Background: an optimization exercise with open tools, aiming at small area. Do not read the settings as production practice. At most, simulation tests tie the RTL to the original design; equivalence was not proved. Not every run is shown, and edits may drop behaviour that the tests do not exercise. Only the layout flow was run in run 2; the RTL was not checked for function there.

### flow/run.sh
#!/bin/bash
# synth_recipe.tcl (not shown) runs the flow's synth.tcl, then flattens the netlist and writes it again
# the make line also repeats each setting of config.mk as NAME=value (left out here)
make -C /OpenROAD-flow-scripts/flow DESIGN_CONFIG=/design/flow/config.mk WORK_HOME=/design/flow/orfs CLKGATE_MAP_FILE= SYNTH_SCRIPT=/design/flow/synth_recipe.tcl finish
### flow/config.mk
export PLATFORM = sky130hd
export DESIGN_NAME = qga_top
export DESIGN_NICKNAME = qga_top
export VERILOG_FILES = /design/flow/design.v
export SDC_FILE = /design/flow/constraint.sdc
export NUM_CORES = 8
export LEC_CHECK = 0
export CAP_MARGIN = 20
export CORE_MARGIN = 2
export CORE_UTILIZATION = 40
export SLEW_MARGIN = 20
### flow/constraint.sdc
create_clock -name core_clock -period 100.0 [get_ports {clk}]
set_input_delay 20.0000 -clock core_clock [delete_from_list [all_inputs] [get_ports {clk}]]
set_output_delay 20.0000 -clock core_clock [all_outputs]
set_load 0.01 [all_outputs]
### flow/design.v
module dna_quant_processor #(
    parameter DNA_WIDTH = 32,       
    parameter QUANTUM_DEPTH = 4,    
    parameter AGING_FACTOR_WIDTH = 8
) (
    input wire clk,
    input wire rst_n,
    input wire start,
    input wire [DNA_WIDTH-1:0] dna_sequence,
    input wire [AGING_FACTOR_WIDTH-1:0] aging_factor,
    input wire [1:0] gate_select,   
    output reg [DNA_WIDTH-1:0] processed_dna,
    output reg [15:0] entropy_measure,
    output reg processing_done,
    output reg [7:0] mutation_count
);
    localparam BASE_A = 2'b00;
    localparam BASE_T = 2'b01;
    localparam BASE_G = 2'b10;
    localparam BASE_C = 2'b11;
    localparam GATE_HADAMARD = 2'b00;
    localparam GATE_CNOT = 2'b01;
    localparam GATE_TOFFOLI = 2'b10;
    localparam GATE_CUSTOM = 2'b11;
    reg [DNA_WIDTH-1:0] quantum_state;
    reg [DNA_WIDTH-1:0] working_dna;
    reg [3:0] process_counter;
    reg [15:0] entropy_accumulator;
    reg [7:0] mutation_counter;
    reg [15:0] pseudo_random;
    reg [15:0] lfsr;
    always @(posedge clk or negedge rst_n) begin
        if (!rst_n)
            lfsr <= 16'hACE1;
        else
            lfsr <= {lfsr[14:0], lfsr[15] ^ lfsr[13] ^ lfsr[12] ^ lfsr[10]};
    end
    reg [2:0] state;
    localparam IDLE = 3'b000;
    localparam INIT_QUANTUM = 3'b001;
    localparam APPLY_GATES = 3'b010;
    localparam AGING_MUTATION = 3'b011;
    localparam ENTROPY_CALC = 3'b100;
    localparam COLLAPSE = 3'b101;
    localparam DONE = 3'b110;
    always @(posedge clk or negedge rst_n) begin
        if (!rst_n) begin
            state <= IDLE;
            processed_dna <= 0;
            entropy_measure <= 0;
            processing_done <= 0;
            mutation_count <= 0;
            process_counter <= 0;
            entropy_accumulator <= 0;
            mutation_counter <= 0;
        end else begin
            case (state)
                IDLE: begin
                    processing_done <= 0;
                    mutation_counter <= 0;
                    entropy_accumulator <= 0;
                    if (start) begin
                        working_dna <= dna_sequence;
                        quantum_state <= dna_sequence;
                        process_counter <= 0;
                        state <= INIT_QUANTUM;
                    end
                end
                INIT_QUANTUM: begin
                    quantum_state <= working_dna ^ {{(DNA_WIDTH-16){1'b0}}, lfsr};
                    state <= APPLY_GATES;
                end
                APPLY_GATES: begin
                    case (gate_select)
                        GATE_HADAMARD: begin
                            quantum_state <= quantum_hadamard(quantum_state, process_counter);
                        end
                        GATE_CNOT: begin
                            quantum_state <= quantum_cnot(quantum_state, process_counter);
                        end
                        GATE_TOFFOLI: begin
                            quantum_state <= quantum_toffoli(quantum_state, process_counter);
                        end
                        GATE_CUSTOM: begin
                            quantum_state <= quantum_aging_gate(quantum_state, aging_factor, process_counter);
                        end
                    endcase
                    process_counter <= process_counter + 1;
                    if (process_counter >= QUANTUM_DEPTH - 1)
                        state <= AGING_MUTATION;
                end
                AGING_MUTATION: begin
                    {working_dna, mutation_counter} <= apply_aging_mutations(quantum_state, aging_factor, lfsr);
                    state <= ENTROPY_CALC;
                end
                ENTROPY_CALC: begin
                    entropy_accumulator <= calculate_dna_entropy(working_dna);
                    state <= COLLAPSE;
                end
                COLLAPSE: begin
                    processed_dna <= collapse_quantum_state(working_dna, lfsr);
                    entropy_measure <= entropy_accumulator;
                    mutation_count <= mutation_counter;
                    state <= DONE;
                end
                DONE: begin
                    processing_done <= 1;
                    if (!start)
                        state <= IDLE;
                end
            endcase
        end
    end
    function [DNA_WIDTH-1:0] quantum_hadamard;
        input [DNA_WIDTH-1:0] dna_in;
        input [3:0] position;
        integer i;
        begin
            quantum_hadamard = dna_in;
            for (i = 0; i < DNA_WIDTH; i = i + 2) begin
                if ((i >> 1) % 4 == position % 4) begin
                    quantum_hadamard[i +: 2] = dna_in[i +: 2] ^ lfsr[1:0];
                end
            end
        end
    endfunction
    function [DNA_WIDTH-1:0] quantum_cnot;
        input [DNA_WIDTH-1:0] dna_in;
        input [3:0] position;
        integer i;
        begin
            quantum_cnot = dna_in;
            for (i = 0; i < DNA_WIDTH-2; i = i + 2) begin
                if ((i >> 1) % 4 == position % 4) begin
                    if (dna_in[i +: 2] == BASE_A || dna_in[i +: 2] == BASE_G)
                        quantum_cnot[i+2 +: 2] = dna_in[i+2 +: 2] ^ 2'b01;
                end
            end
        end
    endfunction
    function [DNA_WIDTH-1:0] quantum_toffoli;
        input [DNA_WIDTH-1:0] dna_in;
        input [3:0] position;
        integer i;
        begin
            quantum_toffoli = dna_in;
            for (i = 0; i < DNA_WIDTH-4; i = i + 2) begin
                if ((i >> 1) % 4 == position % 4) begin
                    if ((dna_in[i +: 2] == BASE_G) && (dna_in[i+2 +: 2] == BASE_C))
                        quantum_toffoli[i+4 +: 2] = dna_in[i+4 +: 2] ^ 2'b11;
                end
            end
        end
    endfunction
    function [DNA_WIDTH-1:0] quantum_aging_gate;
        input [DNA_WIDTH-1:0] dna_in;
        input [AGING_FACTOR_WIDTH-1:0] aging;
        input [3:0] position;
        integer i;
        begin
            quantum_aging_gate = dna_in;
            for (i = 0; i < DNA_WIDTH; i = i + 2) begin
                if ((lfsr[7:0] < aging) && ((i >> 1) % 8 == position % 8)) begin
                    quantum_aging_gate[i +: 2] = dna_in[i +: 2] ^ lfsr[9:8];
                end
            end
        end
    endfunction
    function [DNA_WIDTH:0] apply_aging_mutations;
        input [DNA_WIDTH-1:0] dna_in;
        input [AGING_FACTOR_WIDTH-1:0] aging;
        input [15:0] random;
        integer i;
        reg [7:0] mutations;
        reg [DNA_WIDTH-1:0] mutated_dna;
        begin
            mutated_dna = dna_in;
            mutations = 0;
            for (i = 0; i < DNA_WIDTH; i = i + 2) begin
                if (random[i%16] && (random[7:0] < aging)) begin
                    case (dna_in[i +: 2])
                        BASE_A: mutated_dna[i +: 2] = BASE_G;   
                        BASE_T: mutated_dna[i +: 2] = BASE_C;   
                        BASE_G: mutated_dna[i +: 2] = BASE_A;   
                        BASE_C: mutated_dna[i +: 2] = BASE_T;   
                    endcase
                    mutations = mutations + 1;
                end
            end
            apply_aging_mutations = {mutated_dna, mutations};
        end
    endfunction
    function [15:0] calculate_dna_entropy;
        input [DNA_WIDTH-1:0] dna_in;
        integer i;
        reg [7:0] base_count [0:3];
        reg [15:0] entropy;
        begin
            base_count[0] = 0; base_count[1] = 0; base_count[2] = 0; base_count[3] = 0;
            for (i = 0; i < DNA_WIDTH; i = i + 2) begin
                base_count[dna_in[i +: 2]] = base_count[dna_in[i +: 2]] + 1;
            end
            entropy = (base_count[0] * base_count[0]) + 
                     (base_count[1] * base_count[1]) + 
                     (base_count[2] * base_count[2]) + 
                     (base_count[3] * base_count[3]);
            calculate_dna_entropy = 16'hFFFF - entropy;   
        end
    endfunction
    function [DNA_WIDTH-1:0] collapse_quantum_state;
        input [DNA_WIDTH-1:0] quantum_dna;
        input [15:0] random;
        integer i;
        begin
            collapse_quantum_state = quantum_dna;
            for (i = 0; i < DNA_WIDTH; i = i + 2) begin
                if (random[i%16]) begin
                    case (quantum_dna[i +: 2])
                        2'b00: collapse_quantum_state[i +: 2] = BASE_A;
                        2'b01: collapse_quantum_state[i +: 2] = BASE_T;
                        2'b10: collapse_quantum_state[i +: 2] = BASE_G;
                        2'b11: collapse_quantum_state[i +: 2] = BASE_C;
                    endcase
                end
            end
        end
    endfunction
endmodule
module quant_interface #(
    parameter DNA_WIDTH = 32,
    parameter BATCH_SIZE = 16,
    parameter RESULT_BUFFER_DEPTH = 64,
    parameter AGING_FACTOR_WIDTH = 8
) (
    input wire clk,
    input wire rst_n,
    input wire host_req,
    input wire [7:0] host_cmd,
    input wire [DNA_WIDTH-1:0] host_dna_data,
    input wire [AGING_FACTOR_WIDTH-1:0] host_aging_factor,
    output reg host_ack,
    output reg [DNA_WIDTH-1:0] host_result_data,
    output reg [15:0] host_entropy_data,
    output reg [7:0] host_mutation_count,
    output reg host_data_valid,
    output reg proc_start,
    output reg [DNA_WIDTH-1:0] proc_dna_sequence,
    output reg [AGING_FACTOR_WIDTH-1:0] proc_aging_factor,
    output reg [1:0] proc_gate_select,
    input wire [DNA_WIDTH-1:0] proc_processed_dna,
    input wire [15:0] proc_entropy_measure,
    input wire proc_processing_done,
    input wire [7:0] proc_mutation_count,
    output reg [7:0] batch_progress,
    output reg batch_complete,
    output reg error_flag,
    output reg [15:0] total_sequences_processed
);
    localparam CMD_SINGLE_PROCESS = 8'h01;
    localparam CMD_BATCH_PROCESS = 8'h02;
    localparam CMD_SET_GATE = 8'h03;
    localparam CMD_GET_STATUS = 8'h04;
    localparam CMD_RESET_COUNTERS = 8'h05;
    localparam CMD_CONFIGURE_AGING = 8'h06;
    localparam CMD_GET_BATCH_RESULTS = 8'h07;
    localparam CMD_CONTINUOUS_MODE = 8'h08;
    reg [3:0] interface_state;
    localparam IF_IDLE = 4'h0;
    localparam IF_DECODE_CMD = 4'h1;
    localparam IF_SETUP_PROC = 4'h2;
    localparam IF_WAIT_PROC = 4'h3;
    localparam IF_COLLECT_RESULT = 4'h4;
    localparam IF_SEND_RESPONSE = 4'h5;
    localparam IF_BATCH_PROCESS = 4'h6;
    localparam IF_ERROR = 4'hF;
    reg [7:0] current_cmd;
    reg [1:0] current_gate_select;
    reg [AGING_FACTOR_WIDTH-1:0] configured_aging_factor;
    reg [DNA_WIDTH-1:0] batch_dna_buffer [0:BATCH_SIZE-1];
    reg [4:0] batch_counter;
    reg [4:0] batch_size_reg;
    reg continuous_mode;
    reg [15:0] sequence_counter;
    reg [DNA_WIDTH-1:0] result_buffer [0:RESULT_BUFFER_DEPTH-1];
    reg [15:0] entropy_buffer [0:RESULT_BUFFER_DEPTH-1];
    reg [7:0] mutation_buffer [0:RESULT_BUFFER_DEPTH-1];
    reg [5:0] result_write_ptr;
    reg [5:0] result_read_ptr;
    reg result_buffer_full;
    reg [15:0] timeout_counter;
    localparam TIMEOUT_LIMIT = 16'hFFFF;
    always @(posedge clk or negedge rst_n) begin
        if (!rst_n) begin
            interface_state <= IF_IDLE;
            host_ack <= 0;
            host_data_valid <= 0;
            host_result_data <= 0;
            host_entropy_data <= 0;
            host_mutation_count <= 0;
            proc_start <= 0;
            batch_progress <= 0;
            batch_complete <= 0;
            error_flag <= 0;
            current_gate_select <= 2'b00;
            configured_aging_factor <= 8'h10;
            batch_counter <= 0;
            sequence_counter <= 0;
            total_sequences_processed <= 0;
            result_write_ptr <= 0;
            result_read_ptr <= 0;
            result_buffer_full <= 0;
            continuous_mode <= 0;
            timeout_counter <= 0;
        end else begin
            if (proc_processing_done) begin
                sequence_counter <= sequence_counter + 1;
            end
            if (interface_state != IF_IDLE && interface_state != IF_SEND_RESPONSE) begin
                timeout_counter <= timeout_counter + 1;
                if (timeout_counter >= TIMEOUT_LIMIT) begin
                    interface_state <= IF_ERROR;
                    error_flag <= 1;
                end
            end else begin
                timeout_counter <= 0;
            end
            case (interface_state)
                IF_IDLE: begin
                    host_ack <= 0;
                    host_data_valid <= 0;
                    proc_start <= 0;
                    error_flag <= 0;
                    if (host_req) begin
                        current_cmd <= host_cmd;
                        interface_state <= IF_DECODE_CMD;
                    end
                end
                IF_DECODE_CMD: begin
                    case (current_cmd)
                        CMD_SINGLE_PROCESS: begin
                            proc_dna_sequence <= host_dna_data;
                            proc_aging_factor <= host_aging_factor;
                            proc_gate_select <= current_gate_select;
                            interface_state <= IF_SETUP_PROC;
                        end
                        CMD_BATCH_PROCESS: begin
                            batch_counter <= 0;
                            batch_size_reg <= host_dna_data[4:0];   
                            batch_complete <= 0;
                            interface_state <= IF_BATCH_PROCESS;
                        end
                        CMD_SET_GATE: begin
                            current_gate_select <= host_dna_data[1:0];
                            interface_state <= IF_SEND_RESPONSE;
                        end
                        CMD_CONFIGURE_AGING: begin
                            configured_aging_factor <= host_aging_factor;
                            interface_state <= IF_SEND_RESPONSE;
                        end
                        CMD_GET_STATUS: begin
                            host_result_data <= {16'h0, batch_progress, 8'h0};
                            host_entropy_data <= total_sequences_processed;
                            host_mutation_count <= {7'h0, batch_complete};
                            interface_state <= IF_SEND_RESPONSE;
                        end
                        CMD_RESET_COUNTERS: begin
                            total_sequences_processed <= 0;
                            sequence_counter <= 0;
                            result_write_ptr <= 0;
                            result_read_ptr <= 0;
                            result_buffer_full <= 0;
                            interface_state <= IF_SEND_RESPONSE;
                        end
                        CMD_GET_BATCH_RESULTS: begin
                            if (result_read_ptr != result_write_ptr || result_buffer_full) begin
                                host_result_data <= result_buffer[result_read_ptr];
                                host_entropy_data <= entropy_buffer[result_read_ptr];
                                host_mutation_count <= mutation_buffer[result_read_ptr];
                                result_read_ptr <= (result_read_ptr + 1) % RESULT_BUFFER_DEPTH;
                                result_buffer_full <= 0;
                            end
                            interface_state <= IF_SEND_RESPONSE;
                        end
                        CMD_CONTINUOUS_MODE: begin
                            continuous_mode <= host_dna_data[0];
                            interface_state <= IF_SEND_RESPONSE;
                        end
                        default: begin
                            interface_state <= IF_ERROR;
                        end
                    endcase
                end
                IF_SETUP_PROC: begin
                    proc_start <= 1;
                    interface_state <= IF_WAIT_PROC;
                end
                IF_WAIT_PROC: begin
                    if (proc_processing_done) begin
                        proc_start <= 0;
                        interface_state <= IF_COLLECT_RESULT;
                    end
                end
                IF_COLLECT_RESULT: begin
                    host_result_data <= proc_processed_dna;
                    host_entropy_data <= proc_entropy_measure;
                    host_mutation_count <= proc_mutation_count;
                    if (!result_buffer_full) begin
                        result_buffer[result_write_ptr] <= proc_processed_dna;
                        entropy_buffer[result_write_ptr] <= proc_entropy_measure;
                        mutation_buffer[result_write_ptr] <= proc_mutation_count;
                        result_write_ptr <= (result_write_ptr + 1) % RESULT_BUFFER_DEPTH;
                        if (((result_write_ptr + 1) % RESULT_BUFFER_DEPTH) == result_read_ptr)
                            result_buffer_full <= 1;
                    end
                    total_sequences_processed <= total_sequences_processed + 1;
                    if (current_cmd == CMD_BATCH_PROCESS)
                        interface_state <= IF_BATCH_PROCESS;
                    else
                        interface_state <= IF_SEND_RESPONSE;
                end
                IF_SEND_RESPONSE: begin
                    host_ack <= 1;
                    host_data_valid <= 1;
                    if (continuous_mode && current_cmd == CMD_SINGLE_PROCESS) begin
                        interface_state <= IF_IDLE;
                    end else if (!host_req) begin
                        interface_state <= IF_IDLE;
                    end
                end
                IF_BATCH_PROCESS: begin
                    if (batch_counter < batch_size_reg) begin
                        proc_dna_sequence <= generate_synthetic_dna(batch_counter, configured_aging_factor);
                        proc_aging_factor <= configured_aging_factor;
                        proc_gate_select <= current_gate_select;
                        proc_start <= 1;
                        batch_counter <= batch_counter + 1;
                        interface_state <= IF_WAIT_PROC;
                        batch_progress <= (batch_counter * 100) / batch_size_reg;
                    end else begin
                        batch_complete <= 1;
                        batch_progress <= 100;
                        interface_state <= IF_SEND_RESPONSE;
                    end
                end
                IF_ERROR: begin
                    error_flag <= 1;
                    host_ack <= 1;
                    host_result_data <= 32'hDEADBEEF;   
                    host_entropy_data <= 16'hFFFF;
                    host_mutation_count <= 8'hFF;
                    if (!host_req) begin
                        interface_state <= IF_IDLE;
                    end
                end
            endcase
        end
    end
    function [DNA_WIDTH-1:0] generate_synthetic_dna;
        input [4:0] sequence_id;
        input [AGING_FACTOR_WIDTH-1:0] aging;
        integer i;
        reg [DNA_WIDTH-1:0] synthetic_dna;
        reg [15:0] seed;
        begin
            seed = {sequence_id, aging, 3'b101};
            synthetic_dna = 0;
            for (i = 0; i < DNA_WIDTH; i = i + 2) begin
                seed = seed * 1664525 + 1013904223;   
                case (seed[1:0])
                    2'b00: synthetic_dna[i +: 2] = 2'b00;   
                    2'b01: synthetic_dna[i +: 2] = 2'b01;   
                    2'b10: synthetic_dna[i +: 2] = 2'b10;   
                    2'b11: synthetic_dna[i +: 2] = 2'b11;   
                endcase
                if ((seed[7:0] < aging) && (aging > 8'h20)) begin
                    synthetic_dna[i +: 2] = synthetic_dna[i +: 2] ^ 2'b01;
                end
            end
            generate_synthetic_dna = synthetic_dna;
        end
    endfunction
endmodule
module qga_top (
    input wire clk,
    input wire rst_n,
    input wire host_req,
    input wire [7:0] host_cmd,
    input wire [31:0] host_dna_data,
    input wire [7:0] host_aging_factor,
    output wire host_ack,
    output wire [31:0] host_result_data,
    output wire [15:0] host_entropy_data,
    output wire [7:0] host_mutation_count,
    output wire host_data_valid,
    output wire [7:0] batch_progress,
    output wire batch_complete,
    output wire error_flag,
    output wire [15:0] total_sequences_processed
);
    wire proc_start;
    wire [31:0] proc_dna_sequence;
    wire [7:0] proc_aging_factor;
    wire [1:0] proc_gate_select;
    wire [31:0] proc_processed_dna;
    wire [15:0] proc_entropy_measure;
    wire proc_processing_done;
    wire [7:0] proc_mutation_count;
    quant_interface #(
        .DNA_WIDTH(32),
        .BATCH_SIZE(16),
        .RESULT_BUFFER_DEPTH(64),
        .AGING_FACTOR_WIDTH(8)
    ) u_if (
        .clk(clk),
        .rst_n(rst_n),
        .host_req(host_req),
        .host_cmd(host_cmd),
        .host_dna_data(host_dna_data),
        .host_aging_factor(host_aging_factor),
        .host_ack(host_ack),
        .host_result_data(host_result_data),
        .host_entropy_data(host_entropy_data),
        .host_mutation_count(host_mutation_count),
        .host_data_valid(host_data_valid),
        .proc_start(proc_start),
        .proc_dna_sequence(proc_dna_sequence),
        .proc_aging_factor(proc_aging_factor),
        .proc_gate_select(proc_gate_select),
        .proc_processed_dna(proc_processed_dna),
        .proc_entropy_measure(proc_entropy_measure),
        .proc_processing_done(proc_processing_done),
        .proc_mutation_count(proc_mutation_count),
        .batch_progress(batch_progress),
        .batch_complete(batch_complete),
        .error_flag(error_flag),
        .total_sequences_processed(total_sequences_processed)
    );
    dna_quant_processor #(
        .DNA_WIDTH(32),
        .QUANTUM_DEPTH(4),
        .AGING_FACTOR_WIDTH(8)
    ) u_p (
        .clk(clk),
        .rst_n(rst_n),
        .start(proc_start),
        .dna_sequence(proc_dna_sequence),
        .aging_factor(proc_aging_factor),
        .gate_select(proc_gate_select),
        .processed_dna(proc_processed_dna),
        .entropy_measure(proc_entropy_measure),
        .processing_done(proc_processing_done),
        .mutation_count(proc_mutation_count)
    );
endmodule
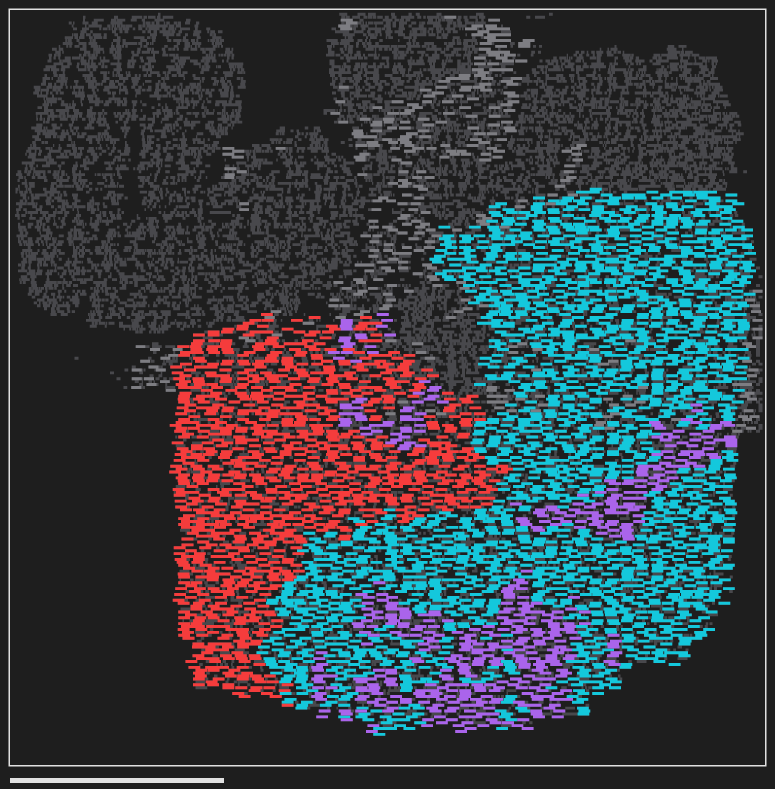
(run_1/flops_by_reg.png)
Bar = 200 um. Other sequential cells in the stronger grey, the rest of the logic in the fainter grey.
- u_if.result_buffer: cyan (flops 2048)
- u_if.mutation_buffer: purple (flops 512)
- u_if.entropy_buffer: red (flops 1024)
- not coloured: 350

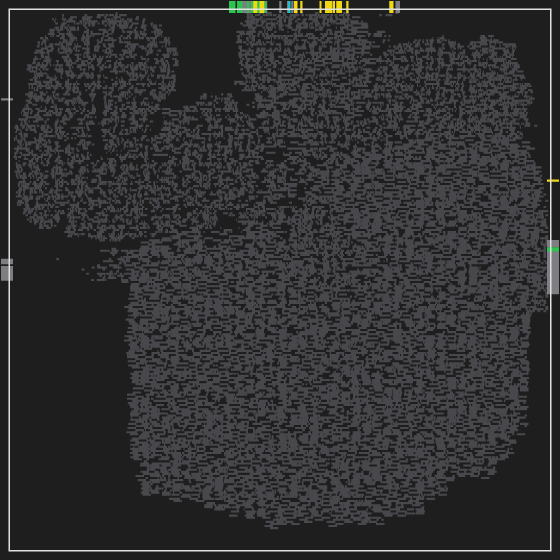
(run_1/io_placement.png)
Pins as bars across the die edge, other pins in grey.
- batch_complete: cyan (pins 1; direction output; edge north)
- total_sequences_processed: green (pins 16; direction output; edge 13 north, 3 east)
- host_dna_data: yellow (pins 32; direction input; edge 31 north, 1 east)
- all pins by edge: 69 north, 50 east, 16 west

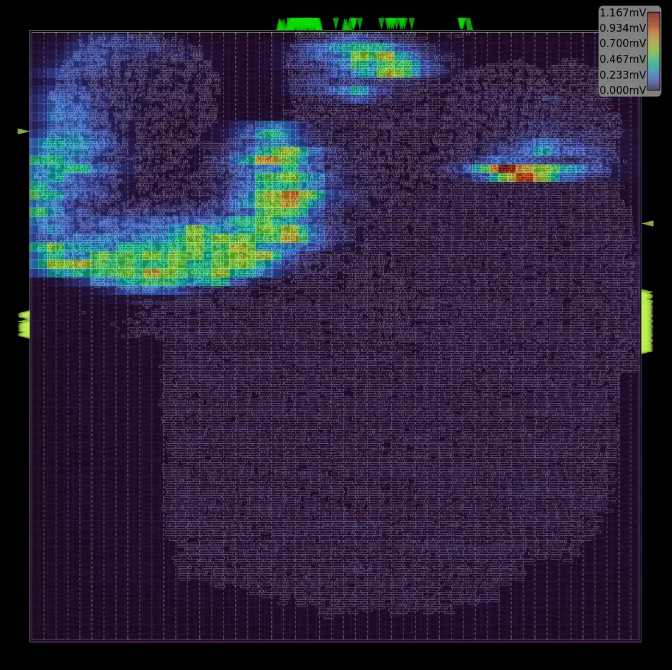
(run_1/ir_drop.png)

==> reports/metrics.cfg, run 1 <==
[status]
status=timing/DRC/antenna clean

[yosys]
synth_compound_area_share_pct=15.5
synth_area_leaders=edfxtp_1 (57%), a22oi_1 (3.8%), ha_1 (3.4%)
yosys_warnings=6
ys_top_cells_by_count=edfxtp_1 (3696), a22oi_1 (999), nor2_1 (966), nand2_1 (694), xnor2_1 (612)
synth_xor_area_share_pct=4.37
syn-instance-count=14918
synth_top_family_by_area=compound AO/OA/AOI/OAI gates
syn-mean-instance-area_sq_um=13.2
synth_area_leader_cell=edfxtp_1
muxShareOfSynthArea_pct=1.83
synth_top_area_share_pct=56.6
seq_area_frac_synth_pct=59.6

[run]
cap_violations=0

[clock_network]
cts_buffers=379
cts_root_buffer=clkbuf_16
clock_latency_ns=1.06
post_cts_buffers=0
cts_sinks=3934
cts.repair.resized=0
htreeDepth=5
cts_tree=yes
hold_buffers=0
clk_pin_slew_ns=0.06

[critical_path]
crit_path_frequent_cell=a21oi_1
cp_max_fo=32
slowest_stage=and3_1
worstReg2RegEnd=u_if.batch_progress[0]
cp-end-kind=flip-flop
ff2ff_setup_slack_ns=11.54
path_delay_family=compound AO/OA/AOI/OAI gates
critical_path.endpoint=u_if.batch_progress[0]
cp.depth=347
worstPathRequired_ns=100.80
crit_type=flip-flop to flip-flop
worstRegToRegCells=347

[routing]
route.met3.wl_mm=120
wl_met2_mm=348
dr.max_layer_used=met5
drtAntennaViolNets=0
finalWirelength_mm=818
drt_iter0_markers=28106
drt-pass1-iter-count=9
vias=147833
route.detailed.drc=0

[floorplanning]
num_io_pins=135
num_rows=257
die_x_um=704
core_region_area_sq_mm=0.489
dieArea_sq_mm=0.496
taps=6475

[sta]
grt_setup_unrepaired=no
max_freq_mhz=11.3
fin_tns_setup_ns=0
clock-skew-final_ns=0.146
slew_headroom_pct=8.77
hold_viol=0
worst_slew_pin_slew_ns=1.37
fin_crit_ns=88.46
post-route-period-util_pct=88.5
slew_viol_final=0
hold_ws_ns=0.396

[layout]
reg_top3=u_if.result_buffer: 2048 flops, u_if.entropy_buffer: 1024 flops, u_if.mutation_buffer: 512 flops
fillerInstances=43647
final_cells=22008
multi_input_area_share_pct=34.2
clock_buffers=507
nNonClkBuffers=616
multi_input_comb_area_sq_mm=0.0749
sh_seq_area_pct=53.4
layout.area.seq_sq_mm=0.117
n_all_inverters=533
multi_input_cells=9719
final_cell_mix=edfxtp_1 (3696), a22oi_1 (999), nor2_1 (838)
nonClkBufAreaFrac_pct=2.46
fin_area_sq_mm=0.219
finalNetCount=15966
n_antenna_cell=37

[placed_design]
placed_cell_area_sq_mm=0.207
io_buffer_count=134
gp_congestion=0.890
dp_cells=21271
place_hpwl_mm=483

[hold_path]
min_from=u_p.lfsr[10]
hp-class=flip-flop to flip-flop
hold_depth=0
hold_end=u_p.lfsr[11]

[grt]
grtUsageMet2_pct=46.7
use_met1_pct=41.5
antenna_found_initial=37
use_met3_pct=9.97
grt_pass1_wl_mm=1110

==> run 2: a larger rewrite; changed files in full <==
==> flow/design.v <==
module qga_top (
    input wire clk,
    input wire rst_n,
    input wire host_req,
    input wire [7:0] host_cmd,
    input wire [31:0] host_dna_data,
    input wire [7:0] host_aging_factor,
    output wire host_ack,
    output wire [31:0] host_result_data,
    output wire [15:0] host_entropy_data,
    output wire [7:0] host_mutation_count,
    output wire host_data_valid,
    output reg [7:0] batch_progress,
    output reg batch_complete,
    output reg error_flag,
    output reg [15:0] total_sequences_processed
);
    localparam S_IDLE = 3'd0, S_DEC = 3'd1, S_SETUP = 3'd2, S_WAIT = 3'd3,
               S_COLL = 3'd4, S_SEND = 3'd5, S_BATCH = 3'd6, S_ERR = 3'd7;
    reg [2:0] st;
    reg [3:0] cnt;           
    reg [3:0] cc;            
    reg ack;
    reg [1:0] gate_sel;
    reg [7:0] cfg_aging;
    reg [7:0] aging;         
    reg [4:0] bcnt;
    reg [4:0] bsize;
    reg cont;
    reg [15:0] lfsr;
    reg [31:0] q;            
    reg [3:0] mp;            
    reg [31:0] r;            
    reg [4:0] m;             
    reg m_stat, m_err;       
    reg [5:0] wptr, rptr;
    reg full, pend;
    reg [2:0] phi;           
    wire lt = lfsr[7:0] < aging;
    localparam [13*5-1:0] SMK = {5'd29, 5'd17, 5'd21, 5'd9, 5'd13, 5'd1, 5'd5, 5'd25, 5'd29, 5'd17, 5'd21, 5'd9, 5'd13};
    localparam [13*5-1:0] SDK = {5'd31, 5'd26, 5'd23, 5'd0, 5'd9, 5'd9, 5'd4, 5'd4, 5'd26, 5'd1, 5'd26, 5'd15, 5'd20};
    localparam [13*3-1:0] SEK = {3'd4, 3'd1, 3'd2, 3'd7, 3'd0, 3'd5, 3'd6, 3'd3, 3'd4, 3'd1, 3'd2, 3'd7, 3'd0};
    wire [24:0] syn;
    wire ag_big = cfg_aging > 8'h20;
    genvar gk;
    generate
        for (gk = 0; gk < 13; gk = gk + 1) begin : g_syn
            wire [4:0] uk = SMK[5*gk +: 5] * cfg_aging[4:0] + SDK[5*gk +: 5];
            wire ltk = (uk < cfg_aging[7:3]) || (uk == cfg_aging[7:3] && SEK[3*gk +: 3] < cfg_aging[2:0]);
            assign syn[2*gk] = SEK[3*gk] ^ (ag_big & ltk);
            if (gk < 12) begin : g_hi
                assign syn[2*gk+1] = SEK[3*gk+1];
            end
        end
    endgenerate
    function [31:0] gate_step;
        input [31:0] d;
        input [1:0] p;
        input [1:0] g;
        input [15:0] rnd;
        input ltc;
        integer b;
        begin
            gate_step = d;
            for (b = 0; b < 16; b = b + 1) begin
                case (g)
                    2'b00: if (b % 4 == p) gate_step[2*b +: 2] = d[2*b +: 2] ^ rnd[1:0];
                    2'b01: if (b < 15 && b % 4 == p && !d[2*b])
                               gate_step[2*b+2 +: 2] = d[2*b+2 +: 2] ^ 2'b01;
                    2'b10: if (b < 14 && b % 4 == p && d[2*b +: 2] == 2'b10 && d[2*b+2 +: 2] == 2'b11)
                               gate_step[2*b+4 +: 2] = d[2*b+4 +: 2] ^ 2'b11;
                    2'b11: if (ltc && b % 8 == {1'b0, p}) gate_step[2*b +: 2] = d[2*b +: 2] ^ rnd[9:8];
                endcase
            end
        end
    endfunction
    wire [31:0] mut_mask;
    genvar gb;
    generate
        for (gb = 0; gb < 16; gb = gb + 1) begin : g_mut
            assign mut_mask[2*gb] = 1'b0;
            assign mut_mask[2*gb+1] = lfsr[2*(gb%8)] & lt;
        end
    endgenerate
    wire [3:0] pc8 = lfsr[0] + lfsr[2] + lfsr[4] + lfsr[6] + lfsr[8] + lfsr[10] + lfsr[12] + lfsr[14];
    reg [29*64-1:0] ring;
    wire [28:0] wdata = {q[24:0], mp};
    wire wr = pend && (phi == ~wptr[2:0]);
    integer bi, pi;
    always @(posedge clk) begin
        for (bi = 0; bi < 8; bi = bi + 1) begin
            for (pi = 1; pi < 8; pi = pi + 1)
                ring[29*(bi*8+pi) +: 29] <= ring[29*(bi*8+pi-1) +: 29];
            ring[29*(bi*8) +: 29] <= (wr && wptr[5:3] == bi) ? wdata : ring[29*(bi*8+7) +: 29];
        end
    end
    reg [28:0] hd;
    wire [5:0] rptr_n;
    wire [2:0] tpos = rptr_n[2:0] + phi;
    wire tap = (tpos == 3'd0) || (tpos == 3'd3) || (tpos == 3'd6);
    reg [28:0] tdata;
    integer ri;
    always @(*) begin
        tdata = 29'd0;
        for (ri = 0; ri < 8; ri = ri + 1) begin
            tdata = tdata | ({29{rptr_n[5:3] == ri && tpos == 3'd0}} & ring[29*(ri*8+0) +: 29])
                          | ({29{rptr_n[5:3] == ri && tpos == 3'd3}} & ring[29*(ri*8+3) +: 29])
                          | ({29{rptr_n[5:3] == ri && tpos == 3'd6}} & ring[29*(ri*8+6) +: 29]);
        end
    end
    always @(posedge clk) begin
        if (pend && rptr_n == wptr)
            hd <= wdata;
        else if (tap)
            hd <= tdata;
    end
    reg [4:0] c0, c1, c2, c3;
    reg [8:0] sq;
    integer ei;
    always @(*) begin
        c0 = 0; c1 = 0; c2 = 0; c3 = 0;
        for (ei = 0; ei < 16; ei = ei + 1) begin
            c0 = c0 + (r[2*ei +: 2] == 2'd0);
            c1 = c1 + (r[2*ei +: 2] == 2'd1);
            c2 = c2 + (r[2*ei +: 2] == 2'd2);
            c3 = c3 + (r[2*ei +: 2] == 2'd3);
        end
        sq = c0 * c0 + c1 * c1 + c2 * c2 + c3 * c3;
    end
    assign host_ack = ack;
    assign host_data_valid = ack & ~error_flag;
    assign host_result_data = {r[31:16] & {16{~m_stat}}, r[15:0]};
    assign host_entropy_data = m_err ? 16'hFFFF : m_stat ? r[31:16] : {7'h7F, ~sq};
    assign host_mutation_count = {{3{m_err}}, m};
    wire pop_ok = (rptr != wptr) || full || pend;
    wire do_pop = st == S_DEC && cc == 4'd7 && pop_ok;
    wire do_clr = st == S_DEC && cc == 4'd5;
    assign rptr_n = do_clr ? 6'd0 : do_pop ? rptr + 6'd1 : rptr;
    reg [11:0] dv;
    wire [11:0] pnum = bcnt * 7'd100;
    wire [5:0] dvt = dv[11:6];
    wire dvge = dvt >= {1'b0, bsize};
    wire [5:0] dvs = dvt - {1'b0, bsize};
    always @(posedge clk) begin
        if (st == S_WAIT && cnt == 4'd4)
            dv <= pnum;
        else
            dv <= {dvge ? dvs[4:0] : dvt[4:0], dv[5:0], dvge};
    end
    always @(posedge clk or negedge rst_n) begin
        if (!rst_n)
            lfsr <= 16'hACE1;
        else
            lfsr <= {lfsr[14:0], lfsr[15] ^ lfsr[13] ^ lfsr[12] ^ lfsr[10]};
    end
    always @(posedge clk or negedge rst_n) begin
        if (!rst_n)
            phi <= 3'd0;
        else
            phi <= phi + 3'd1;
    end
    always @(posedge clk) begin
        if (st == S_IDLE && host_req)
            cc <= (host_cmd[7:4] == 4'd0 && host_cmd[3:0] >= 4'd1 && host_cmd[3:0] <= 4'd8) ? host_cmd[3:0] : 4'd0;
        if (st == S_DEC && cc == 4'd1) begin
            q <= host_dna_data;
            aging <= host_aging_factor;
        end
        if (st == S_DEC && cc == 4'd2)
            bsize <= host_dna_data[4:0];
        if (st == S_BATCH)
            aging <= cfg_aging;
        if (st == S_SETUP || st == S_BATCH)
            cnt <= 4'd0;
        else
            cnt <= cnt + 4'd1;
        if (st == S_WAIT) begin
            if (cnt == 4'd1)
                q <= (cc == 4'd2 ? {7'h0, syn} : q) ^ {16'h0, lfsr};
            else if (cnt >= 4'd2 && cnt <= 4'd5)
                q <= gate_step(q, cnt[1:0] - 2'd2, gate_sel, lfsr, lt);
            else if (cnt == 4'd6) begin
                q <= q ^ mut_mask;
                mp <= lt ? pc8 : 4'd0;
            end
        end
    end
    always @(posedge clk or negedge rst_n) begin
        if (!rst_n) begin
            st <= S_IDLE;
            ack <= 1'b0;
            error_flag <= 1'b0;
            batch_progress <= 8'd0;
            batch_complete <= 1'b0;
            total_sequences_processed <= 16'd0;
            gate_sel <= 2'b00;
            cfg_aging <= 8'h10;
            bcnt <= 5'd0;
            cont <= 1'b0;
            r <= 32'd0;
            m <= 5'd0;
            m_stat <= 1'b1;
            m_err <= 1'b0;
            wptr <= 6'd0;
            rptr <= 6'd0;
            full <= 1'b0;
            pend <= 1'b0;
        end else begin
            if (st == S_WAIT && cnt == 4'd6 && !full)
                pend <= 1'b1;
            if (wr) begin
                pend <= 1'b0;
                wptr <= wptr + 6'd1;
                if (wptr + 6'd1 == rptr)
                    full <= 1'b1;
            end
            case (st)
                S_IDLE: begin
                    ack <= 1'b0;
                    error_flag <= 1'b0;
                    if (host_req)
                        st <= S_DEC;
                end
                S_DEC: begin
                    case (cc)
                        4'd1: st <= S_SETUP;
                        4'd2: begin
                            bcnt <= 5'd0;
                            batch_complete <= 1'b0;
                            st <= S_BATCH;
                        end
                        4'd3: begin
                            gate_sel <= host_dna_data[1:0];
                            st <= S_SEND;
                        end
                        4'd6: begin
                            cfg_aging <= host_aging_factor;
                            st <= S_SEND;
                        end
                        4'd4: begin
                            r <= {total_sequences_processed, batch_progress, 8'h0};
                            m <= {4'h0, batch_complete};
                            m_stat <= 1'b1;
                            m_err <= 1'b0;
                            st <= S_SEND;
                        end
                        4'd5: begin
                            total_sequences_processed <= 16'd0;
                            wptr <= 6'd0;
                            rptr <= 6'd0;
                            full <= 1'b0;
                            pend <= 1'b0;
                            st <= S_SEND;
                        end
                        4'd7: begin
                            if (pop_ok) begin
                                r <= {7'h0, hd[28:4]};
                                m <= {hd[3:0], 1'b0};
                                m_stat <= 1'b0;
                                m_err <= 1'b0;
                                rptr <= rptr + 6'd1;
                                full <= 1'b0;
                            end
                            st <= S_SEND;
                        end
                        4'd8: begin
                            cont <= host_dna_data[0];
                            st <= S_SEND;
                        end
                        default: st <= S_ERR;
                    endcase
                end
                S_SETUP: st <= S_WAIT;
                S_WAIT: if (cnt == 4'd10) st <= S_COLL;
                S_COLL: begin
                    r <= {7'h0, q[24:0]};
                    m <= {mp, 1'b0};
                    m_stat <= 1'b0;
                    m_err <= 1'b0;
                    total_sequences_processed <= total_sequences_processed + 16'd1;
                    st <= (cc == 4'd2) ? S_BATCH : S_SEND;
                end
                S_SEND: begin
                    ack <= 1'b1;
                    if ((cont && cc == 4'd1) || !host_req)
                        st <= S_IDLE;
                end
                S_BATCH: begin
                    if (bcnt < bsize) begin
                        bcnt <= bcnt + 5'd1;
                        batch_progress <= (bcnt == 5'd0) ? 8'd0 : {1'b0, dv[6:0]};
                        st <= S_WAIT;
                    end else begin
                        batch_complete <= 1'b1;
                        batch_progress <= 8'd100;
                        st <= S_SEND;
                    end
                end
                S_ERR: begin
                    error_flag <= 1'b1;
                    ack <= 1'b1;
                    r <= 32'hDEADBEEF;
                    m <= 5'h1F;
                    m_stat <= 1'b0;
                    m_err <= 1'b1;
                    if (!host_req)
                        st <= S_IDLE;
                end
            endcase
        end
    end
endmodule
==> flow/config.mk <==
export PLATFORM = sky130hd
export DESIGN_NAME = qga_top
export DESIGN_NICKNAME = qga_top
export VERILOG_FILES = /design/flow/design.v
export SDC_FILE = /design/flow/constraint.sdc
export NUM_CORES = 8
export LEC_CHECK = 0
export CAP_MARGIN = 20
export CORE_MARGIN = 2
export CORE_UTILIZATION = 60
export CTS_BUF_LIST = sky130_fd_sc_hd__clkbuf_4
export SLEW_MARGIN = 20
==> reports/metrics.cfg, run 2 <==
[layout]
top_area_cell_class=flip-flops and latches  ; unchanged
largest_reg_flops=1856  ; was 2048
n_antenna_cell=12  ; was 37
sh_seq_area_pct=58.4  ; was 53.4%
n_all_inverters=195  ; was 533
fillerInstances=7896  ; was 43.6k
clock_buffers=736  ; was 507
drive_above_1_share_pct=20.3  ; was 13.2%
nFlopsAndLatches=2064  ; was 3934
nNonClkBuffers=218  ; was 616
multi_input_comb_area_sq_mm=0.0198  ; was 0.0749 sq mm
multi_input_area_share_pct=27.2  ; was 34.2%
finalNetCount=5751  ; was 16.0k
reg_top3=ring: 1856 flops, r: 32 flops, hd: 29 flops  ; was u_if.result_buffer: 2048 flops, u_if.entropy_buffer: 1024 flops, u_if.mutation_buffer: 512 flops
final_cell_mix=dfxtp_1 (1878), clkbuf_4 (736), nand2_1 (254)  ; was edfxtp_1 (3696), a22oi_1 (999), nor2_1 (838)
top_register=ring  ; was u_if.result_buffer
fin_area_sq_mm=0.0729  ; was 0.219 sq mm
multi_input_cells=2466  ; was 9719
syn2layout_area_growth_pct=13.7  ; was 11.7%
final_common_cell=dfxtp_1  ; was edfxtp_1
nonClkBufAreaFrac_pct=2.71  ; was 2.46%
final_cells=7183  ; was 22.0k
layout.area.seq_sq_mm=0.0426  ; was 0.117 sq mm
clk_share_pct=8.27  ; was 5.32%

[critical_path]
crit_path_frequent_cell=fa_1  ; was a21oi_1
r2r-start=st[0]  ; was u_if.batch_counter[2]
cp-end-kind=output port  ; was flip-flop
setup.worst_path.start=r[2]  ; was u_if.batch_counter[2]
path_delay_family=adder cells  ; was compound AO/OA/AOI/OAI gates
crit_type=flip-flop to output port  ; was flip-flop to flip-flop
worstRegToRegCells=18  ; was 347
worstReg2RegEnd=hd[13]  ; was u_if.batch_progress[0]
critical_path.endpoint=host_entropy_data[8]  ; was u_if.batch_progress[0]
crit_arrival_ns=11.21  ; was 89.25 ns
critical_path.startpoint_type=flip-flop  ; unchanged
ff2ff_setup_slack_ns=92.25  ; was 11.54 ns
slowest_stage=fa_1  ; was and3_1
cp_max_fo=7  ; was 32
slowest_delay_ns=0.56  ; was 0.86 ns
cp.depth=31  ; was 347
path_buf_inv=8  ; was 20
worstPathRequired_ns=80.00  ; was 100.80 ns

[yosys]
synth_top_family_by_area=compound AO/OA/AOI/OAI gates  ; unchanged
ys_top_cells_by_count=dfxtp_1 (1878), nand2_1 (255), mux2_2 (252), inv_1 (195)  ; was edfxtp_1 (3696), a22oi_1 (999), nor2_1 (966), nand2_1 (694), xnor2_1 (612)
synth_top_area_share_pct=58.6  ; was 56.6%
seq_area_frac_synth_pct=66.4  ; was 59.6%
synth_ff_type=dfxtp_1  ; was edfxtp_1
synth_fa_ha_area_share_pct=6.57  ; was 5.43%
synth_xor_area_share_pct=2.21  ; was 4.37%
synth_cell_type_count=97  ; was 211
synth_edf_count=69  ; was 3696
mappedNetlistArea_sq_mm=0.0642  ; was 0.196 sq mm
syn-instance-count=4991  ; was 14.9k
synth_area_leaders=dfxtp_1 (59%), mux2_2 (4.4%), dfrtp_1 (4.2%)  ; was edfxtp_1 (57%), a22oi_1 (3.8%), ha_1 (3.4%)
synth_area_leader_cell=dfxtp_1  ; was edfxtp_1
yosysMostFrequentCell=dfxtp_1  ; was edfxtp_1
synth-simple-area-share_pct=6.98  ; was 10.4%
syn-mean-instance-area_sq_um=12.9  ; was 13.2 sq um
synth_compound_area_share_pct=9.70  ; was 15.5%
synth_seq_cells=2064  ; was 3934
ys_async_sr_fraction_pct=5.67  ; was 6.05%
yosys_warnings=26  ; was 6
muxShareOfSynthArea_pct=5.19  ; was 1.83%

[routing]
dr.max_layer_used=met5  ; unchanged
drt_iter0_markers=3482  ; was 28.1k
route.detailed.drc=0  ; unchanged
route.met3.wl_mm=13.2  ; was 120 mm
wl_per_cell_um=24.3  ; was 37.2 um
drt-pass1-iter-count=7  ; was 9
routed_via_density=5.64  ; was 6.72
drtAntennaViolNets=0  ; unchanged
wl_met2_mm=77.6  ; was 348 mm
finalWirelength_mm=175  ; was 818 mm
drt-met1-wl_mm=78.0  ; was 296 mm
vias=40496  ; was 148k

[hold_path]
min_from=ring[1761]  ; was u_p.lfsr[10]
hold_end=ring[1790]  ; was u_p.lfsr[11]
hp-class=flip-flop to flip-flop  ; unchanged
hold_depth=0  ; unchanged

[grt]
busiest_layer=met2  ; unchanged
grt_use_total_pct=32.0  ; was 31.6%
grt_max_degree=75  ; was 96
antenna_found_initial=8  ; was 37
grtUsageMet2_pct=48.6  ; was 46.7%
first_global_vias=40311  ; was 135k
use_met1_pct=45.3  ; was 41.5%
use_met3_pct=6.13  ; was 9.97%
grt-ovfl-total=0  ; unchanged
grt_pass1_wl_mm=257  ; was 1110 mm

[sta]
slew_headroom_pct=20.6  ; was 8.77%
post-route-period-util_pct=31.2  ; was 88.5%
max_freq_mhz=32.0  ; was 11.3 MHz
fin_tns_setup_ns=0  ; unchanged
hold_viol=0  ; unchanged
finalSetupViolCount=0  ; unchanged
hold_ws_ns=0.247  ; was 0.396 ns
setup_slack_ns=68.79  ; was 11.54 ns
clock-skew-final_ns=0.167  ; was 0.146 ns
fin_crit_ns=31.21  ; was 88.46 ns
slew_viol_final=0  ; unchanged
grt_setup_unrepaired=no  ; unchanged
worst_slew_pin_slew_ns=1.19  ; was 1.37 ns

[clock_network]
htreeDepth=5  ; unchanged
clock_latency_ns=1.30  ; was 1.06 ns
cts.repair.resized=0  ; unchanged
hold_buffers=0  ; unchanged
clk_pin_slew_ns=0.07  ; was 0.06 ns
cts_tree=yes  ; unchanged
cts_sinks=2064  ; was 3934
cts_buffer_depth=4  ; unchanged
post_cts_buffers=0  ; unchanged
cts_root_buffer=clkbuf_4  ; was clkbuf_16
cts_buffers=477  ; was 379

[placed_design]
post-place-ws_ns=70.01  ; was 12.73 ns
dp_cells=6333  ; was 21.3k
placed_cell_area_sq_mm=0.0668  ; was 0.207 sq mm
gp_congestion=0.901  ; was 0.890
place_hpwl_mm=110  ; was 483 mm

[floorplanning]
taps=1391  ; was 6475
num_io_pins=135  ; unchanged
dieArea_sq_mm=0.110  ; was 0.496 sq mm
num_rows=119  ; was 257

[run]
cap_violations=0  ; unchanged

[status]
status=timing/DRC/antenna clean  ; unchanged

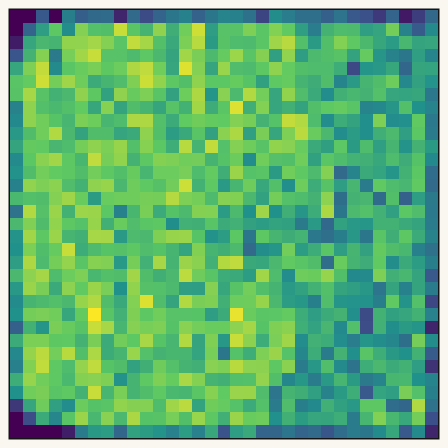
(run_2/cell_density.png)
33 x 33 tiles, from dark purple (low) to yellow (high), 0 to 100% covered.
- tiles over 75% full: 31%
- mean over tiles: 65%
- fullest tile: 100%
area of the core region: 0.106 sq mm
Initial Util: 60.7%
post-layout util: 69.0%

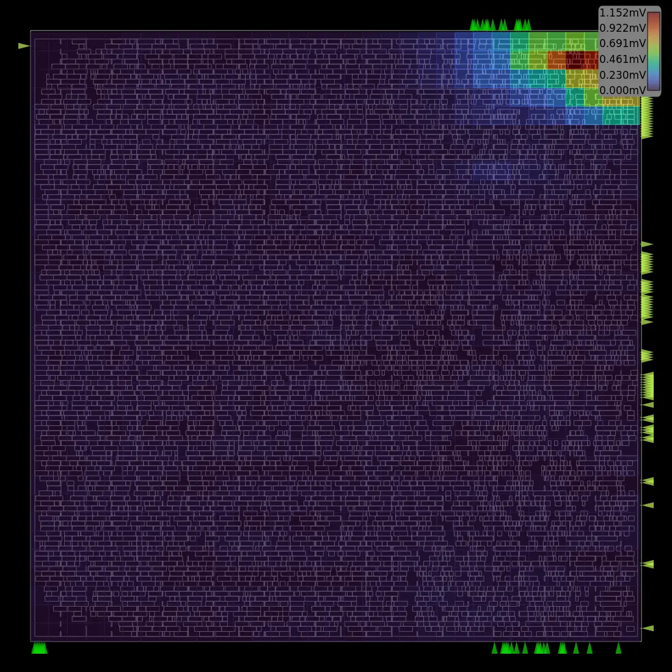
(run_2/ir_drop.png)

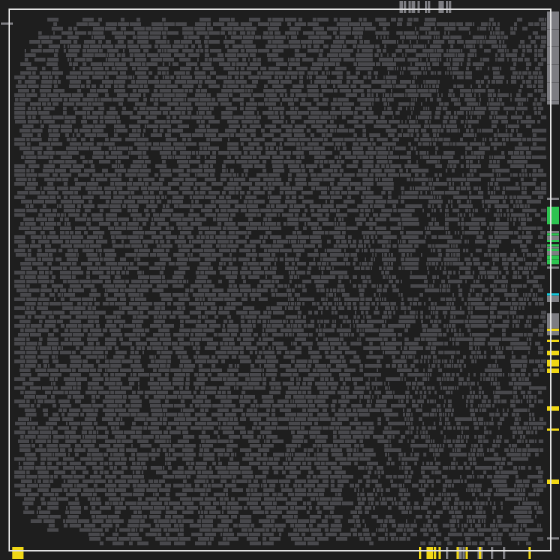
(run_2/io_placement.png)
Pins as bars across the die edge, other pins in grey.
- total_sequences_processed: green (pins 16; direction output; edge east)
- host_dna_data: yellow (pins 32; direction input; edge 18 south, 14 east)
- batch_complete: cyan (pins 1; direction output; edge east)
- all pins by edge: 94 east, 26 south, 14 north, 1 west
I/O Buffers: 126
die extent in x: 331 um
Die Y: 331 um

==> run 3: changes to the inputs <==
--- a/flow/design.v
+++ b/flow/design.v
@@ -37,22 +37,19 @@
     reg full, pend;
     reg [2:0] phi;           
     wire lt = lfsr[7:0] < aging;
-    localparam [13*5-1:0] SMK = {5'd29, 5'd17, 5'd21, 5'd9, 5'd13, 5'd1, 5'd5, 5'd25, 5'd29, 5'd17, 5'd21, 5'd9, 5'd13};
-    localparam [13*5-1:0] SDK = {5'd31, 5'd26, 5'd23, 5'd0, 5'd9, 5'd9, 5'd4, 5'd4, 5'd26, 5'd1, 5'd26, 5'd15, 5'd20};
-    localparam [13*3-1:0] SEK = {3'd4, 3'd1, 3'd2, 3'd7, 3'd0, 3'd5, 3'd6, 3'd3, 3'd4, 3'd1, 3'd2, 3'd7, 3'd0};
-    wire [24:0] syn;
-    wire ag_big = cfg_aging > 8'h20;
-    genvar gk;
-    generate
-        for (gk = 0; gk < 13; gk = gk + 1) begin : g_syn
-            wire [4:0] uk = SMK[5*gk +: 5] * cfg_aging[4:0] + SDK[5*gk +: 5];
-            wire ltk = (uk < cfg_aging[7:3]) || (uk == cfg_aging[7:3] && SEK[3*gk +: 3] < cfg_aging[2:0]);
-            assign syn[2*gk] = SEK[3*gk] ^ (ag_big & ltk);
-            if (gk < 12) begin : g_hi
-                assign syn[2*gk+1] = SEK[3*gk+1];
-            end
-        end
-    endgenerate
+    function [31:0] synth;
+        input [7:0] ag;
+        integer k;
+        reg [7:0] s;
+        begin
+            s = {ag[4:0], 3'b101};
+            synth = 0;
+            for (k = 0; k < 16; k = k + 1) begin
+                s = s * 8'd13 + 8'd95;
+                synth[2*k +: 2] = s[1:0] ^ {1'b0, (s < ag) && (ag > 8'h20)};
+            end
+        end
+    endfunction
     function [31:0] gate_step;
         input [31:0] d;
         input [1:0] p;
@@ -94,25 +91,14 @@
             ring[29*(bi*8) +: 29] <= (wr && wptr[5:3] == bi) ? wdata : ring[29*(bi*8+7) +: 29];
         end
     end
-    reg [28:0] hd;
-    wire [5:0] rptr_n;
-    wire [2:0] tpos = rptr_n[2:0] + phi;
-    wire tap = (tpos == 3'd0) || (tpos == 3'd3) || (tpos == 3'd6);
-    reg [28:0] tdata;
+    wire [2:0] rpos = rptr[2:0] + phi;
+    wire [5:0] raddr = {rptr[5:3], rpos};
+    reg [28:0] rdata;
     integer ri;
     always @(*) begin
-        tdata = 29'd0;
-        for (ri = 0; ri < 8; ri = ri + 1) begin
-            tdata = tdata | ({29{rptr_n[5:3] == ri && tpos == 3'd0}} & ring[29*(ri*8+0) +: 29])
-                          | ({29{rptr_n[5:3] == ri && tpos == 3'd3}} & ring[29*(ri*8+3) +: 29])
-                          | ({29{rptr_n[5:3] == ri && tpos == 3'd6}} & ring[29*(ri*8+6) +: 29]);
-        end
-    end
-    always @(posedge clk) begin
-        if (pend && rptr_n == wptr)
-            hd <= wdata;
-        else if (tap)
-            hd <= tdata;
+        rdata = 29'd0;
+        for (ri = 0; ri < 64; ri = ri + 1)
+            rdata = rdata | ({29{raddr == ri}} & ring[29*ri +: 29]);
     end
     reg [4:0] c0, c1, c2, c3;
     reg [8:0] sq;
@@ -133,20 +119,9 @@
     assign host_entropy_data = m_err ? 16'hFFFF : m_stat ? r[31:16] : {7'h7F, ~sq};
     assign host_mutation_count = {{3{m_err}}, m};
     wire pop_ok = (rptr != wptr) || full || pend;
-    wire do_pop = st == S_DEC && cc == 4'd7 && pop_ok;
-    wire do_clr = st == S_DEC && cc == 4'd5;
-    assign rptr_n = do_clr ? 6'd0 : do_pop ? rptr + 6'd1 : rptr;
-    reg [11:0] dv;
+    wire byp = pend && (rptr == wptr);
     wire [11:0] pnum = bcnt * 7'd100;
-    wire [5:0] dvt = dv[11:6];
-    wire dvge = dvt >= {1'b0, bsize};
-    wire [5:0] dvs = dvt - {1'b0, bsize};
-    always @(posedge clk) begin
-        if (st == S_WAIT && cnt == 4'd4)
-            dv <= pnum;
-        else
-            dv <= {dvge ? dvs[4:0] : dvt[4:0], dv[5:0], dvge};
-    end
+    wire [11:0] prog = pnum / bsize;
     always @(posedge clk or negedge rst_n) begin
         if (!rst_n)
             lfsr <= 16'hACE1;
@@ -176,7 +151,7 @@
             cnt <= cnt + 4'd1;
         if (st == S_WAIT) begin
             if (cnt == 4'd1)
-                q <= (cc == 4'd2 ? {7'h0, syn} : q) ^ {16'h0, lfsr};
+                q <= (cc == 4'd2 ? synth(cfg_aging) : q) ^ {16'h0, lfsr};
             else if (cnt >= 4'd2 && cnt <= 4'd5)
                 q <= gate_step(q, cnt[1:0] - 2'd2, gate_sel, lfsr, lt);
             else if (cnt == 4'd6) begin
@@ -254,8 +229,8 @@
                         end
                         4'd7: begin
                             if (pop_ok) begin
-                                r <= {7'h0, hd[28:4]};
-                                m <= {hd[3:0], 1'b0};
+                                r <= {7'h0, byp ? q[24:0] : rdata[28:4]};
+                                m <= {byp ? mp : rdata[3:0], 1'b0};
                                 m_stat <= 1'b0;
                                 m_err <= 1'b0;
                                 rptr <= rptr + 6'd1;
@@ -288,7 +263,7 @@
                 S_BATCH: begin
                     if (bcnt < bsize) begin
                         bcnt <= bcnt + 5'd1;
-                        batch_progress <= (bcnt == 5'd0) ? 8'd0 : {1'b0, dv[6:0]};
+                        batch_progress <= prog[7:0];
                         st <= S_WAIT;
                     end else begin
                         batch_complete <= 1'b1;
--- a/flow/config.mk
+++ b/flow/config.mk
@@ -7,6 +7,5 @@
 export LEC_CHECK = 0
 export CAP_MARGIN = 20
 export CORE_MARGIN = 2
-export CORE_UTILIZATION = 60
-export CTS_BUF_LIST = sky130_fd_sc_hd__clkbuf_4
+export CORE_UTILIZATION = 40
 export SLEW_MARGIN = 20
==> reports/metrics.cfg, run 3 <==
[routing]
route.met3.wl_mm=30.9  ; was 13.2 mm
wl_per_cell_um=30.9  ; was 24.3 um
route.detailed.drc=0  ; unchanged
drt-met1-wl_mm=112  ; was 78.0 mm

[layout]
finalNetCount=6829  ; was 5751
reg_top3=ring: 1856 flops, r: 32 flops, q: 25 flops  ; was ring: 1856 flops, r: 32 flops, hd: 29 flops
nNonClkBuffers=258  ; was 218
nonClkBufAreaFrac_pct=2.71  ; about the same
fin_area_sq_mm=0.0836  ; was 0.0729 sq mm
clock_buffers=277  ; was 736
n_all_inverters=196  ; was 195
top_register=ring  ; unchanged
drive_above_1_share_pct=12.6  ; was 20.3%

[clock_network]
clock_latency_ns=0.87  ; was 1.30 ns
cts.repair.resized=0  ; unchanged
hold_buffers=0  ; unchanged
cts_root_buffer=clkbuf_16  ; was clkbuf_4
cts_buffers=190  ; was 477
cts_tree=yes  ; unchanged
cts_sinks=2024  ; was 2064
cts_buffer_depth=3  ; was 4

[hold_path]
hold_end=ring[1853]  ; was ring[1790]
min_from=ring[1824]  ; was ring[1761]
hp-class=flip-flop to flip-flop  ; unchanged
hold_depth=0  ; unchanged

[yosys]
synth_top_area_share_pct=51.4  ; was 58.6%
synth-simple-area-share_pct=8.67  ; was 6.98%
synth_xor_area_share_pct=2.94  ; was 2.21%
syn-instance-count=6344  ; was 4991
ys_async_sr_fraction_pct=5.83  ; was 5.67%
synth_area_leaders=dfxtp_1 (51%), ha_1 (4.4%), a22oi_1 (4.0%)  ; was dfxtp_1 (59%), mux2_2 (4.4%), dfrtp_1 (4.2%)
seq_area_frac_synth_pct=57.1  ; was 66.4%
yosys_warnings=26  ; unchanged
synth_edf_count=40  ; was 69
synth_fa_ha_area_share_pct=7.21  ; was 6.57%
synth_ff_type=dfxtp_1  ; unchanged
synth_top_family_by_area=compound AO/OA/AOI/OAI gates  ; unchanged
synth_compound_area_share_pct=16.5  ; was 9.70%
ys_top_cells_by_count=dfxtp_1 (1866), a22oi_1 (392), nor2_1 (314), clkbuf_1 (287), a221oi_1 (272)  ; was dfxtp_1 (1878), nand2_1 (255), mux2_2 (252), inv_1 (195)
yosysMostFrequentCell=dfxtp_1  ; unchanged
synth_area_leader_cell=dfxtp_1  ; unchanged

[sta]
fin_tns_setup_ns=0  ; unchanged
setup_slack_ns=69.42  ; was 68.79 ns
hold_ws_ns=0.308  ; was 0.247 ns
max_freq_mhz=32.7  ; was 32.0 MHz
grt_setup_unrepaired=no  ; unchanged

[run]
cap_violations=0  ; unchanged

[critical_path]
critical_path.startpoint_type=flip-flop  ; unchanged
cp_max_fo=6  ; was 7
cp.depth=32  ; was 31
critical_path.endpoint=host_entropy_data[8]  ; unchanged
cp-end-kind=output port  ; unchanged
worstReg2RegEnd=batch_progress[0]  ; was hd[13]
path_delay_family=adder cells  ; unchanged
slowest_delay_ns=0.60  ; was 0.56 ns
setup.worst_path.start=r[2]  ; unchanged
worstRegToRegCells=117  ; was 18
path_buf_inv=7  ; was 8

[placed_design]
gp_congestion=0.929  ; was 0.901
place_hpwl_mm=175  ; was 110 mm
io_buffer_count=127  ; was 126

[grt]
grt_use_total_pct=29.0  ; was 32.0%
grt_max_degree=70  ; was 75
grt-ovfl-total=0  ; unchanged
first_global_vias=53924  ; was 40.3k
use_met1_pct=38.9  ; was 45.3%
grtUsageMet2_pct=43.7  ; was 48.6%
grt_pass1_wl_mm=389  ; was 257 mm
use_met3_pct=7.02  ; was 6.13%
antenna_found_initial=11  ; was 8
busiest_layer=met2  ; unchanged

[status]
status=timing/DRC/antenna clean  ; unchanged

[floorplanning]
num_io_pins=135  ; unchanged
num_rows=156  ; was 119
dieArea_sq_mm=0.185  ; was 0.110 sq mm

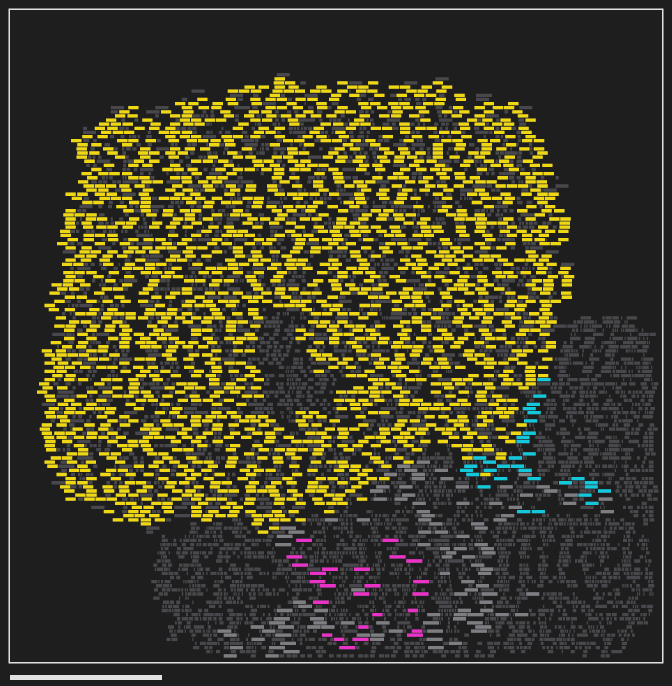
(run_3/flops_by_reg.png)
Bar = 100 um. Other sequential cells in the stronger grey, the rest of the logic in the fainter grey.
FF/Latch Area: 0.0415 sq mm
post-layout util: 46.3%

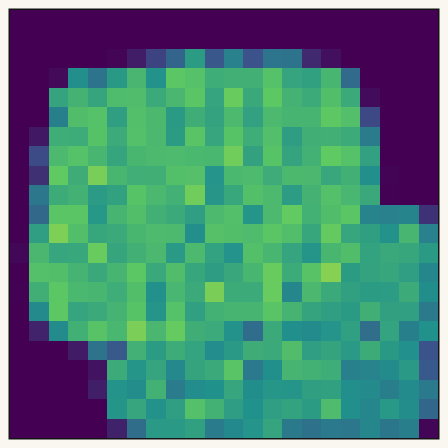
(run_3/cell_density.png)
22 x 22 tiles, from dark purple (low) to yellow (high), 0 to 100% covered.
area of the core region: 0.181 sq mm
Initial Util: 40.2%

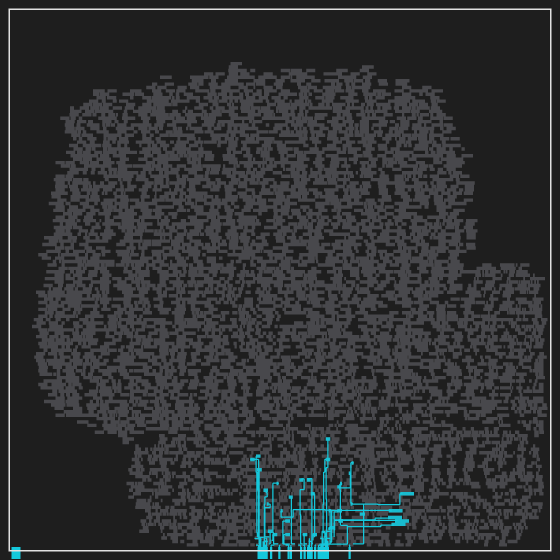
(run_3/io_fan.png)
- host_dna_data: cyan (bits 32; direction input; end cells 34; wire 1500 um)

==> run 4: a larger rewrite; changed files in full <==
==> flow/design.v <==
module qga_top (
    input wire clk,
    input wire rst_n,
    input wire host_req,
    input wire [7:0] host_cmd,
    input wire [31:0] host_dna_data,
    input wire [7:0] host_aging_factor,
    output wire host_ack,
    output wire [31:0] host_result_data,
    output wire [15:0] host_entropy_data,
    output wire [7:0] host_mutation_count,
    output wire host_data_valid,
    output reg [7:0] batch_progress,
    output reg batch_complete,
    output reg error_flag,
    output reg [15:0] total_sequences_processed
);
    localparam S_IDLE = 3'd0, S_DEC = 3'd1, S_SETUP = 3'd2, S_WAIT = 3'd3,
               S_COLL = 3'd4, S_SEND = 3'd5, S_BATCH = 3'd6, S_ERR = 3'd7;
    reg [2:0] st;
    reg [3:0] cnt;           
    reg [3:0] cc;            
    reg ack;
    reg [1:0] gate_sel;
    reg [7:0] cfg_aging;
    reg [7:0] aging;         
    reg [4:0] bcnt;
    reg [4:0] bsize;
    reg cont;
    reg [15:0] lfsr;
    reg [24:0] q;            
    reg [3:0] mp;            
    reg [31:0] r;            
    reg [4:0] m;             
    reg m_stat, m_err;       
    reg [5:0] wptr, rptr;
    reg full, pend;
    reg [2:0] phi;           
    wire lt = lfsr[7:0] < aging;
    localparam [13*5-1:0] SMK = {5'd29, 5'd17, 5'd21, 5'd9, 5'd13, 5'd1, 5'd5, 5'd25, 5'd29, 5'd17, 5'd21, 5'd9, 5'd13};
    localparam [13*5-1:0] SDK = {5'd31, 5'd26, 5'd23, 5'd0, 5'd9, 5'd9, 5'd4, 5'd4, 5'd26, 5'd1, 5'd26, 5'd15, 5'd20};
    localparam [13*3-1:0] SEK = {3'd4, 3'd1, 3'd2, 3'd7, 3'd0, 3'd5, 3'd6, 3'd3, 3'd4, 3'd1, 3'd2, 3'd7, 3'd0};
    wire [24:0] syn;
    wire ag_big = cfg_aging > 8'h20;
    genvar gk;
    generate
        for (gk = 0; gk < 13; gk = gk + 1) begin : g_syn
            wire [4:0] uk = SMK[5*gk +: 5] * cfg_aging[4:0] + SDK[5*gk +: 5];
            wire ltk = (uk < cfg_aging[7:3]) || (uk == cfg_aging[7:3] && SEK[3*gk +: 3] < cfg_aging[2:0]);
            assign syn[2*gk] = SEK[3*gk] ^ (ag_big & ltk);
            if (gk < 12) begin : g_hi
                assign syn[2*gk+1] = SEK[3*gk+1];
            end
        end
    endgenerate
    wire w_init = st == S_WAIT && cnt == 4'd1;
    wire w_gate = st == S_WAIT && cnt >= 4'd2 && cnt <= 4'd5;
    wire w_mut = st == S_WAIT && cnt == 4'd6;
    wire [1:0] gp = cnt[1:0] - 2'd2;
    wire [3:0] ph = {gp == 2'd3, gp == 2'd2, gp == 2'd1, gp == 2'd0};
    wire gh = w_gate && gate_sel == 2'd0;    
    wire gn = w_gate && gate_sel == 2'd1;    
    wire gt = w_gate && gate_sel == 2'd2;    
    wire gc = w_gate && gate_sel == 2'd3 && lt;   
    wire [24:0] dq;
    genvar gb;
    generate
        for (gb = 0; gb < 13; gb = gb + 1) begin : g_dq
            wire r0 = ph[gb % 4];
            wire rn = (gb >= 1) ? ph[(gb + 3) % 4] & ~q[2*gb-2 + (gb == 0 ? 2 : 0)] : 1'b0;
            wire rt = (gb >= 2) ? ph[(gb + 2) % 4] & (q[2*gb-4 + (gb < 2 ? 4 : 0) +: 4] == 4'b1110) : 1'b0;
            wire cu = (gb % 8) < 4;
            wire d0 = (r0 & gh & lfsr[0]) | (r0 & cu & gc & lfsr[8]) | (gn & rn) | (gt & rt);
            wire d1 = (r0 & gh & lfsr[1]) | (r0 & cu & gc & lfsr[9]) | (gt & rt)
                      | (w_mut & lt & lfsr[2*(gb%8)]);
            if (gb < 8) begin : g_lo
                assign dq[2*gb] = d0 | (w_init & lfsr[2*gb]);
                assign dq[2*gb+1] = d1 | (w_init & lfsr[2*gb+1]);
            end else if (gb < 12) begin : g_hi
                assign dq[2*gb] = d0;
                assign dq[2*gb+1] = d1;
            end else begin : g_top
                assign dq[2*gb] = d0;
            end
        end
    endgenerate
    wire [3:0] pc8 = lfsr[0] + lfsr[2] + lfsr[4] + lfsr[6] + lfsr[8] + lfsr[10] + lfsr[12] + lfsr[14];
    reg [29*64-1:0] ring;
    wire [28:0] wdata = {q, mp};
    wire wr = pend && (phi == ~wptr[2:0]);
    integer bi, pi;
    always @(posedge clk) begin
        for (bi = 0; bi < 8; bi = bi + 1) begin
            for (pi = 1; pi < 8; pi = pi + 1)
                ring[29*(bi*8+pi) +: 29] <= ring[29*(bi*8+pi-1) +: 29];
            ring[29*(bi*8) +: 29] <= (wr && wptr[5:3] == bi) ? wdata : ring[29*(bi*8+7) +: 29];
        end
    end
    reg [28:0] hd;
    wire [5:0] rptr_n;
    wire [2:0] tpos = rptr_n[2:0] + phi;
    wire tap = (tpos == 3'd0) || (tpos == 3'd3) || (tpos == 3'd6);
    reg [28:0] tdata;
    integer ri;
    always @(*) begin
        tdata = 29'd0;
        for (ri = 0; ri < 8; ri = ri + 1) begin
            tdata = tdata | ({29{rptr_n[5:3] == ri && tpos == 3'd0}} & ring[29*(ri*8+0) +: 29])
                          | ({29{rptr_n[5:3] == ri && tpos == 3'd3}} & ring[29*(ri*8+3) +: 29])
                          | ({29{rptr_n[5:3] == ri && tpos == 3'd6}} & ring[29*(ri*8+6) +: 29]);
        end
    end
    always @(posedge clk) begin
        if (pend && rptr_n == wptr)
            hd <= wdata;
        else if (tap)
            hd <= tdata;
    end
    wire [11:0] ba, bt, bg, bc;
    genvar ge;
    generate
        for (ge = 0; ge < 12; ge = ge + 1) begin : g_ent
            assign ba[ge] = ~r[2*ge+1] & ~r[2*ge];
            assign bt[ge] = ~r[2*ge+1] &  r[2*ge];
            assign bg[ge] =  r[2*ge+1] & ~r[2*ge];
            assign bc[ge] =  r[2*ge+1] &  r[2*ge];
        end
    endgenerate
    function [3:0] pop12;
        input [11:0] v;
        reg [1:0] p0, p1, p2, p3;
        reg [2:0] h0, h1;
        begin
            p0 = v[0] + v[1] + v[2];
            p1 = v[3] + v[4] + v[5];
            p2 = v[6] + v[7] + v[8];
            p3 = v[9] + v[10] + v[11];
            h0 = p0 + p1;
            h1 = p2 + p3;
            pop12 = h0 + h1;
        end
    endfunction
    function [8:0] sqa;
        input [4:0] v;
        case (v)
            5'd3: sqa = 9'd9;     5'd4: sqa = 9'd16;    5'd5: sqa = 9'd25;    5'd6: sqa = 9'd36;
            5'd7: sqa = 9'd49;    5'd8: sqa = 9'd64;    5'd9: sqa = 9'd81;    5'd10: sqa = 9'd100;
            5'd11: sqa = 9'd121;  5'd12: sqa = 9'd144;  5'd13: sqa = 9'd169;  5'd14: sqa = 9'd196;
            5'd15: sqa = 9'd225;  5'd16: sqa = 9'd256;  default: sqa = 9'bx;
        endcase
    endfunction
    function [7:0] sqb;
        input [3:0] v;
        case (v)
            4'd0: sqb = 8'd0;     4'd1: sqb = 8'd1;     4'd2: sqb = 8'd4;     4'd3: sqb = 8'd9;
            4'd4: sqb = 8'd16;    4'd5: sqb = 8'd25;    4'd6: sqb = 8'd36;    4'd7: sqb = 8'd49;
            4'd8: sqb = 8'd64;    4'd9: sqb = 8'd81;    4'd10: sqb = 8'd100;  4'd11: sqb = 8'd121;
            4'd12: sqb = 8'd144;  4'd13: sqb = 8'd169;  default: sqb = 8'bx;
        endcase
    endfunction
    wire [4:0] cnt_a = pop12(ba) + 5'd3 + {4'd0, ~r[24]};
    wire [3:0] cnt_t = pop12(bt) + {3'd0, r[24]};
    wire [8:0] sq = sqa(cnt_a) + sqb(cnt_t) + sqb(pop12(bg)) + sqb(pop12(bc));
    assign host_ack = ack;
    assign host_data_valid = ack & ~error_flag;
    assign host_result_data = {r[31:16] & {16{~m_stat}}, r[15:0]};
    assign host_entropy_data = m_err ? 16'hFFFF : m_stat ? r[31:16] : {7'h7F, ~sq};
    assign host_mutation_count = {{3{m_err}}, m};
    wire pop_ok = (rptr != wptr) || full || pend;
    wire do_pop = st == S_DEC && cc == 4'd7 && pop_ok;
    wire do_clr = st == S_DEC && cc == 4'd5;
    assign rptr_n = do_clr ? 6'd0 : do_pop ? rptr + 6'd1 : rptr;
    reg [11:0] dv;
    wire [11:0] pnum = bcnt * 7'd100;
    wire [5:0] dvt = dv[11:6];
    wire dvge = dvt >= {1'b0, bsize};
    wire [5:0] dvs = dvt - {1'b0, bsize};
    always @(posedge clk) begin
        if (st == S_WAIT && cnt == 4'd4)
            dv <= pnum;
        else
            dv <= {dvge ? dvs[4:0] : dvt[4:0], dv[5:0], dvge};
    end
    always @(posedge clk or negedge rst_n) begin
        if (!rst_n)
            lfsr <= 16'hACE1;
        else
            lfsr <= {lfsr[14:0], lfsr[15] ^ lfsr[13] ^ lfsr[12] ^ lfsr[10]};
    end
    always @(posedge clk or negedge rst_n) begin
        if (!rst_n)
            phi <= 3'd0;
        else
            phi <= phi + 3'd1;
    end
    always @(posedge clk) begin
        if (st == S_IDLE && host_req)
            cc <= (host_cmd[7:4] == 4'd0 && host_cmd[3:0] >= 4'd1 && host_cmd[3:0] <= 4'd8) ? host_cmd[3:0] : 4'd0;
        if (st == S_DEC && cc == 4'd1) begin
            q <= host_dna_data[24:0];
            aging <= host_aging_factor;
        end
        if (st == S_DEC && cc == 4'd2)
            bsize <= host_dna_data[4:0];
        if (st == S_BATCH)
            aging <= cfg_aging;
        if (st == S_SETUP || st == S_BATCH)
            cnt <= 4'd0;
        else
            cnt <= cnt + 4'd1;
        if (w_init || w_gate || w_mut)
            q <= ((w_init && cc == 4'd2) ? syn : q) ^ dq;
        if (w_mut)
            mp <= lt ? pc8 : 4'd0;
    end
    always @(posedge clk or negedge rst_n) begin
        if (!rst_n) begin
            st <= S_IDLE;
            ack <= 1'b0;
            error_flag <= 1'b0;
            batch_progress <= 8'd0;
            batch_complete <= 1'b0;
            total_sequences_processed <= 16'd0;
            gate_sel <= 2'b00;
            cfg_aging <= 8'h10;
            bcnt <= 5'd0;
            cont <= 1'b0;
            r <= 32'd0;
            m <= 5'd0;
            m_stat <= 1'b1;
            m_err <= 1'b0;
            wptr <= 6'd0;
            rptr <= 6'd0;
            full <= 1'b0;
            pend <= 1'b0;
        end else begin
            if (st == S_WAIT && cnt == 4'd6 && !full)
                pend <= 1'b1;
            if (wr) begin
                pend <= 1'b0;
                wptr <= wptr + 6'd1;
                if (wptr + 6'd1 == rptr)
                    full <= 1'b1;
            end
            case (st)
                S_IDLE: begin
                    ack <= 1'b0;
                    error_flag <= 1'b0;
                    if (host_req)
                        st <= S_DEC;
                end
                S_DEC: begin
                    case (cc)
                        4'd1: st <= S_SETUP;
                        4'd2: begin
                            bcnt <= 5'd0;
                            batch_complete <= 1'b0;
                            st <= S_BATCH;
                        end
                        4'd3: begin
                            gate_sel <= host_dna_data[1:0];
                            st <= S_SEND;
                        end
                        4'd6: begin
                            cfg_aging <= host_aging_factor;
                            st <= S_SEND;
                        end
                        4'd4: begin
                            r <= {total_sequences_processed, batch_progress, 8'h0};
                            m <= {4'h0, batch_complete};
                            m_stat <= 1'b1;
                            m_err <= 1'b0;
                            st <= S_SEND;
                        end
                        4'd5: begin
                            total_sequences_processed <= 16'd0;
                            wptr <= 6'd0;
                            rptr <= 6'd0;
                            full <= 1'b0;
                            pend <= 1'b0;
                            st <= S_SEND;
                        end
                        4'd7: begin
                            if (pop_ok) begin
                                r <= {7'h0, hd[28:4]};
                                m <= {hd[3:0], 1'b0};
                                m_stat <= 1'b0;
                                m_err <= 1'b0;
                                rptr <= rptr + 6'd1;
                                full <= 1'b0;
                            end
                            st <= S_SEND;
                        end
                        4'd8: begin
                            cont <= host_dna_data[0];
                            st <= S_SEND;
                        end
                        default: st <= S_ERR;
                    endcase
                end
                S_SETUP: st <= S_WAIT;
                S_WAIT: if (cnt == 4'd10) st <= S_COLL;
                S_COLL: begin
                    r <= {7'h0, q};
                    m <= {mp, 1'b0};
                    m_stat <= 1'b0;
                    m_err <= 1'b0;
                    total_sequences_processed <= total_sequences_processed + 16'd1;
                    st <= (cc == 4'd2) ? S_BATCH : S_SEND;
                end
                S_SEND: begin
                    ack <= 1'b1;
                    if ((cont && cc == 4'd1) || !host_req)
                        st <= S_IDLE;
                end
                S_BATCH: begin
                    if (bcnt < bsize) begin
                        bcnt <= bcnt + 5'd1;
                        batch_progress <= (bcnt == 5'd0) ? 8'd0 : {1'b0, dv[6:0]};
                        st <= S_WAIT;
                    end else begin
                        batch_complete <= 1'b1;
                        batch_progress <= 8'd100;
                        st <= S_SEND;
                    end
                end
                S_ERR: begin
                    error_flag <= 1'b1;
                    ack <= 1'b1;
                    r <= 32'hDEADBEEF;
                    m <= 5'h1F;
                    m_stat <= 1'b0;
                    m_err <= 1'b1;
                    if (!host_req)
                        st <= S_IDLE;
                end
            endcase
        end
    end
endmodule
==> flow/config.mk <==
export PLATFORM = sky130hd
export DESIGN_NAME = qga_top
export DESIGN_NICKNAME = qga_top
export VERILOG_FILES = /design/flow/design.v
export SDC_FILE = /design/flow/constraint.sdc
export NUM_CORES = 8
export LEC_CHECK = 0
export CAP_MARGIN = 20
export CORE_MARGIN = 2
export CORE_UTILIZATION = 60
export CTS_BUF_LIST = sky130_fd_sc_hd__clkbuf_16
export CTS_CLUSTER_DIAMETER = 60
export CTS_CLUSTER_SIZE = 40
export SLEW_MARGIN = 20
==> reports/metrics.cfg, run 4 <==
[floorplanning]
taps=1368  ; was 2370
fp.dieH_um=324  ; was 430 um
core_region_area_sq_mm=0.102  ; was 0.181 sq mm
num_rows=117  ; was 156
dieArea_sq_mm=0.105  ; was 0.185 sq mm
start_util_pct=60.5  ; was 40.2%
die_x_um=324  ; was 430 um

[routing]
routed_via_density=5.86  ; was 6.18
finalWirelength_mm=169  ; was 277 mm
route.detailed.drc=0  ; unchanged
drtAntennaViolNets=0  ; unchanged
drt-pass1-iter-count=8  ; was 9
dr.max_layer_used=met5  ; unchanged
drt_iter0_markers=3477  ; was 8119
wl_per_cell_um=26.8  ; was 30.9 um
drt-met1-wl_mm=74.2  ; was 112 mm
wl_met2_mm=73.8  ; was 119 mm
route.met3.wl_mm=12.5  ; was 30.9 mm
vias=36828  ; was 55.3k

[layout]
largest_reg_flops=1856  ; unchanged
multi_input_area_share_pct=25.6  ; was 35.3%
reg_top3=ring: 1856 flops, r: 32 flops, hd: 29 flops  ; was ring: 1856 flops, r: 32 flops, q: 25 flops
fillerInstances=7571  ; was 16.3k
clk_share_pct=6.30  ; was 7.90%
fin_area_sq_mm=0.0687  ; was 0.0836 sq mm
final_common_cell=dfxtp_1  ; unchanged
nFlopsAndLatches=2064  ; was 2024
nonClkBufAreaFrac_pct=2.84  ; was 2.71%
multi_input_comb_area_sq_mm=0.0176  ; was 0.0295 sq mm
top_register=ring  ; unchanged
drive_above_1_share_pct=12.8  ; was 12.6%
final_cells=6284  ; was 8956
nNonClkBuffers=216  ; was 258
syn2layout_area_growth_pct=11.7  ; was 15.0%
n_antenna_cell=1  ; was 7
multi_input_cells=2298  ; was 3750
sh_seq_area_pct=62.1  ; was 49.7%
top_area_cell_class=flip-flops and latches  ; unchanged
clock_buffers=117  ; was 277
fin_util_pct=67.5  ; was 46.3%
n_all_inverters=120  ; was 196
finalNetCount=5057  ; was 6829
final_cell_mix=dfxtp_1 (1872), nand2_1 (275), mux2_2 (246)  ; was dfxtp_1 (1866), a22oi_1 (392), a221oi_1 (272)
layout.area.seq_sq_mm=0.0427  ; was 0.0415 sq mm

[grt]
grt_pass1_wl_mm=242  ; was 389 mm
busiest_layer=met2  ; unchanged
antenna_found_initial=10  ; was 11
use_met3_pct=5.20  ; was 7.02%
grt_use_total_pct=32.0  ; was 29.0%
first_global_vias=35341  ; was 53.9k
use_met1_pct=44.8  ; was 38.9%
grt-ovfl-total=0  ; unchanged
grtUsageMet2_pct=49.0  ; was 43.7%
grt_max_degree=72  ; was 70

[yosys]
seq_area_frac_synth_pct=69.4  ; was 57.1%
ys_top_cells_by_count=dfxtp_1 (1872), nand2_1 (277), mux2_2 (246), nor2_1 (192), a22oi_1 (174)  ; was dfxtp_1 (1866), a22oi_1 (392), nor2_1 (314), clkbuf_1 (287), a221oi_1 (272)
muxShareOfSynthArea_pct=4.89  ; was 4.52%
synth-simple-area-share_pct=7.00  ; was 8.67%
synth_edf_count=75  ; was 40
yosys_warnings=1  ; was 26
synth_ff_type=dfxtp_1  ; unchanged
synth_compound_area_share_pct=10.1  ; was 16.5%
synth_area_leaders=dfxtp_1 (61%), mux2_2 (4.5%), dfrtp_1 (4.4%)  ; was dfxtp_1 (51%), ha_1 (4.4%), a22oi_1 (4.0%)
synth_top_family_by_area=compound AO/OA/AOI/OAI gates  ; unchanged
yosysMostFrequentCell=dfxtp_1  ; unchanged
synth_fa_ha_area_share_pct=4.48  ; was 7.21%
synth_top_area_share_pct=60.9  ; was 51.4%
mappedNetlistArea_sq_mm=0.0615  ; was 0.0727 sq mm
synth_xor_area_share_pct=1.77  ; was 2.94%
synth_area_leader_cell=dfxtp_1  ; unchanged
synth_cell_type_count=96  ; was 106
synth_seq_cells=2064  ; was 2024
syn-instance-count=4724  ; was 6344
ys_async_sr_fraction_pct=5.67  ; was 5.83%
syn-mean-instance-area_sq_um=13.0  ; was 11.5 sq um

[hold_path]
min_from=ring[290]  ; was ring[1824]
hp-class=flip-flop to flip-flop  ; unchanged
hold_depth=0  ; unchanged
hold_end=ring[319]  ; was ring[1853]

[critical_path]
r2r-start=st[0]  ; was bcnt[2]
path_delay_family=adder cells  ; unchanged
worstPathRequired_ns=80.00  ; about the same
setup.worst_path.start=r[13]  ; was r[2]
crit_path_frequent_cell=fa_1  ; unchanged
cp.depth=27  ; was 32
worstReg2RegEnd=hd[20]  ; was batch_progress[0]
critical_path.endpoint=host_entropy_data[8]  ; unchanged
critical_path.startpoint_type=flip-flop  ; unchanged
cp_max_fo=6  ; unchanged
crit_arrival_ns=8.34  ; was 10.58 ns
path_buf_inv=4  ; was 7
slowest_stage=fa_1  ; unchanged
cp-end-kind=output port  ; unchanged
ff2ff_setup_slack_ns=92.22  ; was 73.08 ns
worstRegToRegCells=17  ; was 117
slowest_delay_ns=0.57  ; was 0.60 ns
crit_type=flip-flop to output port  ; unchanged

[sta]
fin_crit_ns=28.34  ; was 30.58 ns
clock-skew-final_ns=0.0542  ; was 0.0624 ns
hold_ws_ns=0.300  ; was 0.308 ns
grt_setup_unrepaired=no  ; unchanged
slew_headroom_pct=20.5  ; was 11.3%
post-route-period-util_pct=28.3  ; was 30.6%
finalSetupViolCount=0  ; unchanged
hold_viol=0  ; unchanged
fin_tns_setup_ns=0  ; unchanged
max_freq_mhz=35.3  ; was 32.7 MHz
worst_slew_pin_slew_ns=1.19  ; was 1.32 ns
slew_viol_final=0  ; unchanged
setup_slack_ns=71.66  ; was 69.42 ns

[placed_design]
placed_cell_area_sq_mm=0.0644  ; was 0.0770 sq mm
post-place-ws_ns=72.38  ; was 70.20 ns
dp_cells=6065  ; was 8598
io_buffer_count=126  ; was 127
place_hpwl_mm=109  ; was 175 mm
gp_congestion=0.929  ; about the same

[clock_network]
cts_tree=yes  ; unchanged
hold_buffers=0  ; unchanged
clk_pin_slew_ns=0.10  ; was 0.07 ns
cts.repair.resized=0  ; unchanged
cts_buffer_depth=3  ; unchanged
cts_root_buffer=clkbuf_16  ; unchanged
cts_sinks=2064  ; was 2024
htreeDepth=3  ; was 4
post_cts_buffers=0  ; unchanged
clock_latency_ns=0.75  ; was 0.87 ns
cts_buffers=115  ; was 190

[status]
status=timing/DRC/antenna clean  ; unchanged

[run]
cap_violations=0  ; unchanged

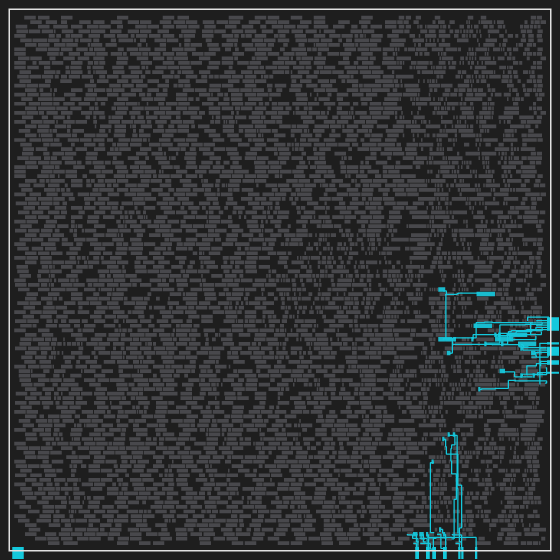
(run_4/io_fan.png)
- host_dna_data: cyan (bits 32; direction input; end cells 33; wire 1090 um)
I/O Pins: 135

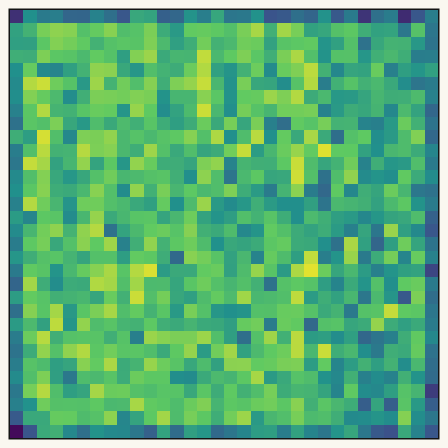
(run_4/cell_density.png)
32 x 32 tiles, from dark purple (low) to yellow (high), 0 to 100% covered.
- mean over tiles: 64%
- tiles over 75% full: 25%
- fullest tile: 96%

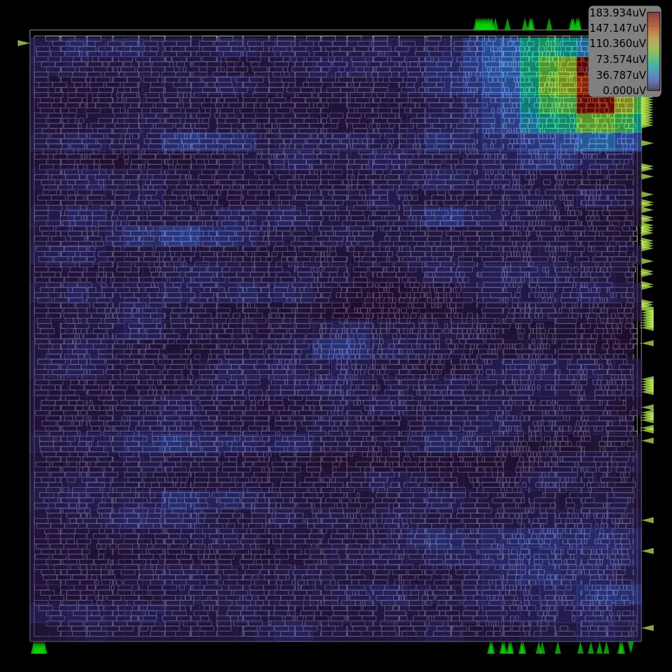
(run_4/ir_drop.png)

==> run 5: changes to the inputs <==
--- a/flow/config.mk
+++ b/flow/config.mk
@@ -8,7 +8,7 @@
 export CAP_MARGIN = 20
 export CORE_MARGIN = 2
 export CORE_UTILIZATION = 60
-export CTS_BUF_LIST = sky130_fd_sc_hd__clkbuf_16
-export CTS_CLUSTER_DIAMETER = 60
-export CTS_CLUSTER_SIZE = 40
+export CTS_BUF_LIST = sky130_fd_sc_hd__clkbuf_4
+export CTS_CLUSTER_DIAMETER = 40
+export CTS_CLUSTER_SIZE = 10
 export SLEW_MARGIN = 20
==> reports/metrics.cfg, run 5 <==
[status]
status=timing/DRC/antenna clean  ; unchanged

[sta]
fin_crit_ns=28.80  ; was 28.34 ns
slew_viol_final=0  ; unchanged
grt_setup_unrepaired=no  ; unchanged
fin_tns_setup_ns=0  ; unchanged
setup_slack_ns=71.20  ; was 71.66 ns
worst_slew_pin_slew_ns=1.12  ; was 1.19 ns
hold_ws_ns=0.274  ; was 0.300 ns
hold_viol=0  ; unchanged
finalSetupViolCount=0  ; unchanged
max_freq_mhz=34.7  ; was 35.3 MHz
post-route-period-util_pct=28.8  ; was 28.3%
clock-skew-final_ns=0.0996  ; was 0.0542 ns
slew_headroom_pct=25.2  ; was 20.5%

[clock_network]
clk_pin_slew_ns=0.12  ; was 0.10 ns
clock_latency_ns=1.20  ; was 0.75 ns
htreeDepth=4  ; was 3
cts_buffers=236  ; was 115
cts_buffer_depth=3  ; unchanged
cts.repair.resized=0  ; unchanged
hold_buffers=0  ; unchanged
post_cts_buffers=0  ; unchanged
cts_root_buffer=clkbuf_4  ; was clkbuf_16
cts_tree=yes  ; unchanged
cts_sinks=2064  ; unchanged

[critical_path]
ff2ff_setup_slack_ns=92.38  ; was 92.22 ns
slowest_delay_ns=0.57  ; about the same
r2r-start=st[0]  ; unchanged
worstReg2RegEnd=hd[20]  ; unchanged
worstRegToRegCells=17  ; unchanged
crit_path_frequent_cell=fa_1  ; unchanged
path_delay_family=adder cells  ; unchanged
crit_type=flip-flop to output port  ; unchanged
cp_max_fo=6  ; unchanged
slowest_stage=fa_1  ; unchanged
critical_path.endpoint=host_entropy_data[8]  ; unchanged
worstPathRequired_ns=80.00  ; about the same
critical_path.startpoint_type=flip-flop  ; unchanged
setup.worst_path.start=r[9]  ; was r[13]
crit_arrival_ns=8.80  ; was 8.34 ns
cp.depth=27  ; unchanged
path_buf_inv=4  ; unchanged
cp-end-kind=output port  ; unchanged

[layout]
nFlopsAndLatches=2064  ; unchanged
n_antenna_cell=7  ; was 1
nNonClkBuffers=215  ; was 216
final_common_cell=dfxtp_1  ; unchanged
fillerInstances=7911  ; was 7571
reg_top3=ring: 1856 flops, r: 32 flops, hd: 29 flops  ; unchanged
multi_input_cells=2298  ; unchanged
n_all_inverters=120  ; unchanged
final_cell_mix=dfxtp_1 (1872), nand2_1 (275), clkbuf_4 (267)  ; was dfxtp_1 (1872), nand2_1 (275), mux2_2 (246)
finalNetCount=5177  ; was 5057
fin_area_sq_mm=0.0667  ; was 0.0687 sq mm
top_area_cell_class=flip-flops and latches  ; unchanged
multi_input_comb_area_sq_mm=0.0176  ; unchanged
multi_input_area_share_pct=26.4  ; was 25.6%
largest_reg_flops=1856  ; unchanged
drive_above_1_share_pct=14.4  ; was 12.8%
nonClkBufAreaFrac_pct=2.90  ; was 2.84%
clk_share_pct=3.51  ; was 6.30%
top_register=ring  ; unchanged
syn2layout_area_growth_pct=8.46  ; was 11.7%
clock_buffers=267  ; was 117
final_cells=6374  ; was 6284

[hold_path]
min_from=ring[1685]  ; was ring[290]
hp-class=flip-flop to flip-flop  ; unchanged
hold_depth=0  ; unchanged
hold_end=ring[1714]  ; was ring[319]

[grt]
use_met1_pct=44.5  ; was 44.8%
first_global_vias=36235  ; was 35.3k
grt_max_degree=72  ; unchanged
grt_use_total_pct=32.4  ; was 32.0%
grt-ovfl-total=0  ; unchanged
use_met3_pct=6.57  ; was 5.20%
busiest_layer=met2  ; unchanged
grtUsageMet2_pct=49.5  ; was 49.0%
antenna_found_initial=13  ; was 10
grt_pass1_wl_mm=244  ; was 242 mm

[routing]
drt-pass1-iter-count=7  ; was 8
routed_via_density=5.85  ; was 5.86
route.met3.wl_mm=12.6  ; was 12.5 mm
wl_met2_mm=74.6  ; was 73.8 mm
drtAntennaViolNets=0  ; unchanged
drt_iter0_markers=3323  ; was 3477
route.detailed.drc=0  ; unchanged
dr.max_layer_used=met5  ; unchanged
finalWirelength_mm=170  ; was 169 mm
vias=37296  ; was 36.8k
drt-met1-wl_mm=74.5  ; was 74.2 mm
wl_per_cell_um=26.6  ; was 26.8 um

[yosys]
yosys_warnings=1  ; unchanged
muxShareOfSynthArea_pct=4.89  ; unchanged
synth_area_leaders=dfxtp_1 (61%), mux2_2 (4.5%), dfrtp_1 (4.4%)  ; unchanged
synth-simple-area-share_pct=7.00  ; unchanged
syn-mean-instance-area_sq_um=13.0  ; unchanged
synth_top_family_by_area=compound AO/OA/AOI/OAI gates  ; unchanged
synth_cell_type_count=96  ; unchanged
ys_top_cells_by_count=dfxtp_1 (1872), nand2_1 (277), mux2_2 (246), nor2_1 (192), a22oi_1 (174)  ; unchanged
syn-instance-count=4724  ; unchanged
synth_ff_type=dfxtp_1  ; unchanged
synth_area_leader_cell=dfxtp_1  ; unchanged
synth_fa_ha_area_share_pct=4.48  ; unchanged
ys_async_sr_fraction_pct=5.67  ; unchanged
yosysMostFrequentCell=dfxtp_1  ; unchanged
synth_xor_area_share_pct=1.77  ; unchanged
synth_edf_count=75  ; unchanged
seq_area_frac_synth_pct=69.4  ; unchanged
synth_compound_area_share_pct=10.1  ; unchanged
mappedNetlistArea_sq_mm=0.0615  ; unchanged
synth_seq_cells=2064  ; unchanged
synth_top_area_share_pct=60.9  ; unchanged

[floorplanning]
num_io_pins=135  ; unchanged
fp.dieH_um=324  ; unchanged
taps=1368  ; unchanged
die_x_um=324  ; unchanged
num_rows=117  ; unchanged
dieArea_sq_mm=0.105  ; unchanged

[placed_design]
post-place-ws_ns=72.38  ; unchanged
placed_cell_area_sq_mm=0.0644  ; unchanged
place_hpwl_mm=109  ; unchanged
io_buffer_count=126  ; unchanged
gp_congestion=0.929  ; unchanged
dp_cells=6065  ; unchanged

[run]
cap_violations=0  ; unchanged

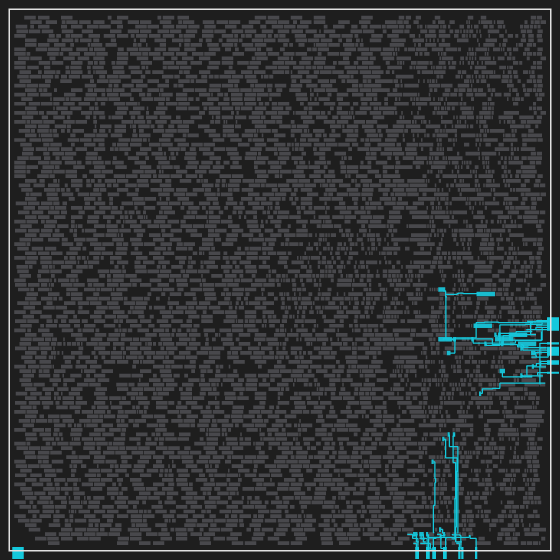
(run_5/io_fan.png)
- host_dna_data: cyan (bits 32; direction input; end cells 33; wire 1090 um)

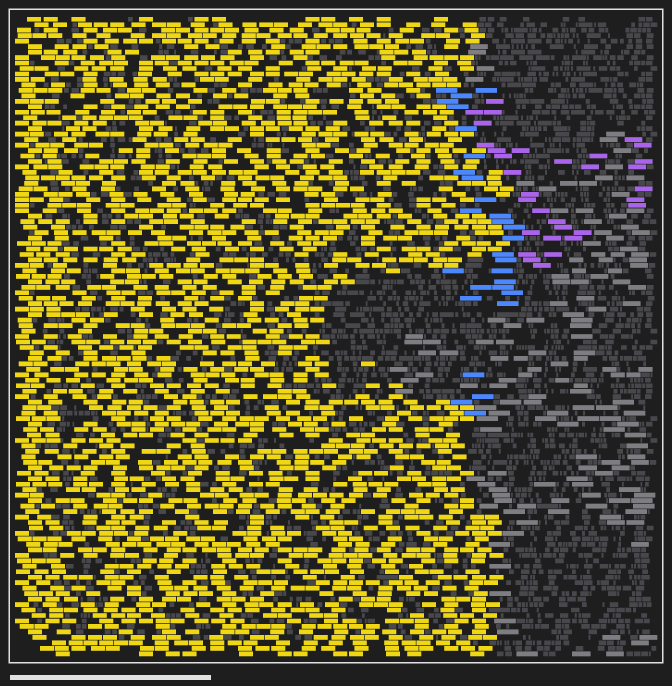
(run_5/flops_by_reg.png)
Bar = 100 um. Other sequential cells in the stronger grey, the rest of the logic in the fainter grey.
- ring: yellow (flops 1856)
- hd: blue (flops 29)
- r: purple (flops 32; where north-east)
- not coloured: 147
FF/Latch Area: 0.0427 sq mm
sequential share of cell area: 63.9%
post-layout util: 65.6%

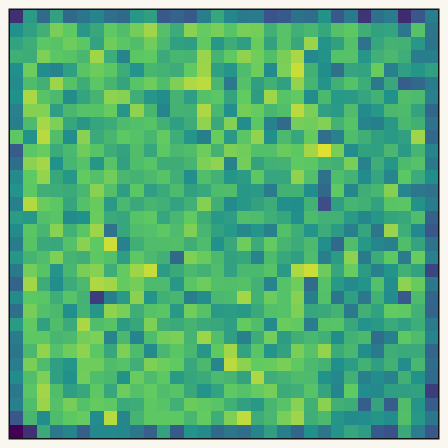
(run_5/cell_density.png)
32 x 32 tiles, from dark purple (low) to yellow (high), 0 to 100% covered.
- nearly empty tiles: 0.10%
- mean over tiles: 62%
- fullest tile: 95%
- tiles over 75% full: 19%
Initial Util: 60.5%
area of the core region: 0.102 sq mm

==> run 6: changes to the inputs <==
--- a/flow/config.mk
+++ b/flow/config.mk
@@ -8,7 +8,7 @@
 export CAP_MARGIN = 20
 export CORE_MARGIN = 2
 export CORE_UTILIZATION = 60
-export CTS_BUF_LIST = sky130_fd_sc_hd__clkbuf_4
-export CTS_CLUSTER_DIAMETER = 40
-export CTS_CLUSTER_SIZE = 10
+export CTS_BUF_LIST = sky130_fd_sc_hd__clkbuf_8
+export CTS_CLUSTER_DIAMETER = 50
+export CTS_CLUSTER_SIZE = 20
 export SLEW_MARGIN = 20
==> reports/metrics.cfg, run 6 <==
[yosys]
mappedNetlistArea_sq_mm=0.0615  ; unchanged
syn-mean-instance-area_sq_um=13.0  ; unchanged
muxShareOfSynthArea_pct=4.89  ; unchanged
synth_fa_ha_area_share_pct=4.48  ; unchanged
ys_async_sr_fraction_pct=5.67  ; unchanged
synth_cell_type_count=96  ; unchanged
synth_seq_cells=2064  ; unchanged
yosys_warnings=1  ; unchanged
synth-simple-area-share_pct=7.00  ; unchanged
seq_area_frac_synth_pct=69.4  ; unchanged
synth_ff_type=dfxtp_1  ; unchanged
synth_compound_area_share_pct=10.1  ; unchanged
ys_top_cells_by_count=dfxtp_1 (1872), nand2_1 (277), mux2_2 (246), nor2_1 (192), a22oi_1 (174)  ; unchanged
syn-instance-count=4724  ; unchanged
synth_area_leaders=dfxtp_1 (61%), mux2_2 (4.5%), dfrtp_1 (4.4%)  ; unchanged
synth_edf_count=75  ; unchanged
synth_xor_area_share_pct=1.77  ; unchanged
synth_top_area_share_pct=60.9  ; unchanged
yosysMostFrequentCell=dfxtp_1  ; unchanged
synth_area_leader_cell=dfxtp_1  ; unchanged
synth_top_family_by_area=compound AO/OA/AOI/OAI gates  ; unchanged

[sta]
fin_tns_setup_ns=0  ; unchanged
worst_slew_pin_slew_ns=1.18  ; was 1.12 ns
max_freq_mhz=35.1  ; was 34.7 MHz
fin_crit_ns=28.48  ; was 28.80 ns
setup_slack_ns=71.52  ; was 71.20 ns
slew_headroom_pct=21.5  ; was 25.2%
grt_setup_unrepaired=no  ; unchanged
finalSetupViolCount=0  ; unchanged
slew_viol_final=0  ; unchanged
hold_ws_ns=0.317  ; was 0.274 ns
hold_viol=0  ; unchanged

[hold_path]
hold_depth=0  ; unchanged
hp-class=flip-flop to flip-flop  ; unchanged
min_from=ring[1666]  ; was ring[1685]
hold_end=ring[1695]  ; was ring[1714]

[layout]
syn2layout_area_growth_pct=9.24  ; was 8.46%
nFlopsAndLatches=2064  ; unchanged
fin_area_sq_mm=0.0672  ; was 0.0667 sq mm
n_antenna_cell=1  ; was 7
clock_buffers=160  ; was 267
reg_top3=ring: 1856 flops, r: 32 flops, hd: 29 flops  ; unchanged
multi_input_comb_area_sq_mm=0.0176  ; about the same
top_area_cell_class=flip-flops and latches  ; unchanged
final_cells=6285  ; was 6374
nonClkBufAreaFrac_pct=2.88  ; was 2.90%
fillerInstances=7789  ; was 7911
multi_input_area_share_pct=26.2  ; was 26.4%
layout.area.seq_sq_mm=0.0427  ; about the same
drive_above_1_share_pct=12.7  ; was 14.4%
top_register=ring  ; unchanged
clk_share_pct=4.21  ; was 3.51%
largest_reg_flops=1856  ; unchanged
multi_input_cells=2298  ; unchanged
sh_seq_area_pct=63.5  ; was 63.9%
final_cell_mix=dfxtp_1 (1872), nand2_1 (275), mux2_2 (246)  ; was dfxtp_1 (1872), nand2_1 (275), clkbuf_4 (267)

[critical_path]
worstRegToRegCells=18  ; was 17
critical_path.endpoint=host_entropy_data[8]  ; unchanged
crit_path_frequent_cell=fa_1  ; unchanged
ff2ff_setup_slack_ns=92.27  ; was 92.38 ns
path_buf_inv=4  ; unchanged
worstReg2RegEnd=hd[4]  ; was hd[20]
cp_max_fo=6  ; unchanged
r2r-start=rptr[5]  ; was st[0]
worstPathRequired_ns=80.00  ; about the same
slowest_delay_ns=0.57  ; about the same
crit_arrival_ns=8.48  ; was 8.80 ns
cp.depth=27  ; unchanged
cp-end-kind=output port  ; unchanged
slowest_stage=fa_1  ; unchanged
critical_path.startpoint_type=flip-flop  ; unchanged
setup.worst_path.start=r[13]  ; was r[9]

[routing]
drtAntennaViolNets=0  ; unchanged
vias=36710  ; was 37.3k
dr.max_layer_used=met5  ; unchanged
route.detailed.drc=0  ; unchanged
drt-met1-wl_mm=74.3  ; was 74.5 mm
drt-pass1-iter-count=8  ; was 7
finalWirelength_mm=169  ; was 170 mm
routed_via_density=5.84  ; was 5.85
wl_per_cell_um=26.8  ; was 26.6 um
route.met3.wl_mm=12.4  ; was 12.6 mm
wl_met2_mm=73.6  ; was 74.6 mm

[clock_network]
clk_pin_slew_ns=0.12  ; about the same
hold_buffers=0  ; unchanged
cts_buffers=141  ; was 236
cts_buffer_depth=3  ; unchanged
htreeDepth=4  ; unchanged
cts_tree=yes  ; unchanged
cts_root_buffer=clkbuf_8  ; was clkbuf_4
clock_latency_ns=0.87  ; was 1.20 ns
post_cts_buffers=0  ; unchanged

[grt]
grt_use_total_pct=32.1  ; was 32.4%
use_met3_pct=5.86  ; was 6.57%
grt_max_degree=72  ; unchanged
grt_pass1_wl_mm=241  ; was 244 mm
use_met1_pct=44.5  ; about the same
antenna_found_initial=9  ; was 13
grtUsageMet2_pct=49.1  ; was 49.5%
busiest_layer=met2  ; unchanged
grt-ovfl-total=0  ; unchanged

[floorplanning]
die_x_um=324  ; unchanged
taps=1368  ; unchanged
core_region_area_sq_mm=0.102  ; unchanged
dieArea_sq_mm=0.105  ; unchanged
num_io_pins=135  ; unchanged
fp.dieH_um=324  ; unchanged
start_util_pct=60.5  ; unchanged
num_rows=117  ; unchanged

[run]
cap_violations=0  ; unchanged

[placed_design]
gp_congestion=0.929  ; unchanged
place_hpwl_mm=109  ; unchanged
io_buffer_count=126  ; unchanged
post-place-ws_ns=72.38  ; unchanged
placed_cell_area_sq_mm=0.0644  ; unchanged

[status]
status=timing/DRC/antenna clean  ; unchanged

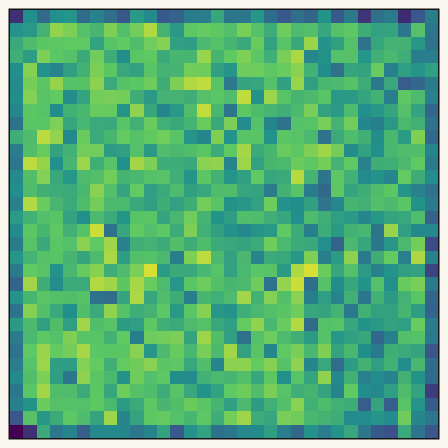
(run_6/cell_density.png)
32 x 32 tiles, from dark purple (low) to yellow (high), 0 to 100% covered.
post-layout util: 66.1%

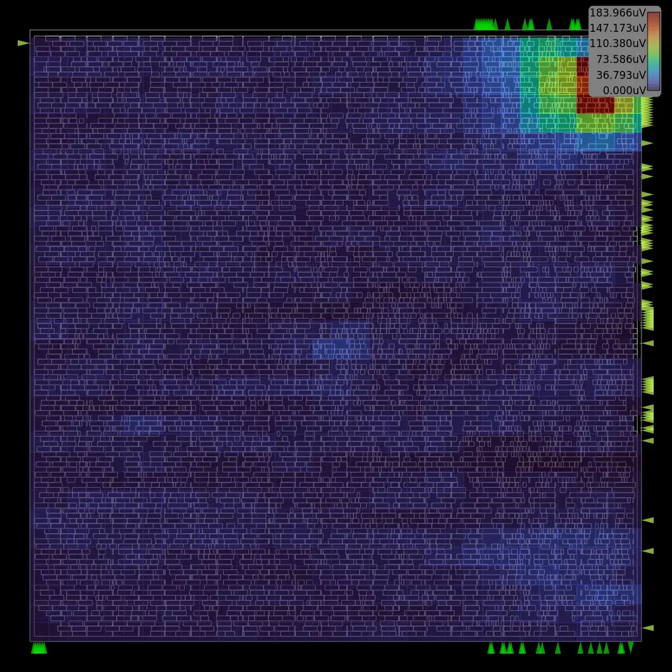
(run_6/ir_drop.png)

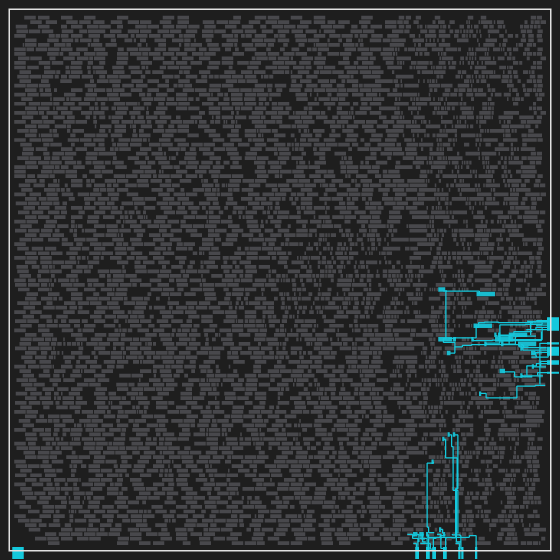
(run_6/io_fan.png)


## Gallery

Ports around the boundary.
Pins as bars across the die edge, other pins in grey.
(a)
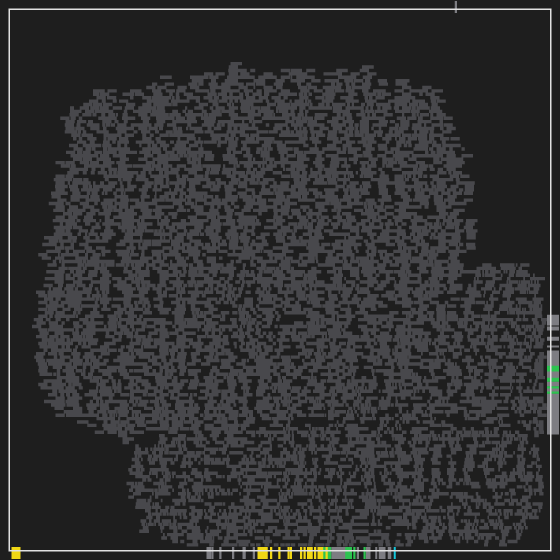
(b)
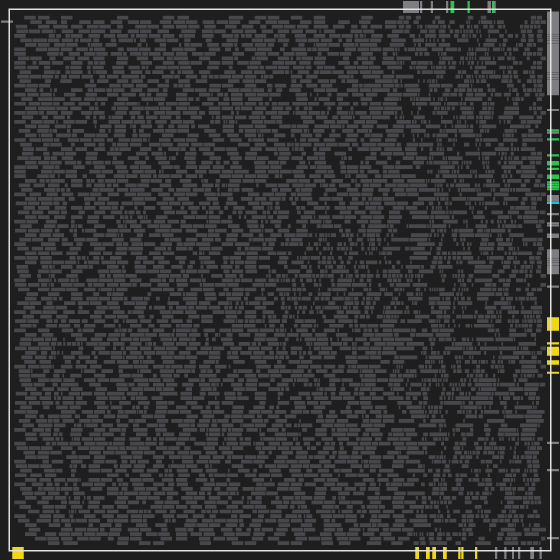
(a) is run 3.
(b) is run 4.

Key to (b):
- batch_complete: cyan (pins 1; direction output; edge east)
- host_dna_data: yellow (pins 32; direction input; edge 18 south, 14 east)
- total_sequences_processed: green (pins 16; direction output; edge 12 east, 4 north)


==> screenshots <==
Sequential cells coloured by netlist name.
Bar = 100 um. Other sequential cells in the stronger grey, the rest of the logic in the fainter grey.
picture 1
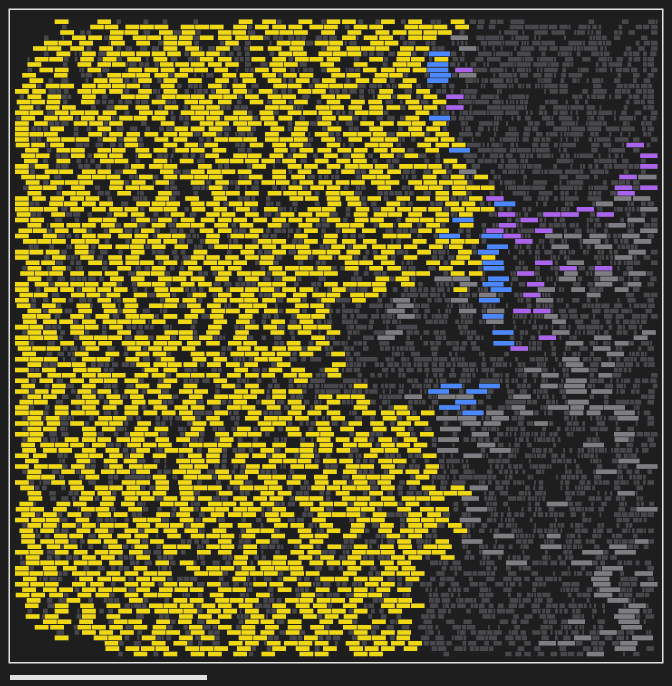
picture 2
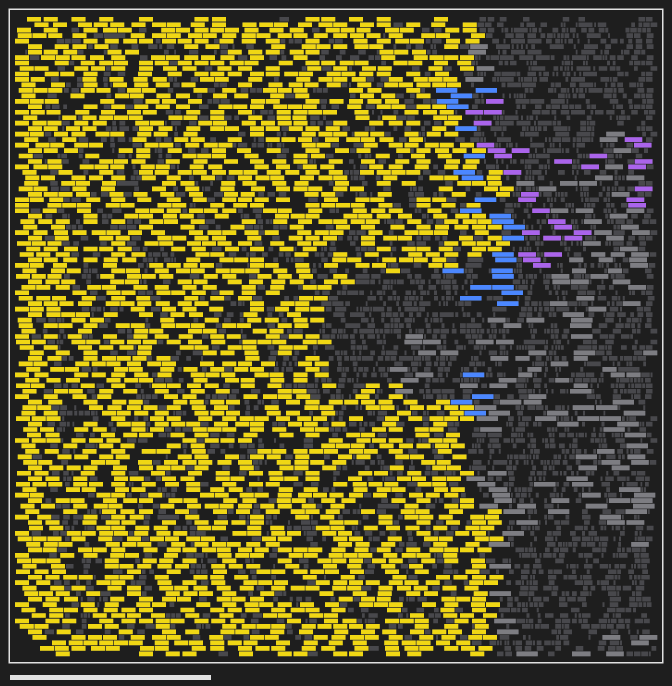
- picture 2 = run 6
- picture 1 = run 2

Key to picture 1:
- r: purple (flops 32)
- ring: yellow (flops 1856)
- hd: blue (flops 29)

## separate check: timing with driven ports
The flow's constraints put no driver on any port. The routed layouts listed below were extracted and timed again, unchanged, in two steps. Step 1 assumes that a clkbuf_16 drives the clock port and a buf_2 every other input. Step 2 adds t to the input delays and takes it off the output delays; t is the mean of the earliest and latest rising clock arrival at the registers after step 1. Input paths then give back, and output paths get back, about the clock's delay inside the block. Three values: ideal ports, drivers, drivers and shift; two values: the first two.
| run | t (ns) | slack for setup (ns) | hold slack, ns | clock arrival spread, ns |
|---|---|---|---|---|
| run 1 | 1.107 | 11.543 / 11.543 / 11.543 | 0.396 / 0.396 / 0.396 | 0.147 / 0.147 |
| run 2 | 1.280 | 68.792 / 68.724 / 70.003 | 0.247 / 0.247 / 0.247 | 0.175 / 0.175 |
| run 3 | 0.927 | 69.420 / 69.326 / 70.253 | 0.308 / 0.308 / 0.308 | 0.079 / 0.078 |
| run 4 | 0.798 | 71.660 / 71.581 / 72.380 | 0.300 / 0.300 / 0.300 | 0.063 / 0.063 |
| run 5 | 1.219 | 71.198 / 71.126 / 72.345 | 0.274 / 0.274 / 0.274 | 0.102 / 0.102 |
| run 6 | 0.913 | 71.516 / 71.452 / 72.365 | 0.317 / 0.317 / 0.317 | 0.052 / 0.052 |
After both steps setup and hold are still met in every run listed.
